What follows belongs to an exercise in optimizing a design on an open flow for small area and a short achievable clock period; a production flow would make more cautious choices.
The RTL was checked by simulation tests, not by an equivalence proof against the original design.
The series may have gaps, and a smaller design here may also do less where the tests do not look.

==> run_1/m1.png <==
(1 px per um) Supply wires on this layer in gray. Cells faint in the background.
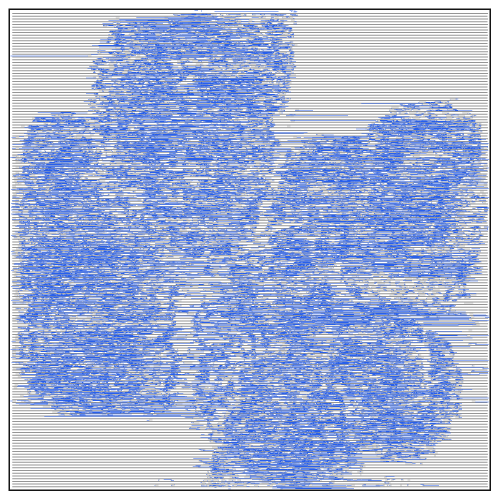
==> run_1/m2.png <==
(1 px per um)
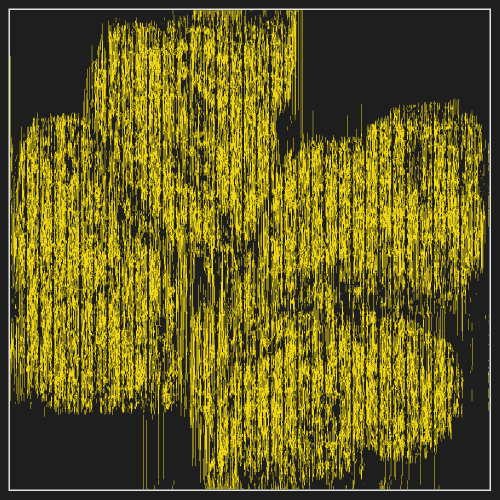
==> run_1/m3.png <==
(1 px per um) Cells faint in the background.
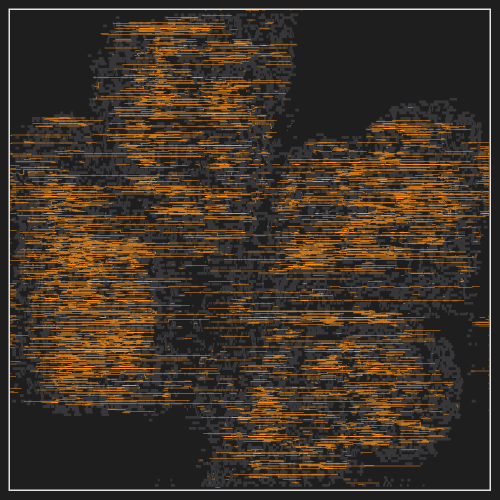
## flow/design.v in outline (module list and top-level ports)
// module ohs_boost_l2: 9200 lines
// module ohs_fa: 4 lines
// module ohs_ha: 4 lines
module ohs_boost_l2 #(
  parameter data_width = 32,
  parameter data_decimal = 22
)(
  input aclk,
  input resetn,
  input ce,
  input signed [data_width-1:0] kL,
  input signed [data_width-1:0] kRL,
  input signed [data_width-1:0] kC,
  input signed [data_width-1:0] kR,
  input signed [data_width-1:0] vdc,
  input S1_pwm,
  output wire signed [data_width-1:0] iL,
  output wire signed [data_width-1:0] vL,
  output wire signed [data_width-1:0] iC,
  output wire signed [data_width-1:0] vC,
  output wire signed [data_width-1:0] iLoad
);
  // ...
==> flow/run.sh <==
#!/bin/bash
# synth_recipe.tcl (not shown) runs the flow's synth.tcl, then flattens the netlist and writes it again
# the make line also repeats each setting of config.mk as NAME=value (left out here)
make -C /OpenROAD-flow-scripts/flow DESIGN_CONFIG=/design/flow/config.mk WORK_HOME=/design/flow/orfs CLKGATE_MAP_FILE= SYNTH_SCRIPT=/design/flow/synth_recipe.tcl finish
==> flow/config.mk <==
export PLATFORM = sky130hd
export DESIGN_NAME = ohs_boost_l2
export DESIGN_NICKNAME = ohs_boost_l2
export VERILOG_FILES = /design/flow/design.v
export SDC_FILE = /design/flow/constraint.sdc
export NUM_CORES = 4
export LEC_CHECK = 0
export ABC_AREA = 1
export CAP_MARGIN = 20
export CORE_MARGIN = 2
export CORE_UTILIZATION = 40
export SLEW_MARGIN = 20
export SYNTH_HIERARCHICAL = 1
export SYNTH_MINIMUM_KEEP_SIZE = 0
==> flow/constraint.sdc <==
create_clock -name core_clock -period 34.0 [get_ports {aclk}]
set_input_delay 6.8000 -clock core_clock [delete_from_list [all_inputs] [get_ports {aclk}]]
set_output_delay 6.8000 -clock core_clock [all_outputs]
set_load 0.01 [all_outputs]
==> impl_metrics.env, run 1 <==
export IMPL_final_util_pct=43.0
export IMPL_io_pins=324
export IMPL_nets=12400
export IMPL_syn_inst=10500
export IMPL_grt_overflow=0
export IMPL_synthTopCellsByCount="1,818 x xor2_1, 1,775 x fa_1, 1,711 x o22ai_1"
export IMPL_syn_cell_area_sq_um=90500
export IMPL_syn_num_nets=12800
export IMPL_cts_root_buf="clkbuf_16"
export IMPL_core_sq_um=225000
export IMPL_cts_resized=0
export IMPL_critPathKind="input pin to output port"
export IMPL_cts_hold_fix_buffers=0
export IMPL_num_rows=174
export IMPL_crit_path_frequent_cell="fa_1"
export IMPL_ant_nets=0
export IMPL_grt_use_total_pct=34.4
export IMPL_synth_top_area_share_pct=39.3
export IMPL_drv_cap=0
export IMPL_cts_made_buffers=17
export IMPL_drive_gt1_share_pct=6.07
export IMPL_gp_congestion=0.978
export IMPL_synth_cell_type_count=58
export IMPL_required_ns=27.20
export IMPL_clk_path_buf_depth=2
export IMPL_finalSetupViolCount=0
export IMPL_instances_no_fill=13100
export IMPL_synthArstFlopShare_pct=0
export IMPL_yosysMostFrequentCell="xor2_1"
export IMPL_tightestPinTransition_ns=1.15
export IMPL_startpoint_type="input pin"
export IMPL_cts_tree="yes"
export IMPL_clkSinkCount=160
export IMPL_synth_edf_count=0
export IMPL_outcome="complete, no violations"
export IMPL_slew_headroom_pct=23.3
export IMPL_finalCriticalPeriod_ns=28.25
export IMPL_vias_per_cell=6.44
export IMPL_yosysTopAreaCell="fa_1"
export IMPL_die_w_um=480
export IMPL_min_period_over_period_pct=83.1
export IMPL_seq_area_frac_synth_pct=3.54
export IMPL_critical_path_max_fanout=36
export IMPL_end_kind="output port"
export IMPL_detail_route_wl_per_cell_um=30.6
## Picture notes: m1.png
main direction: horizontal
nets with wire on the layer: 11,178
WL final: 401,000 um
Via Count: 84,300
routing usage on met1: 42.5%

## Picture notes: m2.png
main direction: vertical
nets with wire on the layer: 10,372
longest straight run: 137 um
share of all routed wire: 43%
wire length on this layer: 172 mm
met2 Resource Use GR: 51.6%

## Picture notes: m3.png
wire length on this layer: 53.6 mm
longest straight run: 213 um
GRT met3 Usage: 10.7%

==> run 1: per-layer routing <==
layer,track usage [%],wire length [um]
met4,22.6,32400
met1,42.5,143000
met2,51.6,172000
met5,0,112
met3,10.7,53600
==> run 1: cell usage in the layout (no fill, tap or decap), types with 6 or more instances in the layout <==
| cell | instances |
|---|---|
| ha_1 | 420 |
| a31oi_1 | 11 |
| a21oi_1 | 280 |
| fa_1 | 1775 |
| nand2_1 | 1036 |
| buf_2 | 16 |
| o21ai_4 | 6 |
| inv_1 | 754 |
| nor3_1 | 30 |
| nor2_2 | 8 |
| a211oi_1 | 31 |
| o21ai_0 | 332 |
| a21o_1 | 13 |
| xor2_1 | 1818 |
| nand3b_1 | 9 |
| nand3_2 | 17 |
| inv_2 | 26 |
| dfxtp_2 | 32 |
| clkbuf_16 | 17 |
| nand2_4 | 6 |
| nor2_1 | 471 |
| o21bai_1 | 6 |
| clkinv_1 | 17 |
| nand4_1 | 19 |
| nand3_1 | 160 |
| a21oi_2 | 10 |
| or2_2 | 26 |
| xnor2_1 | 12 |
| o21a_1 | 8 |
| o22ai_1 | 1711 |
| o21ai_2 | 22 |
| nand2_2 | 67 |
| clkdlybuf4s50_1 | 305 |
| o211ai_1 | 99 |
| o21ai_1 | 11 |
| dfxtp_1 | 128 |
| buf_4 | 329 |
==> run 1: area by class of cell <==
cell class                 count  area, sq um  share of cell area, %
multi-input combinational   8460        80400                   83.2
timing repair buffer         650         5600                   5.80
sequential                   160         3240                   3.36
inverter                     797         2990                   3.10
antenna                        2         5.00                0.00518
tap                         2992         3740                   3.87
clock buffer                  18          439                  0.455
clock inverter                14          201                  0.209
==> run 1: metrics by stage <==
stage / worst slack, ns / instance area, sq um / hold WS (ns)
after floorplan: 9.09 / 90500 / 0.456
after global placement: 5.95 / 96000 / 0.488
after detailed placement: 5.91 / 96000 / 0.487
after CTS: 5.92 / 96600 / 0.518
after global routing: 4.93 / 96600 / 0.556
final: 5.75 / 96600 / 0.512
==> run 1: critical path: cells and delay by family <==
family,cells,cell delay [ns]
AOI/OAI and AO/OA,16,3.71
xor gates and xnor gates,2,0.36
adders and majority gates,14,6.20
buffers and inverters,7,2.90
and+or+nand+nor,9,1.42
==> run 1: cell families (layout without fill, tap and decap cells) <==
logic type      after synthesis  after routing  share of synthesized area [%]
xor+xnor                   1833           1833                           17.7
fa+ha+maj                  2195           2195                           45.1
simple gates               1857           1857                           8.44
flops                       160            160                           3.54
compound gates             2575           2575                           17.2
buf+inv                    1851           1479                           7.95
other cells                   0              2                              0
## Run 2: what changed since run 1
==> flow/flow/run.sh (new file) <==
#!/bin/bash
set -euo pipefail
MARGIN=9
bash standard.sh synth > synth.log 2>&1
bash standard.sh SETUP_SLACK_MARGIN=$MARGIN finish > layout.log 2>&1
==> flow/standard.sh (new file) <==
#!/bin/bash
# synth_recipe.tcl (not shown) runs the flow's synth.tcl, then flattens the netlist and writes it again
# the make line also repeats each setting of config.mk as NAME=value (left out here)
make -C /OpenROAD-flow-scripts/flow DESIGN_CONFIG=/design/flow/config.mk WORK_HOME=/design/flow/orfs CLKGATE_MAP_FILE= SYNTH_SCRIPT=/design/flow/synth_recipe.tcl "${@:-finish}"
removed: flow/run.sh
==> run_2/m3.png <==
(1 px per um) Cells faint in the background.
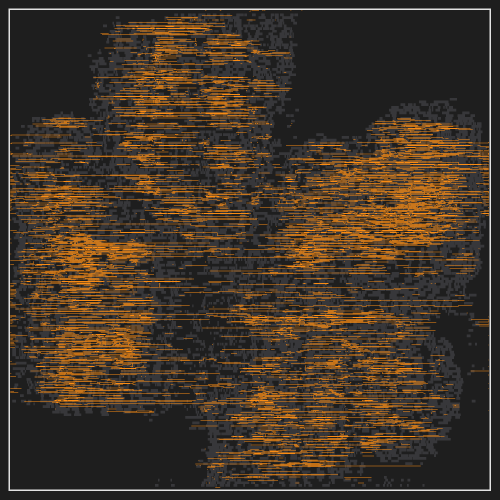
nets with wire on the layer: 1,458
wire length on this layer: 60.0 mm
WL final: 421,000 um
GRT met3 Usage: 12.8%

==> run_2/m2.png <==
(1 px per um)
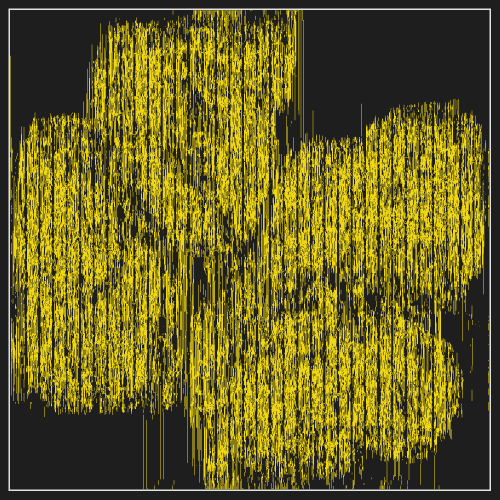
wire length on this layer: 178 mm
main direction: vertical
met2 Resource Use GR: 53.1%
Via Count: 87,000

==> impl_metrics.env, run 2 <==
export IMPL_multiInputGateArea_sq_um=82800
export IMPL_core_sq_um=225000
export IMPL_crit_arrival_ns=18.36
export IMPL_syn_cell_area_sq_um=90500
export IMPL_startpoint_type="input pin"
export IMPL_gp_congestion=0.978
export IMPL_finalSetupViolCount=0
export IMPL_min_period_over_period_pct=74.0
export IMPL_clk_path_buf_depth=2
export IMPL_clock_skew_ns=0.0393
export IMPL_drive_gt1_share_pct=12.9
export IMPL_area_sequential_sq_um=3240
export IMPL_dieHeight_um=480
export IMPL_synth_top_area_share_pct=39.3
export IMPL_pre_cts_slack_ns=5.91
export IMPL_vias_per_cell=6.50
export IMPL_crit_path_frequent_cell="fa_1"
export IMPL_use_met1_pct=43.5
export IMPL_start_util_pct=40.2
export IMPL_drv_cap=0
export IMPL_cts_tree="yes"
export IMPL_synth_fa_ha_area_share_pct=45.1
export IMPL_synth_cell_type_count=58
export IMPL_dr_pass1_iters=9
export IMPL_critPathKind="input pin to output port"
export IMPL_syn2layout_area_growth_pct=14.0
export IMPL_synthTopCellsByCount="1,818 x xor2_1, 1,775 x fa_1, 1,711 x o22ai_1"
export IMPL_grt_overflow=0
export IMPL_tns_ns=0
export IMPL_port_buffers=323
export IMPL_cts_hold_fix_buffers=0
export IMPL_synthArstFlopShare_pct=0
export IMPL_end_kind="output port"
export IMPL_cts_made_buffers=17
export IMPL_synthSimpleGateAreaFrac_pct=8.44
export IMPL_yosys_area_share_xor_xnor_pct=17.7
export IMPL_cts_root_buf="clkbuf_16"
export IMPL_final_common_cell="xor2_1"
export IMPL_clk_pin_slew_worst_paths_ns=0.10
export IMPL_syn_inst=10500
export IMPL_synth_area_leaders="fa_1 39%, xor2_1 18%, o22ai_1 12%"
export IMPL_synth_compound_area_share_pct=17.2
export IMPL_final_cell_mix="1,780 x xor2_1, 1,676 x fa_1, 1,638 x o22ai_1, 987 x nand2_1, 706 x inv_1"
export IMPL_rsz0062_at_grt="yes"
export IMPL_muxShareOfSynthArea_pct=0
export IMPL_max_clock_freq_ghz=0.0397
export IMPL_synth_top_family_by_area="adder cells"
export IMPL_fin_ws_ns=8.84
export IMPL_yosysMostFrequentCell="xor2_1"
export IMPL_num_fill_cells=21300
export IMPL_grt_busiest_layer="met2"
export IMPL_cpPeakStageDelay_ns=0.60
export IMPL_critical_path_max_fanout=11
export IMPL_yosysTopAreaCell="fa_1"
export IMPL_grt_use_total_pct=35.9
export IMPL_io_pins=324
export IMPL_outcome="complete, no violations"
export IMPL_htree_levels=4
export IMPL_tightestPinTransition_ns=1.17
export IMPL_synth_edf_count=0
export IMPL_finalCriticalPeriod_ns=25.16
export IMPL_ant_nets=0
export IMPL_design_die_area_sq_um=230000
export IMPL_syn_num_nets=12800
export IMPL_slew_headroom_pct=21.9
export IMPL_clkSinkCount=160
export IMPL_required_ns=27.20
export IMPL_r2r_slack_ns=17.40
export IMPL_detail_route_wl_per_cell_um=31.5
export IMPL_nets=12700
export IMPL_seq_area_frac_synth_pct=3.54
export IMPL_grt_pass1_vias=89300
export IMPL_num_rows=174
export IMPL_die_w_um=480
export IMPL_clk_latency_ns=0.54
run 2: repair_timing:
item / CTS / global route
gates resized for setup: 545 / 336
pin swaps: 138 / 176
gates cloned: 51 / 3
buffers inserted: 164 / 60
setup endpoints to repair: 32 / 30
run 2: kinds of logic after synthesis:
logic type	Yosys count
AOI/OAI and AO/OA	2575
adders and majority gates	2195
and+or+nand+nor	1857
buffers and inverters	1851
xor gates and xnor gates	1833
DFF	160
run 2: layer usage:
metal  up-vias  share of wire [%]
li1      34800                  -
met5         -              0.072
met3      2005                 14
met1     42900                 34
met4        14                9.0
met2      7324                 42
run 2: worst max-delay path, delay by kind of cell:
| family | cells | cell delay [ns] |
|---|---|---|
| adders and majority gates | 12 | 5.56 |
| AOI/OAI and AO/OA | 16 | 3.32 |
| buffers and inverters | 8 | 1.66 |
| and+or+nand+nor | 5 | 0.63 |
| xor gates and xnor gates | 2 | 0.36 |
run 2: layout make-up:
cell class / instances / share of cell area, %
antenna: 10 / 0.0243
tap: 2992 / 3.63
multi-input combinational: 8465 / 80.3
clock buffer: 18 / 0.426
clock inverter: 14 / 0.195
sequential: 160 / 3.14
timing repair buffer: 916 / 9.23
timing repair inverter: 7 / 0.0461
inverter: 797 / 3.00
run 2: metrics by stage:
step	utilization, %	hold slack, ns	instances	cell area (sq um)
global route	45.8	0.556	13400	103000
detailed placement	42.7	0.487	13100	96000
finish	45.9	0.513	13400	103000
CTS	45.1	0.518	13300	101000
global placement	42.7	0.488	13100	96000
floorplan	-	0.456	10500	90500
==> run 3: too many edits to list; what changed since run 2 <==
flow/design.v: 9208 -> 8569 lines; modules unchanged: 2
  ohs_boost_l2: edited, 9200 -> 8561 lines
==> impl_metrics.env, run 3 <==
export IMPL_avgSynthCellArea_sq_um=9.36
export IMPL_cp_slowest_cell="fa_2"
export IMPL_grt_max_degree=69
export IMPL_reg2regPathDepth=56
export IMPL_final_cell_mix="1,913 x xor2_1, 1,792 x o22ai_1, 1,659 x fa_1, 626 x inv_1, 455 x buf_4"
export IMPL_final_common_cell="xor2_1"
export IMPL_dp_hpwl_um=255000
export IMPL_drc=0
export IMPL_syn2layout_area_growth_pct=15.2
export IMPL_cts_tree="yes"
export IMPL_synthTopCellsByCount="1,994 x xor2_1, 1,894 x o22ai_1, 1,836 x fa_1"
export IMPL_ys_ff_latch=160
export IMPL_vias_per_cell=6.74
export IMPL_clk_pin_slew_worst_paths_ns=0.08
export IMPL_drv_slew=0
export IMPL_grt_use_total_pct=35.8
export IMPL_required_ns=27.20
export IMPL_outcome="complete, no violations"
export IMPL_yosysTopAreaCell="fa_1"
export IMPL_crit_path_frequent_cell="fa_1"
export IMPL_synth_top_area_share_pct=41.9
export IMPL_grt_pass1_wl_um=590000
export IMPL_slew_headroom_pct=19.0
export IMPL_antenna_found_initial=21
export IMPL_grt_overflow=0
export IMPL_cpPeakStageDelay_ns=0.64
export IMPL_synthArstFlopShare_pct=0
export IMPL_clock_skew_ns=0.0414
export IMPL_tns_ns=0
export IMPL_io_pins=324
export IMPL_syn_cell_area_sq_um=87800
export IMPL_dieHeight_um=472
export IMPL_clk_path_buf_depth=2
export IMPL_min_period_over_period_pct=73.7
export IMPL_final_util_pct=46.5
export IMPL_placed_cell_area_sq_um=93500
export IMPL_critical_path_max_fanout=14
export IMPL_ant_nets=0
export IMPL_synth_warnings=7
export IMPL_finalSetupViolCount=0
export IMPL_nets=11700
export IMPL_start_util_pct=40.3
export IMPL_drv_cap=0
export IMPL_max_clock_freq_ghz=0.0399
export IMPL_cts_hold_fix_buffers=0
export IMPL_drive_gt1_share_pct=14.2
export IMPL_die_w_um=472
export IMPL_dr_pass1_iters=8
export IMPL_finalHoldViolCount=0
export IMPL_startpoint_type="input pin"
export IMPL_drt_iter0_markers=12400
export IMPL_hold_depth=2
export IMPL_r2r_slack_ns=17.65
export IMPL_critPathKind="input pin to output port"
export IMPL_synth_area_leaders="fa_1 42%, xor2_1 20%, o22ai_1 14%"
export IMPL_seq_area_frac_synth_pct=3.65
export IMPL_hold_path_class="flip-flop to flip-flop"
export IMPL_syn_inst=9381
export IMPL_finalCriticalPeriod_ns=25.04
export IMPL_stdcell_area_sq_um=101000
export IMPL_tightestPinTransition_ns=1.21
export IMPL_grt_pass1_vias=85800
export IMPL_clkSinkCount=160
export IMPL_cts_made_buffers=17
export IMPL_detail_route_wl_per_cell_um=34.0
export IMPL_synth_cell_type_count=42
export IMPL_end_kind="output port"
export IMPL_port_buffers=323
export IMPL_yosysMostFrequentCell="xor2_1"
export IMPL_clk_latency_ns=0.55
export IMPL_crit_arrival_ns=18.24
export IMPL_syn_num_nets=11800
export IMPL_cts_root_buf="clkbuf_16"
export IMPL_synth_ff_type="dfxtp_1"
export IMPL_htree_levels=4
export IMPL_gp_congestion=0.986
export IMPL_design_die_area_sq_um=223000
export IMPL_rsz0062_at_grt="yes"
export IMPL_synth_edf_count=0
## run 3: cell count changes in the layout (fill, tap and decap cells not counted), sizes merged, moves of 102 or more
cell / before / now
nand3: 177 / 48
nor2: 482 / 256
a21oi: 294 / 192
o21ai: 372 / 168
nand2: 1113 / 440
o22ai: 1711 / 1894
xor2: 1818 / 1994
## run 3: layer usage
layer	part of all wire, %	vias up	track usage [%]
li1	-	31300	-
met1	34	40700	43.7
met2	41	7541	51.3
met3	15	2200	15.0
met4	8.9	30	24.4
met5	0.10	-	0.195
## run 3: cell families after synthesis
kind of cell / after synthesis / share of synthesized area [%]
compound gates: 2365 / 16.5
xor+xnor: 2033 / 20.3
flops: 160 / 3.65
simple gates: 799 / 3.68
fa+ha+maj: 2270 / 48.1
buf+inv: 1754 / 7.78
## run 3: final cells by class
class	instances	area [sq um]
tap	2854	3570
fill	20000	116000
inverter	697	2720
clock inverter	15	211
sequential	160	3240
antenna	8	20.0
multi-input combinational	7467	81100
timing repair buffer	917	9790
clock buffer	17	425
timing repair inverter	5	28.8
## run 3: metrics by stage
step                      hold slack (ns)  cells  setup slack (ns)
final                               0.514  12100              8.96
after global routing                0.540  12100              8.80
after CTS                           0.518  12000              8.83
after detailed placement            0.495  11800              6.17
after global placement              0.485  11800              6.18
after floorplan                     0.469   9381              9.70
## run 3: critical path, delay by kind of cell
kind                       cells  cell delay [ns]
AOI/OAI and AO/OA              5             0.69
xor gates and xnor gates       4             0.94
adders and majority gates     16             7.00
buffers and inverters         10             1.19
and+or+nand+nor               11             1.59
## run 3: timing repair
item	4_1_cts	5_1_grt
buffers inserted	117	97
gates resized for setup	521	390
endpoints found under the setup margin	32	32
gates cloned	45	21
pin swaps	135	189
==> run_3/placed.png <==
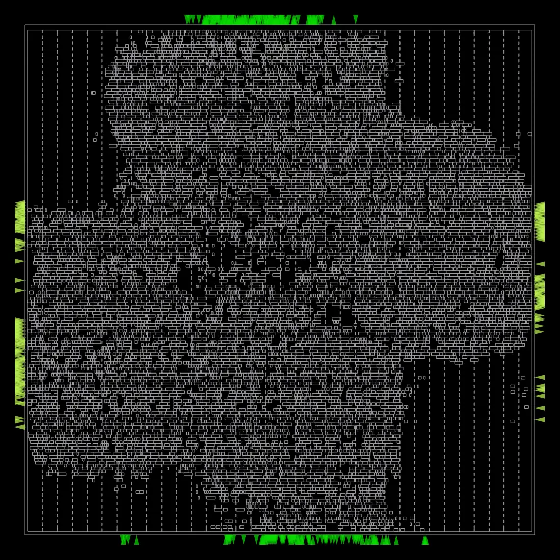
row cnt: 171
Core Footprint: 218,000 sq um
seq_cells: 160
num tapcells: 2,854

==> run_3/m3.png <==
(1 px per um) Cells faint in the background.
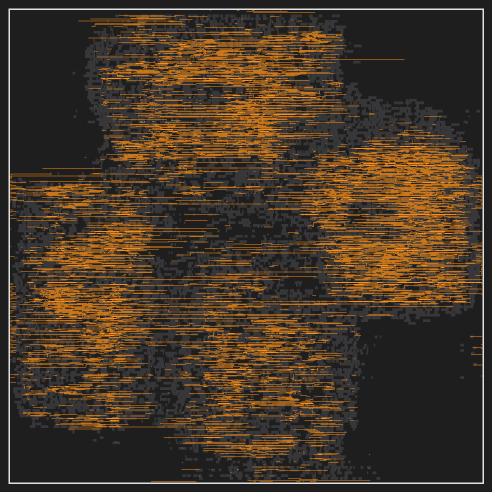
wire length on this layer: 64.1 mm
share of all routed wire: 16%
Via Count: 81,800
WL final: 413,000 um

## Run 4: what changed since run 3
==> flow/flow/run.sh (replaced) <==
#!/bin/bash
set -euo pipefail
MARGIN=9
bash standard.sh synth > synth.log 2>&1
bash standard.sh SETUP_SLACK_MARGIN=$MARGIN "BUFFER_PORTS_ARGS=-buffer_cell sky130_fd_sc_hd__buf_2" finish > layout.log 2>&1
--- a/flow/config.mk
+++ b/flow/config.mk
@@ -10,3 +10,3 @@
 export CORE_MARGIN = 2
-export CORE_UTILIZATION = 40
+export CORE_UTILIZATION = 55
 export SLEW_MARGIN = 20
==> run_4/congestion_map.png <==
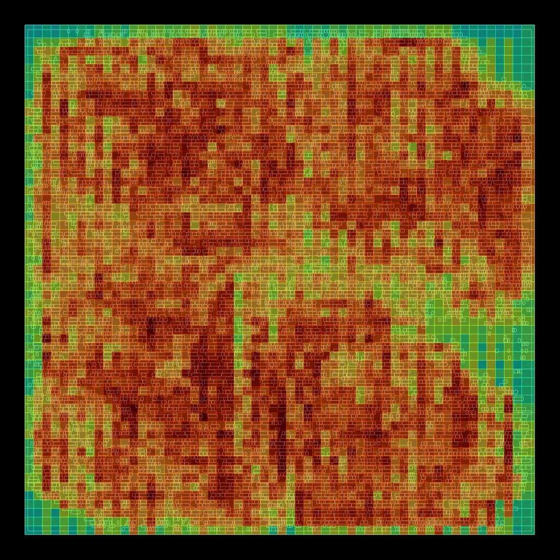
GRT met3 Usage: 18.9%
Tot GR Track Use: 46.1%
routing usage on met1: 59.3%
Post-Route Utilization: 59.4%

==> run_4/placed.png <==
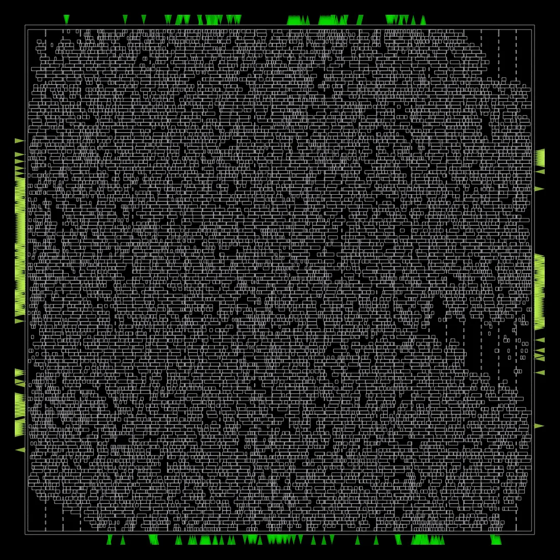
Core Footprint: 158,000 sq um
num tapcells: 2,072
Seq area share: 3.45%
Fillers: 13,800

==> impl_metrics.env, run 4 <==
export IMPL_outcome="complete, no violations"
export IMPL_hold_depth=2
export IMPL_seq_area_frac_synth_pct=3.65
export IMPL_end_kind="output port"
export IMPL_dieHeight_um=403
export IMPL_cpPeakStageDelay_ns=0.58
export IMPL_cts_made_buffers=17
export IMPL_synth_ff_type="dfxtp_1"
export IMPL_drt_iter0_markers=11300
export IMPL_port_buffers=323
export IMPL_die_w_um=403
export IMPL_hold_path_class="flip-flop to flip-flop"
export IMPL_crit_arrival_ns=18.05
export IMPL_io_pins=324
export IMPL_syn_cell_area_sq_um=87800
export IMPL_critPathKind="input pin to output port"
export IMPL_syn2layout_area_growth_pct=7.15
export IMPL_r2r_slack_ns=17.97
export IMPL_antenna_found_initial=12
export IMPL_tightestPinTransition_ns=1.21
export IMPL_yosysMostFrequentCell="xor2_1"
export IMPL_num_rows=146
export IMPL_grt_max_degree=64
export IMPL_timing_hold_ws_ns=0.527
export IMPL_drc=0
export IMPL_dp_hpwl_um=245000
export IMPL_drv_cap=0
export IMPL_clk_path_buf_depth=2
export IMPL_yosysTopAreaCell="fa_1"
export IMPL_finalCriticalPeriod_ns=24.85
export IMPL_finalSetupViolCount=0
export IMPL_finalHoldViolCount=0
export IMPL_grt_pass1_wl_um=555000
export IMPL_clk_pin_slew_worst_paths_ns=0.10
export IMPL_nets=11500
export IMPL_synth_cell_type_count=42
export IMPL_vias_per_cell=7.16
export IMPL_synth_top_area_share_pct=41.9
export IMPL_detail_route_wl_per_cell_um=34.4
export IMPL_syn_inst=9381
export IMPL_clk_latency_ns=0.52
export IMPL_slew_headroom_pct=18.2
export IMPL_synth_area_leaders="fa_1 42%, xor2_1 20%, o22ai_1 14%"
export IMPL_min_period_over_period_pct=73.1
export IMPL_clock_skew_ns=0.0330
export IMPL_dr_pass1_iters=9
export IMPL_cts_hold_fix_buffers=0
export IMPL_grt_pass1_vias=82600
export IMPL_ant_nets=0
export IMPL_synth_warnings=7
export IMPL_final_common_cell="xor2_1"
export IMPL_syn_num_nets=11800
export IMPL_gp_congestion=0.965
export IMPL_htree_levels=4
export IMPL_rsz0062_at_grt="yes"
export IMPL_reg2regPathDepth=56
-- run 4: cell counts after synthesis --
No cell type changed its count.
-- run 4: metal layers --
layer	GRT usage (%)	wire length [um]	vias up
met5	0.149	293	-
met1	59.3	135000	39800
met3	18.9	62200	1861
met2	66.1	159000	7289
li1	-	-	30800
met4	24.9	26700	20
-- run 4: per-stage QoR --
stage / area [sq um] / cells / utilization (%) / setup WS (ns)
finish: 94000 / 11100 / 59.4 / 9.15
global route: 94000 / 11100 / 59.4 / 8.80
CTS: 92400 / 11100 / 58.3 / 9.01
detailed placement: 90900 / 11000 / 57.4 / 8.14
global placement: 90900 / 11000 / 57.4 / 8.38
floorplan: 87800 / 9381 / - / 9.70
-- run 4: kinds of logic after synthesis --
logic type	share of synthesized area [%]
AO/OA/AOI/OAI	16.5
AND/OR/NAND/NOR	3.68
flip-flops	3.65
XOR/XNOR	20.3
adder cells (fa/ha/maj)	48.1
buffers and inverters	7.78
-- run 4: what timing repair did --
item	in CTS	in global routing
setup buffers	7	39
gates cloned	9	21
gates resized for setup	134	159
setup endpoints to repair	31	30
pin swaps	6	43
-- run 4: layout make-up --
class | instances | area (sq um)
Clock inverter | 15 | 189
Timing Repair Buffer | 709 | 5720
Antenna cell | 6 | 15.0
Multi-Input combinational cell | 7467 | 79200
Fill cell | 13800 | 64300
Timing Repair inverter | 1 | 5.00
Clock buffer | 17 | 425
Sequential cell | 160 | 3240
Inverter | 697 | 2670
Tap cell | 2072 | 2590
-- run 4: worst max-delay path, delay by kind of cell --
family / cells / cell delay (ns)
xor+xnor: 2 / 0.37
compound gates: 6 / 1.17
fa+ha+maj: 16 / 7.20
buf+inv: 7 / 0.93
simple gates: 12 / 1.52
## Run 5: what changed since run 4
--- a/flow/config.mk
+++ b/flow/config.mk
@@ -14 +14,2 @@
 export SYNTH_MINIMUM_KEEP_SIZE = 0
+export TNS_END_PERCENT = 10
==> run_5/placed.png <==
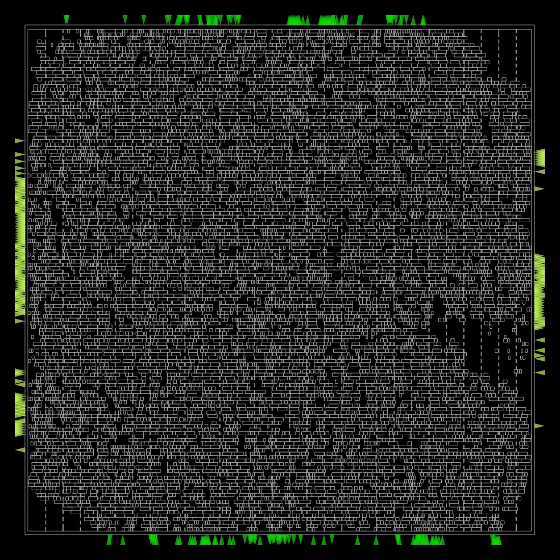
Post-Route Utilization: 59.1%
Fillers: 13,800
Non-Filler Instances: 11,100
row cnt: 146
Seq area share: 3.47%

==> run_5/m3.png <==
(1 px per um) Cells faint in the background.
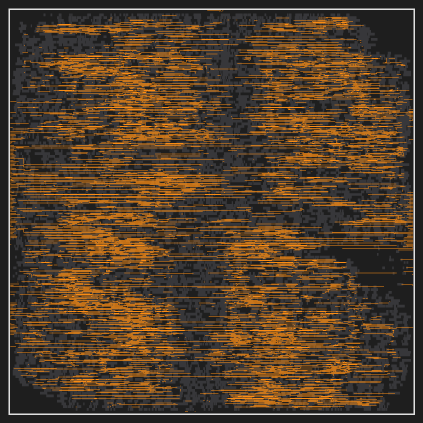
main direction: horizontal
longest straight run: 268 um
nets with wire on the layer: 1,234
wire length on this layer: 63.1 mm
share of all routed wire: 17%
WL final: 381,000 um
Via Count: 79,700

==> impl_metrics.env, run 5 <==
export IMPL_outcome="complete, no violations"
export IMPL_drt_iter0_markers=11300
export IMPL_rsz0062_at_grt="yes"
export IMPL_clk_latency_ns=0.53
export IMPL_use_met1_pct=59.3
export IMPL_finalCriticalPeriod_ns=24.98
export IMPL_synth_ff_type="dfxtp_1"
export IMPL_path_delay_family="adder cells"
export IMPL_syn_cell_area_sq_um=87800
export IMPL_htree_levels=4
export IMPL_crit_cells=38
export IMPL_dp_hpwl_um=245000
export IMPL_core_sq_um=158000
export IMPL_synth_cell_type_count=42
export IMPL_tightestPinTransition_ns=1.23
export IMPL_placed_cell_area_sq_um=90900
export IMPL_io_pins=324
export IMPL_crit_arrival_ns=18.18
export IMPL_grt_pass1_vias=82600
export IMPL_synth_top_area_share_pct=41.9
export IMPL_grt_use_total_pct=46.1
export IMPL_final_common_cell="xor2_1"
export IMPL_hold_path_class="flip-flop to flip-flop"
export IMPL_clk_path_buf_depth=2
export IMPL_hold_depth=2
export IMPL_yosysTopAreaCell="fa_1"
export IMPL_cpPeakStageDelay_ns=0.59
export IMPL_dieHeight_um=403
export IMPL_crit_buf_inv=9
export IMPL_finalSetupViolCount=0
export IMPL_die_w_um=403
export IMPL_nets=11500
export IMPL_ant_nets=0
export IMPL_stdcell_area_sq_um=93600
export IMPL_end_kind="output port"
export IMPL_synth_area_leaders="fa_1 42%, xor2_1 20%, o22ai_1 14%"
export IMPL_port_buffers=323
export IMPL_syn_inst=9381
export IMPL_slew_headroom_pct=17.4
export IMPL_drc=0
export IMPL_clk_pin_slew_worst_paths_ns=0.10
export IMPL_reg2regPathDepth=54
export IMPL_antenna_found_initial=12
export IMPL_cts_made_buffers=17
export IMPL_grtUsageMet3_pct=18.9
export IMPL_syn_num_nets=11800
export IMPL_grt_busiest_layer="met2"
export IMPL_min_period_over_period_pct=73.5
export IMPL_gp_congestion=0.965
export IMPL_dr_pass1_iters=9
export IMPL_dp_cells=11000
export IMPL_yosysMostFrequentCell="xor2_1"
export IMPL_grt_max_degree=64
export IMPL_clock_skew_ns=0.0338
export IMPL_synth_warnings=7
export IMPL_syn2layout_area_growth_pct=6.64
export IMPL_cts_hold_fix_buffers=0
export IMPL_finalHoldViolCount=0
export IMPL_grt_pass1_wl_um=555000
export IMPL_r2r_slack_ns=17.94
-- run 5: changes by cell type in the layout (fill, tap and decap cells not counted), sizes merged --
cell,previous run,this run
clkbuf,38,35
diode,6,5
clkinv,19,20
clkinvlp,13,10
buf,681,665
inv,681,683
-- run 5: cell families after synthesis --
| logic type | after synthesis | share of synthesized area (%) |
|---|---|---|
| buffers and inverters | 1754 | 7.78 |
| XOR/XNOR | 2033 | 20.3 |
| AND/OR/NAND/NOR | 799 | 3.68 |
| adder cells (fa/ha/maj) | 2270 | 48.1 |
| AO/OA/AOI/OAI | 2365 | 16.5 |
| flip-flops | 160 | 3.65 |
-- run 5: metrics by stage --
stage	worst slack [ns]	hold WS, ns
floorplan	9.70	0.469
finish	9.02	0.530
global placement	8.38	0.486
global route	8.69	0.573
CTS	9.01	0.530
detailed placement	8.14	0.506
-- run 5: final cells by class --
cell class | count | area, sq um | area share [%]
multi-input combinational | 7467 | 79000 | 84.4
timing repair buffer | 690 | 5440 | 5.81
sequential | 160 | 3240 | 3.47
inverter | 697 | 2660 | 2.84
tap | 2072 | 2590 | 2.77
clock buffer | 17 | 425 | 0.455
clock inverter | 15 | 189 | 0.202
antenna | 5 | 12.5 | 0.0134
timing repair inverter | 1 | 5.00 | 0.00535
-- run 5: routing by layer --
metal | wire length, um | vias to the layer above | share of wire, %
met5 | 129 | - | 0.034
li1 | - | 30800 | -
met2 | 159000 | 7398 | 42
met3 | 63100 | 1812 | 17
met4 | 25800 | 20 | 6.8
met1 | 133000 | 39600 | 35
-- run 5: what timing repair did --
item / CTS / global route
gates resized for setup: 134 / 121
gates cloned: 9 / 16
endpoints found under the setup margin: 31 / 30
pin swaps: 6 / 38
buffers inserted: 7 / 25
-- run 5: worst reg2reg max path: cells and delay by family (launching register included) --
kind | cells | cell delay [ns]
fa+ha+maj | 17 | 7.58
simple gates | 19 | 2.68
buf+inv | 9 | 2.40
xor+xnor | 4 | 1.68
compound gates | 5 | 1.21
flops | 1 | 0.34
## Run 6: what changed since run 5
--- a/flow/config.mk
+++ b/flow/config.mk
@@ -10,3 +10,5 @@
 export CORE_MARGIN = 2
-export CORE_UTILIZATION = 55
+export CORE_UTILIZATION = 65
+export CTS_CLUSTER_DIAMETER = 40
+export CTS_CLUSTER_SIZE = 10
 export SLEW_MARGIN = 20
@@ -14,2 +16 @@
 export SYNTH_MINIMUM_KEEP_SIZE = 0
-export TNS_END_PERCENT = 10
==> run_6/m3.png <==
(1 px per um) Cells faint in the background.
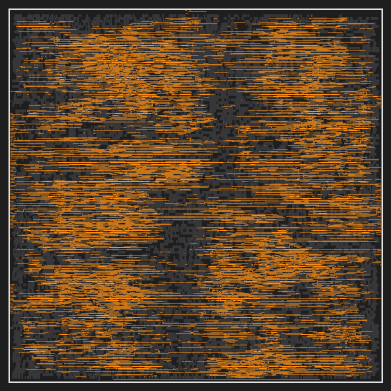
longest straight run: 269 um
nets with wire on the layer: 1,380
main direction: horizontal
WL final: 368,000 um
GRT met3 Usage: 26.2%
Via Count: 81,100

==> impl_metrics.env, run 6 <==
export IMPL_cpPeakStageDelay_ns=0.58
export IMPL_htree_levels=4
export IMPL_ys_ff_latch=160
export IMPL_synth_cell_type_count=42
export IMPL_clk_pin_slew_worst_paths_ns=0.07
export IMPL_dp_hpwl_um=235000
export IMPL_io_pins=324
export IMPL_drv_cap=0
export IMPL_ant_nets=0
export IMPL_yosysTopAreaCell="fa_1"
export IMPL_pre_cts_slack_ns=8.28
export IMPL_final_common_cell="xor2_1"
export IMPL_hold_depth=2
export IMPL_die_w_um=371
export IMPL_synthArstFlopShare_pct=0
export IMPL_final_cell_mix="1,957 x xor2_1, 1,861 x o22ai_1, 1,755 x fa_1, 641 x inv_1, 414 x ha_1"
export IMPL_port_buffers=323
export IMPL_instances_no_fill=10900
export IMPL_cts_tree="yes"
export IMPL_antenna_found_initial=22
export IMPL_synth_ff_type="dfxtp_1"
export IMPL_finalSetupViolCount=0
export IMPL_vias_per_cell=7.45
export IMPL_timing_hold_ws_ns=0.527
export IMPL_startpoint_type="input pin"
export IMPL_drc=0
export IMPL_syn_cell_area_sq_um=87800
export IMPL_synth_warnings=7
export IMPL_yosysMostFrequentCell="xor2_1"
export IMPL_clkSinkCount=160
export IMPL_syn_inst=9381
export IMPL_finalCriticalPeriod_ns=24.85
export IMPL_outcome="complete, no violations"
export IMPL_cp_slowest_cell="fa_2"
export IMPL_design_die_area_sq_um=138000
export IMPL_synth_area_leaders="fa_1 42%, xor2_1 20%, o22ai_1 14%"
export IMPL_synthTopCellsByCount="1,994 x xor2_1, 1,894 x o22ai_1, 1,836 x fa_1"
export IMPL_tightestPinTransition_ns=1.11
export IMPL_syn_num_nets=11800
export IMPL_grt_use_total_pct=52.4
export IMPL_cts_hold_fix_buffers=0
export IMPL_grt_pass1_vias=84000
export IMPL_detail_route_wl_per_cell_um=33.8
export IMPL_finalHoldViolCount=0
export IMPL_avgSynthCellArea_sq_um=9.36
export IMPL_clock_skew_ns=0.0317
export IMPL_grt_max_degree=61
export IMPL_core_sq_um=134000
export IMPL_tns_ns=0
export IMPL_cts_made_buffers=17
export IMPL_start_util_pct=65.6
export IMPL_nets=11500
export IMPL_gp_congestion=0.978
export IMPL_synth_top_area_share_pct=41.9
export IMPL_crit_path_frequent_cell="fa_1"
export IMPL_dr_pass1_iters=10
export IMPL_max_clock_freq_ghz=0.0402
export IMPL_grt_overflow=0
export IMPL_reg2regPathDepth=54
export IMPL_clk_latency_ns=0.54
export IMPL_syn2layout_area_growth_pct=7.32
export IMPL_fin_ws_ns=9.15
export IMPL_drive_gt1_share_pct=12.7
export IMPL_grt_pass1_wl_um=536000
export IMPL_num_rows=134
export IMPL_drt_iter0_markers=12800
export IMPL_clk_path_buf_depth=2
export IMPL_critical_path_max_fanout=16
export IMPL_dp_cells=10700
export IMPL_critPathKind="input pin to output port"
export IMPL_required_ns=27.20
export IMPL_crit_arrival_ns=18.05
export IMPL_r2r_slack_ns=18.11
export IMPL_hold_path_class="flip-flop to flip-flop"
export IMPL_cts_root_buf="clkbuf_16"
export IMPL_rsz0062_at_grt="yes"
export IMPL_dieHeight_um=371
export IMPL_end_kind="output port"
export IMPL_drv_slew=0
export IMPL_slew_headroom_pct=25.2
export IMPL_min_period_over_period_pct=73.1
export IMPL_synth_edf_count=0
export IMPL_seq_area_frac_synth_pct=3.65
==> run_6/m4.png <==
(1 px per um) Supply wires on this layer in gray. Cells faint in the background.
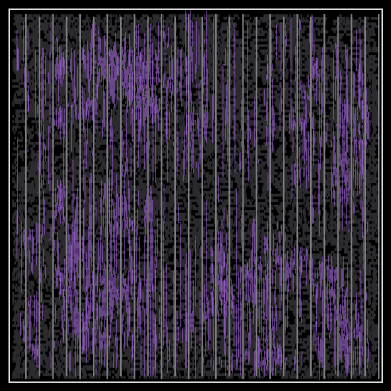
longest straight run: 146 um
share of all routed wire: 8.3%

-- run 6: cell counts after synthesis --
Identical to the previous run, type by type.
-- run 6: area by class of cell --
cell class | instances | area (sq um)
multi-input cells | 7467 | 79300
fillers | 10300 | 39600
repair buffers | 750 | 6080
flip-flops and latches | 160 | 3240
inverters | 697 | 2660
well taps | 1768 | 2210
clock buffers | 18 | 439
clock inverters | 14 | 198
diodes | 5 | 12.5
repair inverters | 1 | 5.00
-- run 6: cell families after synthesis --
| logic type | count (synthesis) | synth area share [%] |
|---|---|---|
| flops | 160 | 3.65 |
| xor+xnor | 2033 | 20.3 |
| fa+ha+maj | 2270 | 48.1 |
| simple gates | 799 | 3.68 |
| compound gates | 2365 | 16.5 |
| buf+inv | 1754 | 7.78 |
-- run 6: repair_timing --
action | CTS | global route
setup buffers | 8 | 66
gates resized for setup | 123 | 238
pin swaps | 4 | 87
gates cloned | 7 | 29
setup endpoints to repair | 32 | 29
-- run 6: critical path, delay by kind of cell --
kind                     cells  cell delay, ns
AO/OA/AOI/OAI                7            1.37
XOR/XNOR                     3            0.53
adder cells (fa/ha/maj)     16            7.07
buffers and inverters        7            0.94
AND/OR/NAND/NOR             11            1.32
-- run 6: per-layer routing --
metal	global-route usage, %	vias to the layer above	wire length (um)
met5	0.769	-	541
met4	31.4	46	30400
met3	26.2	2578	67700
met2	73.6	8223	149000
met1	64.6	39300	121000
li1	-	30900	-
-- run 6: through the flow --
step           instance area [sq um]  util [%]
2_1_floorplan                  87800         -
3_3_place_gp                   90500      67.6
3_5_place_dp                   90500      67.6
4_1_cts                        91900      68.7
5_1_grt                        94200      70.4
6_report                       94200      70.4
==> run_6/placed.png <==
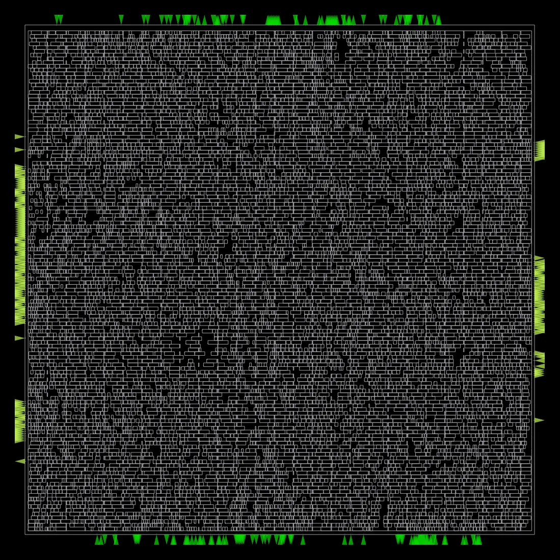

## Run 7: what changed since run 6
--- a/flow/config.mk
+++ b/flow/config.mk
@@ -8,9 +8,8 @@
 export ABC_AREA = 1
-export CAP_MARGIN = 20
+export CAP_MARGIN = 10
 export CORE_MARGIN = 2
-export CORE_UTILIZATION = 65
-export CTS_CLUSTER_DIAMETER = 40
-export CTS_CLUSTER_SIZE = 10
-export SLEW_MARGIN = 20
+export CORE_UTILIZATION = 60
+export SLEW_MARGIN = 10
 export SYNTH_HIERARCHICAL = 1
 export SYNTH_MINIMUM_KEEP_SIZE = 0
+export TNS_END_PERCENT = 10
==> run_7/placed.png <==
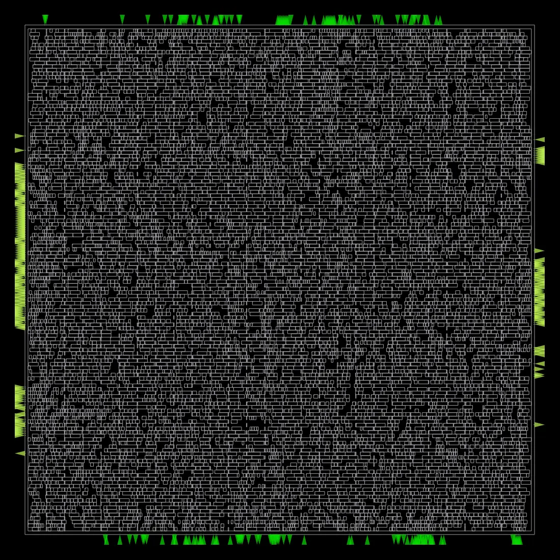
Seq area share: 3.46%
Non-Filler Instances: 11,000

==> impl_metrics.env, run 7 <==
export IMPL_grt_max_degree=63
export IMPL_synth_top_area_share_pct=41.9
export IMPL_ys_ff_latch=160
export IMPL_cts_made_buffers=17
export IMPL_finalCriticalPeriod_ns=24.92
export IMPL_max_clock_freq_ghz=0.0401
export IMPL_core_sq_um=145000
export IMPL_final_common_cell="xor2_1"
export IMPL_start_util_pct=60.4
export IMPL_rsz0062_at_grt="yes"
export IMPL_clock_skew_ns=0.0321
export IMPL_port_buffers=323
export IMPL_critical_path_max_fanout=16
export IMPL_synth_area_leaders="fa_1 42%, xor2_1 20%, o22ai_1 14%"
export IMPL_antenna_found_initial=17
export IMPL_drv_cap=0
export IMPL_tightestPinTransition_ns=1.18
export IMPL_critPathKind="input pin to output port"
export IMPL_synthArstFlopShare_pct=0
export IMPL_synthTopCellsByCount="1,994 x xor2_1, 1,894 x o22ai_1, 1,836 x fa_1"
export IMPL_detail_route_wl_per_cell_um=34.0
export IMPL_required_ns=27.20
export IMPL_design_die_area_sq_um=149000
export IMPL_reg2regPathDepth=58
export IMPL_dieHeight_um=386
export IMPL_nets=11500
export IMPL_cts_root_buf="clkbuf_16"
export IMPL_io_pins=324
export IMPL_hold_path_class="flip-flop to flip-flop"
export IMPL_synth_warnings=7
export IMPL_grt_overflow=0
export IMPL_yosysTopAreaCell="fa_1"
export IMPL_crit_path_frequent_cell="fa_1"
export IMPL_ant_nets=0
export IMPL_finalHoldViolCount=0
export IMPL_drive_gt1_share_pct=12.0
export IMPL_drt_iter0_markers=11900
export IMPL_avgSynthCellArea_sq_um=9.36
export IMPL_syn_num_nets=11800
export IMPL_htree_levels=4
export IMPL_drc=0
export IMPL_cpPeakStageDelay_ns=0.60
export IMPL_cts_tree="yes"
export IMPL_end_kind="output port"
export IMPL_tns_ns=0
export IMPL_synth_ff_type="dfxtp_1"
export IMPL_clk_latency_ns=0.53
export IMPL_syn2layout_area_growth_pct=6.95
export IMPL_slew_headroom_pct=21.1
export IMPL_syn_inst=9381
export IMPL_synth_cell_type_count=42
export IMPL_final_cell_mix="1,958 x xor2_1, 1,870 x o22ai_1, 1,764 x fa_1, 652 x inv_1"
export IMPL_crit_arrival_ns=18.12
export IMPL_drv_slew=0
export IMPL_synth_edf_count=0
export IMPL_cp_slowest_cell="fa_1"
export IMPL_grt_pass1_wl_um=544000
export IMPL_timing_hold_ws_ns=0.526
export IMPL_yosysMostFrequentCell="xor2_1"
export IMPL_outcome="complete, no violations"
export IMPL_grt_use_total_pct=48.9
export IMPL_num_rows=140
export IMPL_die_w_um=386
export IMPL_clk_pin_slew_worst_paths_ns=0.08
export IMPL_grt_pass1_vias=82500
export IMPL_seq_area_frac_synth_pct=3.65
export IMPL_finalSetupViolCount=0
export IMPL_dp_hpwl_um=239000
export IMPL_clk_path_buf_depth=2
export IMPL_r2r_slack_ns=17.66
export IMPL_clkSinkCount=160
export IMPL_dr_pass1_iters=9
export IMPL_syn_cell_area_sq_um=87800
export IMPL_vias_per_cell=7.27
export IMPL_gp_congestion=1.00
export IMPL_min_period_over_period_pct=73.3
export IMPL_hold_depth=2
export IMPL_startpoint_type="input pin"
==> run_7/m1.png <==
(1 px per um) Supply wires on this layer in gray. Cells faint in the background.
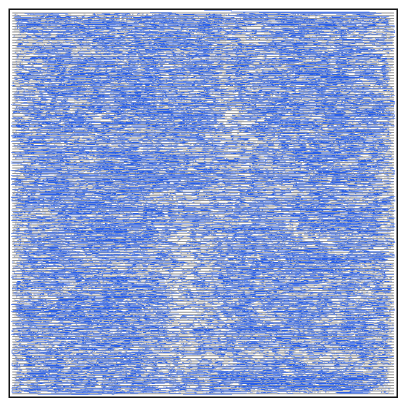
nets with wire on the layer: 10,326
wire length on this layer: 129 mm
share of all routed wire: 34%
longest straight run: 139 um
WL final: 374,000 um
Via Count: 80,000

[run 7: final cells by class]
class	count	area [sq um]
antenna	7	17.5
clock buffer	18	439
clock inverter	14	183
fill	12300	51500
inverter	697	2650
multi-input combinational	7467	79200
sequential	160	3240
tap	1917	2400
timing repair buffer	719	5680
timing repair inverter	1	7.51
[run 7: repair_timing]
action / 4_1_cts / 5_1_grt
setup endpoints to repair: 31 / 31
cloned: 4 / 23
pin swaps: 2 / 70
buffers inserted: 4 / 51
hold buffers: 0 / 0
gates resized for setup: 101 / 220
endpoints found under the hold margin: 0 / 0
[run 7: worst max-delay path, delay by kind of cell]
kind            cells  cell delay [ns]
xor+xnor            3             0.86
buf+inv            10             1.42
simple gates        9             1.32
compound gates      6             0.89
fa+ha+maj          15             6.76
[run 7: per-layer routing]
metal	vias to the layer above	share of wire, %	track usage, %
met5	-	0.033	0
met4	20	7.1	27.4
met3	2030	17	20.1
met2	7638	41	70.0
met1	39400	34	62.6
li1	30900	-	-
[run 7: kinds of logic (layout without fill, tap and decap cells)]
| logic type | count (synthesis) | count (layout) | share of synthesized area [%] |
|---|---|---|---|
| compound gates | 2365 | 2365 | 16.5 |
| xor+xnor | 2033 | 2033 | 20.3 |
| fa+ha+maj | 2270 | 2270 | 48.1 |
| buf+inv | 1754 | 1449 | 7.78 |
| flops | 160 | 160 | 3.65 |
| other cells | 0 | 7 | 0 |
| simple gates | 799 | 799 | 3.68 |
[run 7: metrics by stage]
step | instances | instance area [sq um] | util [%] | worst slack, ns
2_1_floorplan | 9381 | 87800 | - | 9.70
3_5_place_dp | 10900 | 90700 | 62.4 | 8.33
6_report | 11000 | 93900 | 64.6 | 9.08
5_1_grt | 11000 | 93800 | 64.5 | 8.81
4_1_cts | 10900 | 91800 | 63.2 | 9.00
3_3_place_gp | 10900 | 90700 | 62.4 | 8.45
## Run 8: what changed since run 7
==> flow/flow/run.sh (replaced) <==
#!/bin/bash
set -euo pipefail
MARGIN=9
bash standard.sh synth > synth.log 2>&1
bash standard.sh SETUP_SLACK_MARGIN=$MARGIN "BUFFER_PORTS_ARGS=-buffer_cell sky130_fd_sc_hd__buf_1" finish > layout.log 2>&1
--- a/flow/config.mk
+++ b/flow/config.mk
@@ -10,3 +10,3 @@
 export CORE_MARGIN = 2
-export CORE_UTILIZATION = 60
+export CORE_UTILIZATION = 55
 export SLEW_MARGIN = 10
==> run_8/m1.png <==
(1 px per um) Supply wires on this layer in gray. Cells faint in the background.
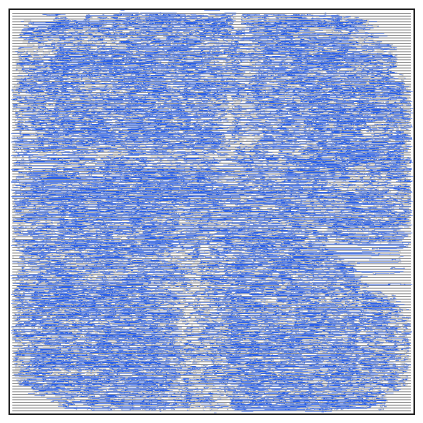
main direction: horizontal
nets with wire on the layer: 10,207
WL final: 384,000 um
Via Count: 79,500
routing usage on met1: 59.7%

==> impl_metrics.env, run 8 <==
export IMPL_required_ns=27.20
export IMPL_yosysMostFrequentCell="xor2_1"
export IMPL_tns_ns=0
export IMPL_r2r_slack_ns=17.61
export IMPL_ys_ff_latch=160
export IMPL_clock_skew_ns=0.0315
export IMPL_grt_pass1_wl_um=557000
export IMPL_gp_congestion=0.956
export IMPL_syn2layout_area_growth_pct=6.60
export IMPL_cts_root_buf="clkbuf_16"
export IMPL_clk_latency_ns=0.54
export IMPL_htree_levels=4
export IMPL_ant_nets=0
export IMPL_drc=0
export IMPL_grt_max_degree=90
export IMPL_slew_headroom_pct=18.4
export IMPL_final_common_cell="xor2_1"
export IMPL_finalHoldViolCount=0
export IMPL_crit_path_frequent_cell="fa_1"
export IMPL_antenna_found_initial=22
export IMPL_syn_cell_area_sq_um=87800
export IMPL_critPathKind="input pin to output port"
export IMPL_syn_num_nets=11800
export IMPL_vias_per_cell=7.14
export IMPL_start_util_pct=55.4
export IMPL_final_cell_mix="1,962 x xor2_1, 1,868 x o22ai_1, 1,772 x fa_1, 639 x inv_1, 415 x ha_1"
export IMPL_grt_overflow=0
export IMPL_port_buffers=323
export IMPL_synth_area_leaders="fa_1 42%, xor2_1 20%, o22ai_1 14%"
export IMPL_placed_cell_area_sq_um=90500
export IMPL_synthArstFlopShare_pct=0
export IMPL_end_kind="output port"
export IMPL_drv_cap=0
export IMPL_yosysTopAreaCell="fa_1"
export IMPL_grt_use_total_pct=46.5
export IMPL_drv_slew=0
export IMPL_crit_arrival_ns=18.03
export IMPL_hold_depth=2
export IMPL_clkSinkCount=160
export IMPL_io_pins=324
export IMPL_synth_cell_type_count=42
export IMPL_dieHeight_um=403
export IMPL_nets=11500
export IMPL_cpPeakStageDelay_ns=0.69
export IMPL_tightestPinTransition_ns=1.22
export IMPL_max_clock_freq_ghz=0.0403
export IMPL_drt_iter0_markers=11200
export IMPL_num_fill_cells=13800
export IMPL_outcome="complete, no violations"
export IMPL_finalSetupViolCount=0
export IMPL_min_period_over_period_pct=73.0
export IMPL_cp_slowest_cell="fa_1"
export IMPL_reg2regPathDepth=57
export IMPL_die_w_um=403
export IMPL_dr_pass1_iters=7
export IMPL_design_die_area_sq_um=163000
export IMPL_stdcell_area_sq_um=93600
export IMPL_grt_pass1_vias=82700
export IMPL_synth_edf_count=0
export IMPL_syn_inst=9381
export IMPL_synth_top_area_share_pct=41.9
export IMPL_clk_pin_slew_worst_paths_ns=0.06
export IMPL_clk_path_buf_depth=2
export IMPL_rsz0062_at_grt="yes"
export IMPL_startpoint_type="input pin"
export IMPL_avgSynthCellArea_sq_um=9.36
export IMPL_dp_hpwl_um=245000
export IMPL_finalCriticalPeriod_ns=24.83
export IMPL_hold_path_class="flip-flop to flip-flop"
export IMPL_num_rows=146
export IMPL_seq_area_frac_synth_pct=3.65
export IMPL_critical_path_max_fanout=16
export IMPL_cts_made_buffers=17
export IMPL_core_sq_um=158000
export IMPL_synth_warnings=7
export IMPL_detail_route_wl_per_cell_um=34.5
export IMPL_synthTopCellsByCount="1,994 x xor2_1, 1,894 x o22ai_1, 1,836 x fa_1"
export IMPL_drive_gt1_share_pct=8.70
export IMPL_cts_tree="yes"
export IMPL_synth_ff_type="dfxtp_1"
==> run_8/m4.png <==
(1 px per um) Supply wires on this layer in gray. Cells faint in the background.
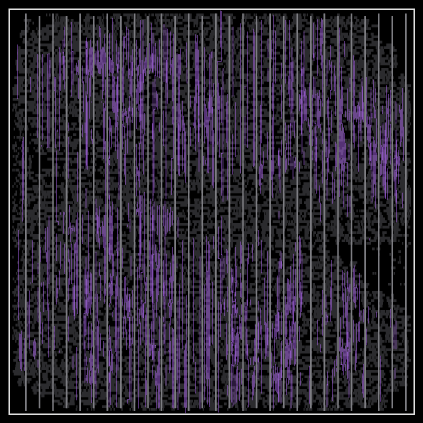
wire length on this layer: 28.9 mm
nets with wire on the layer: 503
longest straight run: 171 um
share of all routed wire: 7.5%

-- run 8: cell counts after synthesis --
No cell type changed its count.
-- run 8: layer usage --
layer,wire length [um],global-route usage [%]
met1,135000,59.7
met2,156000,65.0
met3,63600,19.8
met4,28900,27.4
met5,244,0
-- run 8: critical path: cells and delay by family --
kind / cells / cell delay, ns
adders and majority gates: 14 / 6.14
AOI/OAI and AO/OA: 10 / 2.03
buffers and inverters: 10 / 1.60
and+or+nand+nor: 7 / 1.02
xor gates and xnor gates: 2 / 0.44
-- run 8: cell families after synthesis --
family                   count (synthesis)  synth area share, %
AO/OA/AOI/OAI                         2365                 16.5
XOR/XNOR                              2033                 20.3
adder cells (fa/ha/maj)               2270                 48.1
buffers and inverters                 1754                 7.78
flip-flops                             160                 3.65
AND/OR/NAND/NOR                        799                 3.68
-- run 8: what timing repair did --
item | 4_1_cts | 5_1_grt
pin swaps | 3 | 59
setup endpoints to repair | 31 | 31
gates resized for setup | 138 | 170
hold buffers | 0 | 0
buffers inserted | 10 | 36
cloned | 15 | 18
-- run 8: final cells by class --
class | instances | area, sq um | share of cell area, %
Clock buffer | 19 | 433 | 0.463
Inverter | 697 | 2630 | 2.81
Clock inverter | 12 | 136 | 0.146
Multi-Input combinational cell | 7467 | 79100 | 84.6
Timing Repair Buffer | 711 | 5380 | 5.75
Timing Repair inverter | 2 | 12.5 | 0.0134
Sequential cell | 160 | 3240 | 3.47
Antenna cell | 6 | 15.0 | 0.0160
Tap cell | 2072 | 2590 | 2.77
-- run 8: per-stage QoR --
| step | hold WS [ns] | instances | setup slack, ns | utilization [%] |
|---|---|---|---|---|
| finish | 0.523 | 11100 | 9.17 | 59.1 |
| floorplan | 0.469 | 9381 | 9.70 | - |
| global placement | 0.498 | 11000 | 8.34 | 57.1 |
| global route | 0.559 | 11100 | 8.91 | 59.1 |
| detailed placement | 0.503 | 11000 | 8.15 | 57.1 |
| CTS | 0.520 | 11100 | 8.99 | 58.2 |
==> run_8/m2.png <==
(1 px per um)
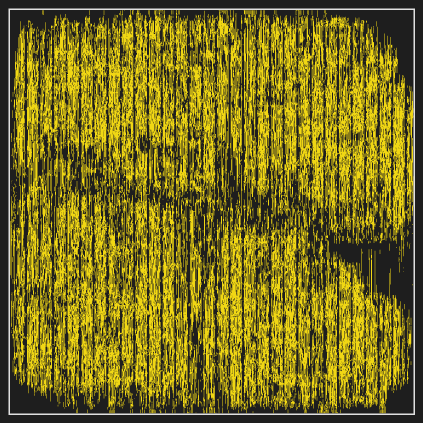

==> run 9: too many edits to list; what changed since run 8 <==
flow/design.v: 8569 -> 8961 lines; modules unchanged: 2
  ohs_boost_l2: edited, 8561 -> 8953 lines
==> flow/flow/run.sh (replaced) <==
#!/bin/bash
set -euo pipefail
MARGIN=9
bash standard.sh synth > synth.log 2>&1
bash standard.sh SETUP_SLACK_MARGIN=$MARGIN "BUFFER_PORTS_ARGS=-buffer_cell sky130_fd_sc_hd__buf_2" finish > layout.log 2>&1
--- a/flow/config.mk
+++ b/flow/config.mk
@@ -7,9 +7,8 @@
 export LEC_CHECK = 0
 export ABC_AREA = 1
-export CAP_MARGIN = 10
+export CAP_MARGIN = 20
 export CORE_MARGIN = 2
-export CORE_UTILIZATION = 55
-export SLEW_MARGIN = 10
+export CORE_UTILIZATION = 40
+export SLEW_MARGIN = 20
 export SYNTH_HIERARCHICAL = 1
 export SYNTH_MINIMUM_KEEP_SIZE = 0
-export TNS_END_PERCENT = 10
==> run_9/m2.png <==
(1 px per um)
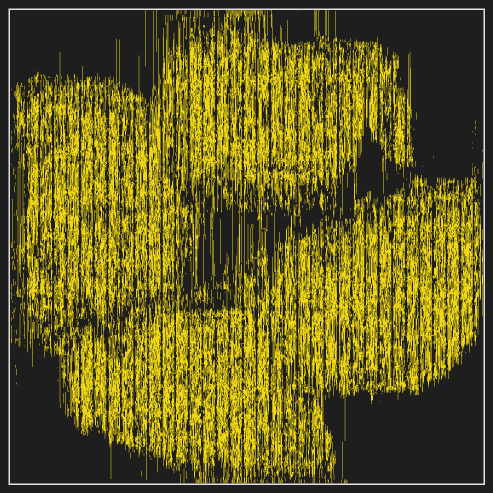
longest straight run: 130 um
nets with wire on the layer: 10,020
wire length on this layer: 167 mm
met2 Resource Use GR: 50.5%
Via Count: 82,300
WL final: 410,000 um

==> impl_metrics.env, run 9 <==
export IMPL_num_rows=172
export IMPL_yosysTopAreaCell="fa_1"
export IMPL_drc=0
export IMPL_cts_made_buffers=17
export IMPL_synthTopCellsByCount="1,937 x xor2_1, 1,805 x fa_1, 1,769 x o22ai_1"
export IMPL_clk_latency_ns=0.51
export IMPL_cts_tree="yes"
export IMPL_port_buffers=323
export IMPL_grt_pass1_wl_um=587000
export IMPL_grt_overflow=0
export IMPL_drive_gt1_share_pct=15.3
export IMPL_syn_num_nets=12000
export IMPL_required_ns=27.20
export IMPL_tightestPinTransition_ns=1.32
export IMPL_slew_headroom_pct=11.0
export IMPL_grt_max_degree=65
export IMPL_synth_cell_type_count=46
export IMPL_synth_ff_type="dfxtp_1"
export IMPL_cp_slowest_cell="fa_1"
export IMPL_synthArstFlopShare_pct=0
export IMPL_rsz0062_at_grt="yes"
export IMPL_clk_pin_slew_worst_paths_ns=0.06
export IMPL_drv_cap=0
export IMPL_antenna_found_initial=35
export IMPL_start_util_pct=40.2
export IMPL_startpoint_type="input pin"
export IMPL_gp_congestion=0.996
export IMPL_synth_edf_count=0
export IMPL_htree_levels=4
export IMPL_finalHoldViolCount=0
export IMPL_synth_warnings=7
export IMPL_synth_area_leaders="fa_1 41%, xor2_1 19%, o22ai_1 13%"
export IMPL_critPathKind="input pin to output port"
export IMPL_vias_per_cell=6.72
export IMPL_grt_use_total_pct=35.4
export IMPL_syn_inst=9586
export IMPL_reg2regPathDepth=52
export IMPL_design_die_area_sq_um=224000
export IMPL_crit_path_frequent_cell="fa_1"
export IMPL_seq_area_frac_synth_pct=3.63
export IMPL_fin_ws_ns=8.97
export IMPL_hold_path_class="flip-flop to flip-flop"
export IMPL_crit_arrival_ns=18.23
export IMPL_io_pins=324
export IMPL_die_w_um=473
export IMPL_yosysMostFrequentCell="xor2_1"
export IMPL_drv_slew=0
export IMPL_clk_path_buf_depth=2
export IMPL_outcome="complete, no violations"
export IMPL_dieHeight_um=473
export IMPL_core_sq_um=219000
export IMPL_dp_hpwl_um=260000
export IMPL_nets=11700
export IMPL_cpPeakStageDelay_ns=0.57
export IMPL_dr_pass1_iters=7
export IMPL_hold_depth=2
export IMPL_syn2layout_area_growth_pct=10.6
export IMPL_synth_top_area_share_pct=41.0
export IMPL_cts_root_buf="clkbuf_16"
export IMPL_pre_cts_slack_ns=7.07
export IMPL_ant_nets=0
export IMPL_end_kind="output port"
export IMPL_grt_pass1_vias=86000
export IMPL_dp_cells=12000
export IMPL_clock_skew_ns=0.0255
export IMPL_ys_ff_latch=160
export IMPL_tns_ns=0
export IMPL_cts_hold_fix_buffers=0
export IMPL_syn_cell_area_sq_um=88200
export IMPL_avgSynthCellArea_sq_um=9.20
export IMPL_max_clock_freq_ghz=0.0399
export IMPL_detail_route_wl_per_cell_um=33.5
export IMPL_finalSetupViolCount=0
export IMPL_finalCriticalPeriod_ns=25.03
export IMPL_final_common_cell="xor2_1"
export IMPL_drt_iter0_markers=12300
export IMPL_r2r_slack_ns=17.21
export IMPL_min_period_over_period_pct=73.6
export IMPL_final_cell_mix="1,888 x xor2_1, 1,740 x o22ai_1, 1,666 x fa_1, 634 x inv_1, 510 x nand2_1"
export IMPL_instances_no_fill=12200
export IMPL_clkSinkCount=160
export IMPL_critical_path_max_fanout=15
==> run_9/m4.png <==
(1 px per um) Supply wires on this layer in gray. Cells faint in the background.
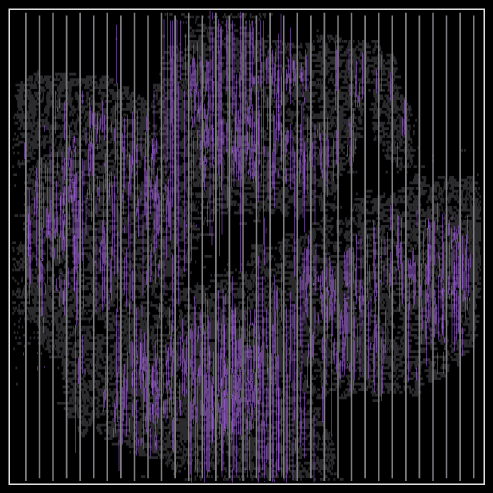
share of all routed wire: 8.6%
nets with wire on the layer: 590

run 9: cells by family (layout without fill, tap and decap cells):
family,count (synthesis),in the layout,synth area share [%]
compound gates,2432,2432,17.2
xor+xnor,1970,1970,19.6
fa+ha+maj,2241,2241,47.2
buf+inv,1755,1524,7.74
flops,160,160,3.63
other cells,0,14,0
simple gates,1028,1029,4.68
run 9: repair_timing:
item	CTS	global route
setup endpoints to repair	31	29
buffers inserted	50	71
cloned	16	15
pin swaps	53	140
gates resized for setup	267	366
run 9: cell type report:
class                      instances  area [sq um]
clock inverter                    14           200
sequential                       160          3240
timing repair buffer             782          6610
clock buffer                      18           429
antenna                           14          35.0
inverter                         708          2750
tap                             2871          3590
timing repair inverter             2          10.0
fill                           20800        122000
multi-input combinational       7672         80700
run 9: layer usage:
layer,vias up,track usage (%),part of all wire (%)
met2,7705,50.5,41
li1,31700,-,-
met1,40700,43.5,35
met4,46,23.9,8.6
met3,2169,14.6,16
met5,-,0,0.069
run 9: critical path, delay by kind of cell:
kind	cells	cell delay, ns
adder cells (fa/ha/maj)	14	6.07
XOR/XNOR	3	0.46
buffers and inverters	14	1.98
AND/OR/NAND/NOR	8	1.13
AO/OA/AOI/OAI	11	1.71
run 9: through the flow:
| stage | hold slack [ns] | cell area (sq um) | util, % |
|---|---|---|---|
| finish | 0.515 | 97500 | 44.5 |
| CTS | 0.518 | 94800 | 43.2 |
| global placement | 0.487 | 92100 | 42.0 |
| detailed placement | 0.502 | 92100 | 42.0 |
| floorplan | 0.469 | 88200 | - |
| global route | 0.532 | 97500 | 44.5 |
## Run 10: what changed since run 9
--- a/flow/flow/run.sh
+++ b/flow/flow/run.sh
@@ -2,3 +2,3 @@
 set -euo pipefail
-MARGIN=9
+MARGIN=10
 bash standard.sh synth > synth.log 2>&1
--- a/flow/config.mk
+++ b/flow/config.mk
@@ -10,3 +10,5 @@
 export CORE_MARGIN = 2
-export CORE_UTILIZATION = 40
+export CORE_UTILIZATION = 55
+export CTS_CLUSTER_DIAMETER = 40
+export CTS_CLUSTER_SIZE = 10
 export SLEW_MARGIN = 20
==> impl_metrics.env, run 10 <==
export IMPL_crit_path_frequent_cell="nand2_4"
export IMPL_nets=11900
export IMPL_detail_route_wl_per_cell_um=33.6
export IMPL_ant_nets=0
export IMPL_synth_ff_type="dfxtp_1"
export IMPL_drv_slew=0
export IMPL_crit_cells=51
export IMPL_outcome="complete, no violations"
export IMPL_reg2regPathDepth=49
export IMPL_critPathKind="input pin to output port"
export IMPL_cpPeakStageDelay_ns=0.65
export IMPL_max_clock_freq_ghz=0.0402
export IMPL_grt_pass1_wl_um=567000
export IMPL_yosysMostFrequentCell="xor2_1"
export IMPL_synth_area_leaders="fa_1 41%, xor2_1 19%, o22ai_1 13%"
export IMPL_syn_inst=9586
export IMPL_syn_cell_area_sq_um=88200
export IMPL_start_util_pct=55.5
export IMPL_vias_per_cell=7.12
export IMPL_num_fill_cells=13200
export IMPL_tns_ns=0
export IMPL_dieHeight_um=404
export IMPL_syn_num_nets=12000
export IMPL_cts_hold_fix_buffers=0
export IMPL_port_buffers=323
export IMPL_antenna_found_initial=16
export IMPL_hold_path_class="flip-flop to flip-flop"
export IMPL_drc=0
export IMPL_rsz0062_at_grt="yes"
export IMPL_design_die_area_sq_um=164000
export IMPL_finalCriticalPeriod_ns=24.85
export IMPL_cp_slowest_cell="fa_1"
export IMPL_clk_path_buf_depth=2
export IMPL_synth_edf_count=0
export IMPL_yosysTopAreaCell="fa_1"
export IMPL_avgSynthCellArea_sq_um=9.20
export IMPL_core_sq_um=159000
export IMPL_crit_arrival_ns=18.05
export IMPL_min_period_over_period_pct=73.1
export IMPL_critical_path_max_fanout=13
export IMPL_synthArstFlopShare_pct=0
export IMPL_clk_latency_ns=0.54
export IMPL_finalHoldViolCount=0
export IMPL_clk_pin_slew_worst_paths_ns=0.07
export IMPL_r2r_slack_ns=17.40
export IMPL_startpoint_type="input pin"
export IMPL_crit_buf_inv=13
export IMPL_synth_warnings=7
export IMPL_cts_root_buf="clkbuf_16"
export IMPL_tightestPinTransition_ns=1.20
export IMPL_io_pins=324
export IMPL_path_delay_family="adder cells"
export IMPL_drt_iter0_markers=11300
export IMPL_htree_levels=4
export IMPL_dp_hpwl_um=243000
export IMPL_drive_gt1_share_pct=17.7
export IMPL_clkSinkCount=160
export IMPL_synth_cell_type_count=46
export IMPL_gp_congestion=0.965
export IMPL_grt_use_total_pct=47.0
export IMPL_drv_cap=0
export IMPL_final_common_cell="xor2_1"
export IMPL_cts_tree="yes"
-- run 10: cell counts after synthesis --
No cell type changed its count.
-- run 10: cells by family (layout without fill, tap and decap cells) --
group / after synthesis / count (layout) / share of synthesized area, %
compound gates: 2432 / 2432 / 17.2
xor+xnor: 1970 / 1970 / 19.6
fa+ha+maj: 2241 / 2241 / 47.2
buf+inv: 1755 / 1654 / 7.74
flops: 160 / 160 / 3.63
other cells: 0 / 9 / 0
simple gates: 1028 / 1030 / 4.68
-- run 10: through the flow --
stage                     worst slack [ns]  hold WS (ns)  std cells  area [sq um]  util, %
after floorplan                      10.02         0.469       9586         88200        -
after global placement                8.22         0.494      11200         91200     57.4
after detailed placement              8.12         0.505      11200         91200     57.4
after CTS                             9.48         0.523      11500         96800     61.0
after global routing                  8.96         0.559      11600         99200     62.5
final                                 9.15         0.519      11600         99200     62.5
-- run 10: per-layer routing --
| layer | up-vias | GRT usage (%) | wire [um] |
|---|---|---|---|
| met4 | 20 | 27.0 | 28200 |
| met1 | 40800 | 59.3 | 137000 |
| li1 | 31900 | - | - |
| met2 | 7472 | 66.7 | 161000 |
| met5 | - | 0 | 162 |
| met3 | 2125 | 20.7 | 62700 |
-- run 10: layout make-up --
class / count / area, sq um / share of cell area (%)
clock inverters: 15 / 180 / 0.182
inverters: 708 / 2720 / 2.74
repair buffers: 913 / 8400 / 8.46
diodes: 9 / 22.5 / 0.0227
clock buffers: 17 / 425 / 0.429
flip-flops and latches: 160 / 3240 / 3.27
repair inverters: 1 / 7.51 / 0.00757
multi-input cells: 7673 / 81600 / 82.3
well taps: 2072 / 2590 / 2.61
-- run 10: worst min-delay path: stages, from the launching register on --
cell and delay [ns]:
dfxtp_1 0.36, o211ai_1 0.09, inv_1 0.05
-- run 10: what timing repair did --
item	in CTS	in global routing
gates resized for setup	554	306
pin swaps	143	151
gates cloned	40	8
buffers inserted	151	80
endpoints found under the setup margin	32	32
==> run_10/m1.png <==
(1 px per um) Supply wires on this layer in gray. Cells faint in the background.
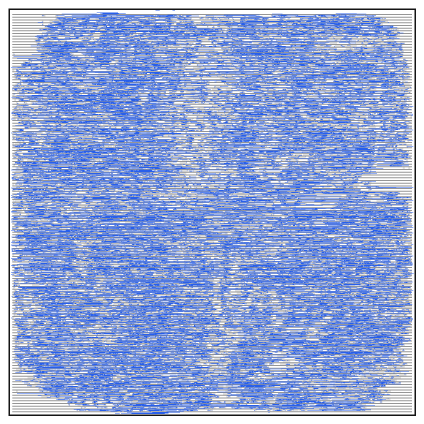
wire length on this layer: 137 mm
main direction: horizontal
longest straight run: 132 um
share of all routed wire: 35%
nets with wire on the layer: 10,597
routing usage on met1: 59.3%
WL final: 389,000 um
Via Count: 82,300

==> run_10/placed.png <==
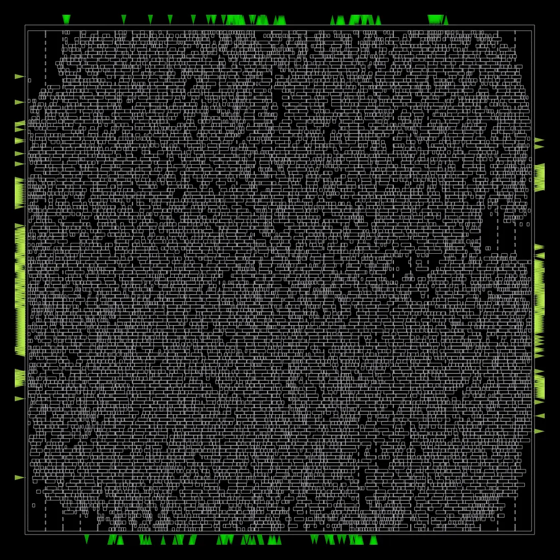
Seq area share: 3.27%
Post-Route Utilization: 62.5%

[port drivers added, routing unchanged]
The results above use ideal ports. As a check the final layouts listed here were re-extracted and re-timed, cells and wires unchanged. Step 1, drivers: a clkbuf_16 drives aclk and a buf_2 each remaining input, both assumed. Step 2, shift: input delay + t, output delay - t, t = (earliest + latest rising clock arrival at the registers) / 2. This alone moves slack from input paths to output paths. Slacks: ideal ports / drivers / drivers and shift; pairs: ideal ports / drivers.
| run | t, ns | slack for setup (ns) | worst setup path at the end | worst register clock-pin slew, ns | cell pins on the clock port's net |
|---|---|---|---|---|---|
| run 1 | 0.587 | 5.747 / 5.715 / 5.715 | input to output | 0.10 / 0.10 | 1 |
| run 2 | 0.591 | 8.842 / 8.804 / 8.804 | input to output | 0.10 / 0.10 | 1 |
| run 3 | 0.605 | 8.959 / 8.936 / 8.936 | input to output | 0.12 / 0.12 | 1 |
| run 4 | 0.570 | 9.146 / 9.126 / 9.126 | input to output | 0.10 / 0.10 | 1 |
| run 5 | 0.576 | 9.020 / 8.998 / 8.998 | input to output | 0.10 / 0.10 | 1 |
| run 6 | 0.583 | 9.149 / 9.125 / 9.125 | input to output | 0.10 / 0.10 | 1 |
| run 7 | 0.574 | 9.081 / 9.060 / 9.060 | input to output | 0.10 / 0.10 | 1 |
| run 8 | 0.594 | 9.169 / 9.144 / 9.144 | input to output | 0.10 / 0.10 | 1 |
| run 9 | 0.577 | 8.969 / 8.928 / 8.928 | input to output | 0.09 / 0.09 | 1 |
| run 10 | 0.614 | 9.155 / 9.133 / 9.133 | input to output | 0.10 / 0.10 | 1 |
After both steps setup and hold are still met in every run listed. The setup slack of run 9, which loses most, moves by -0.041 ns with the drivers and by -0.041 ns with both steps.
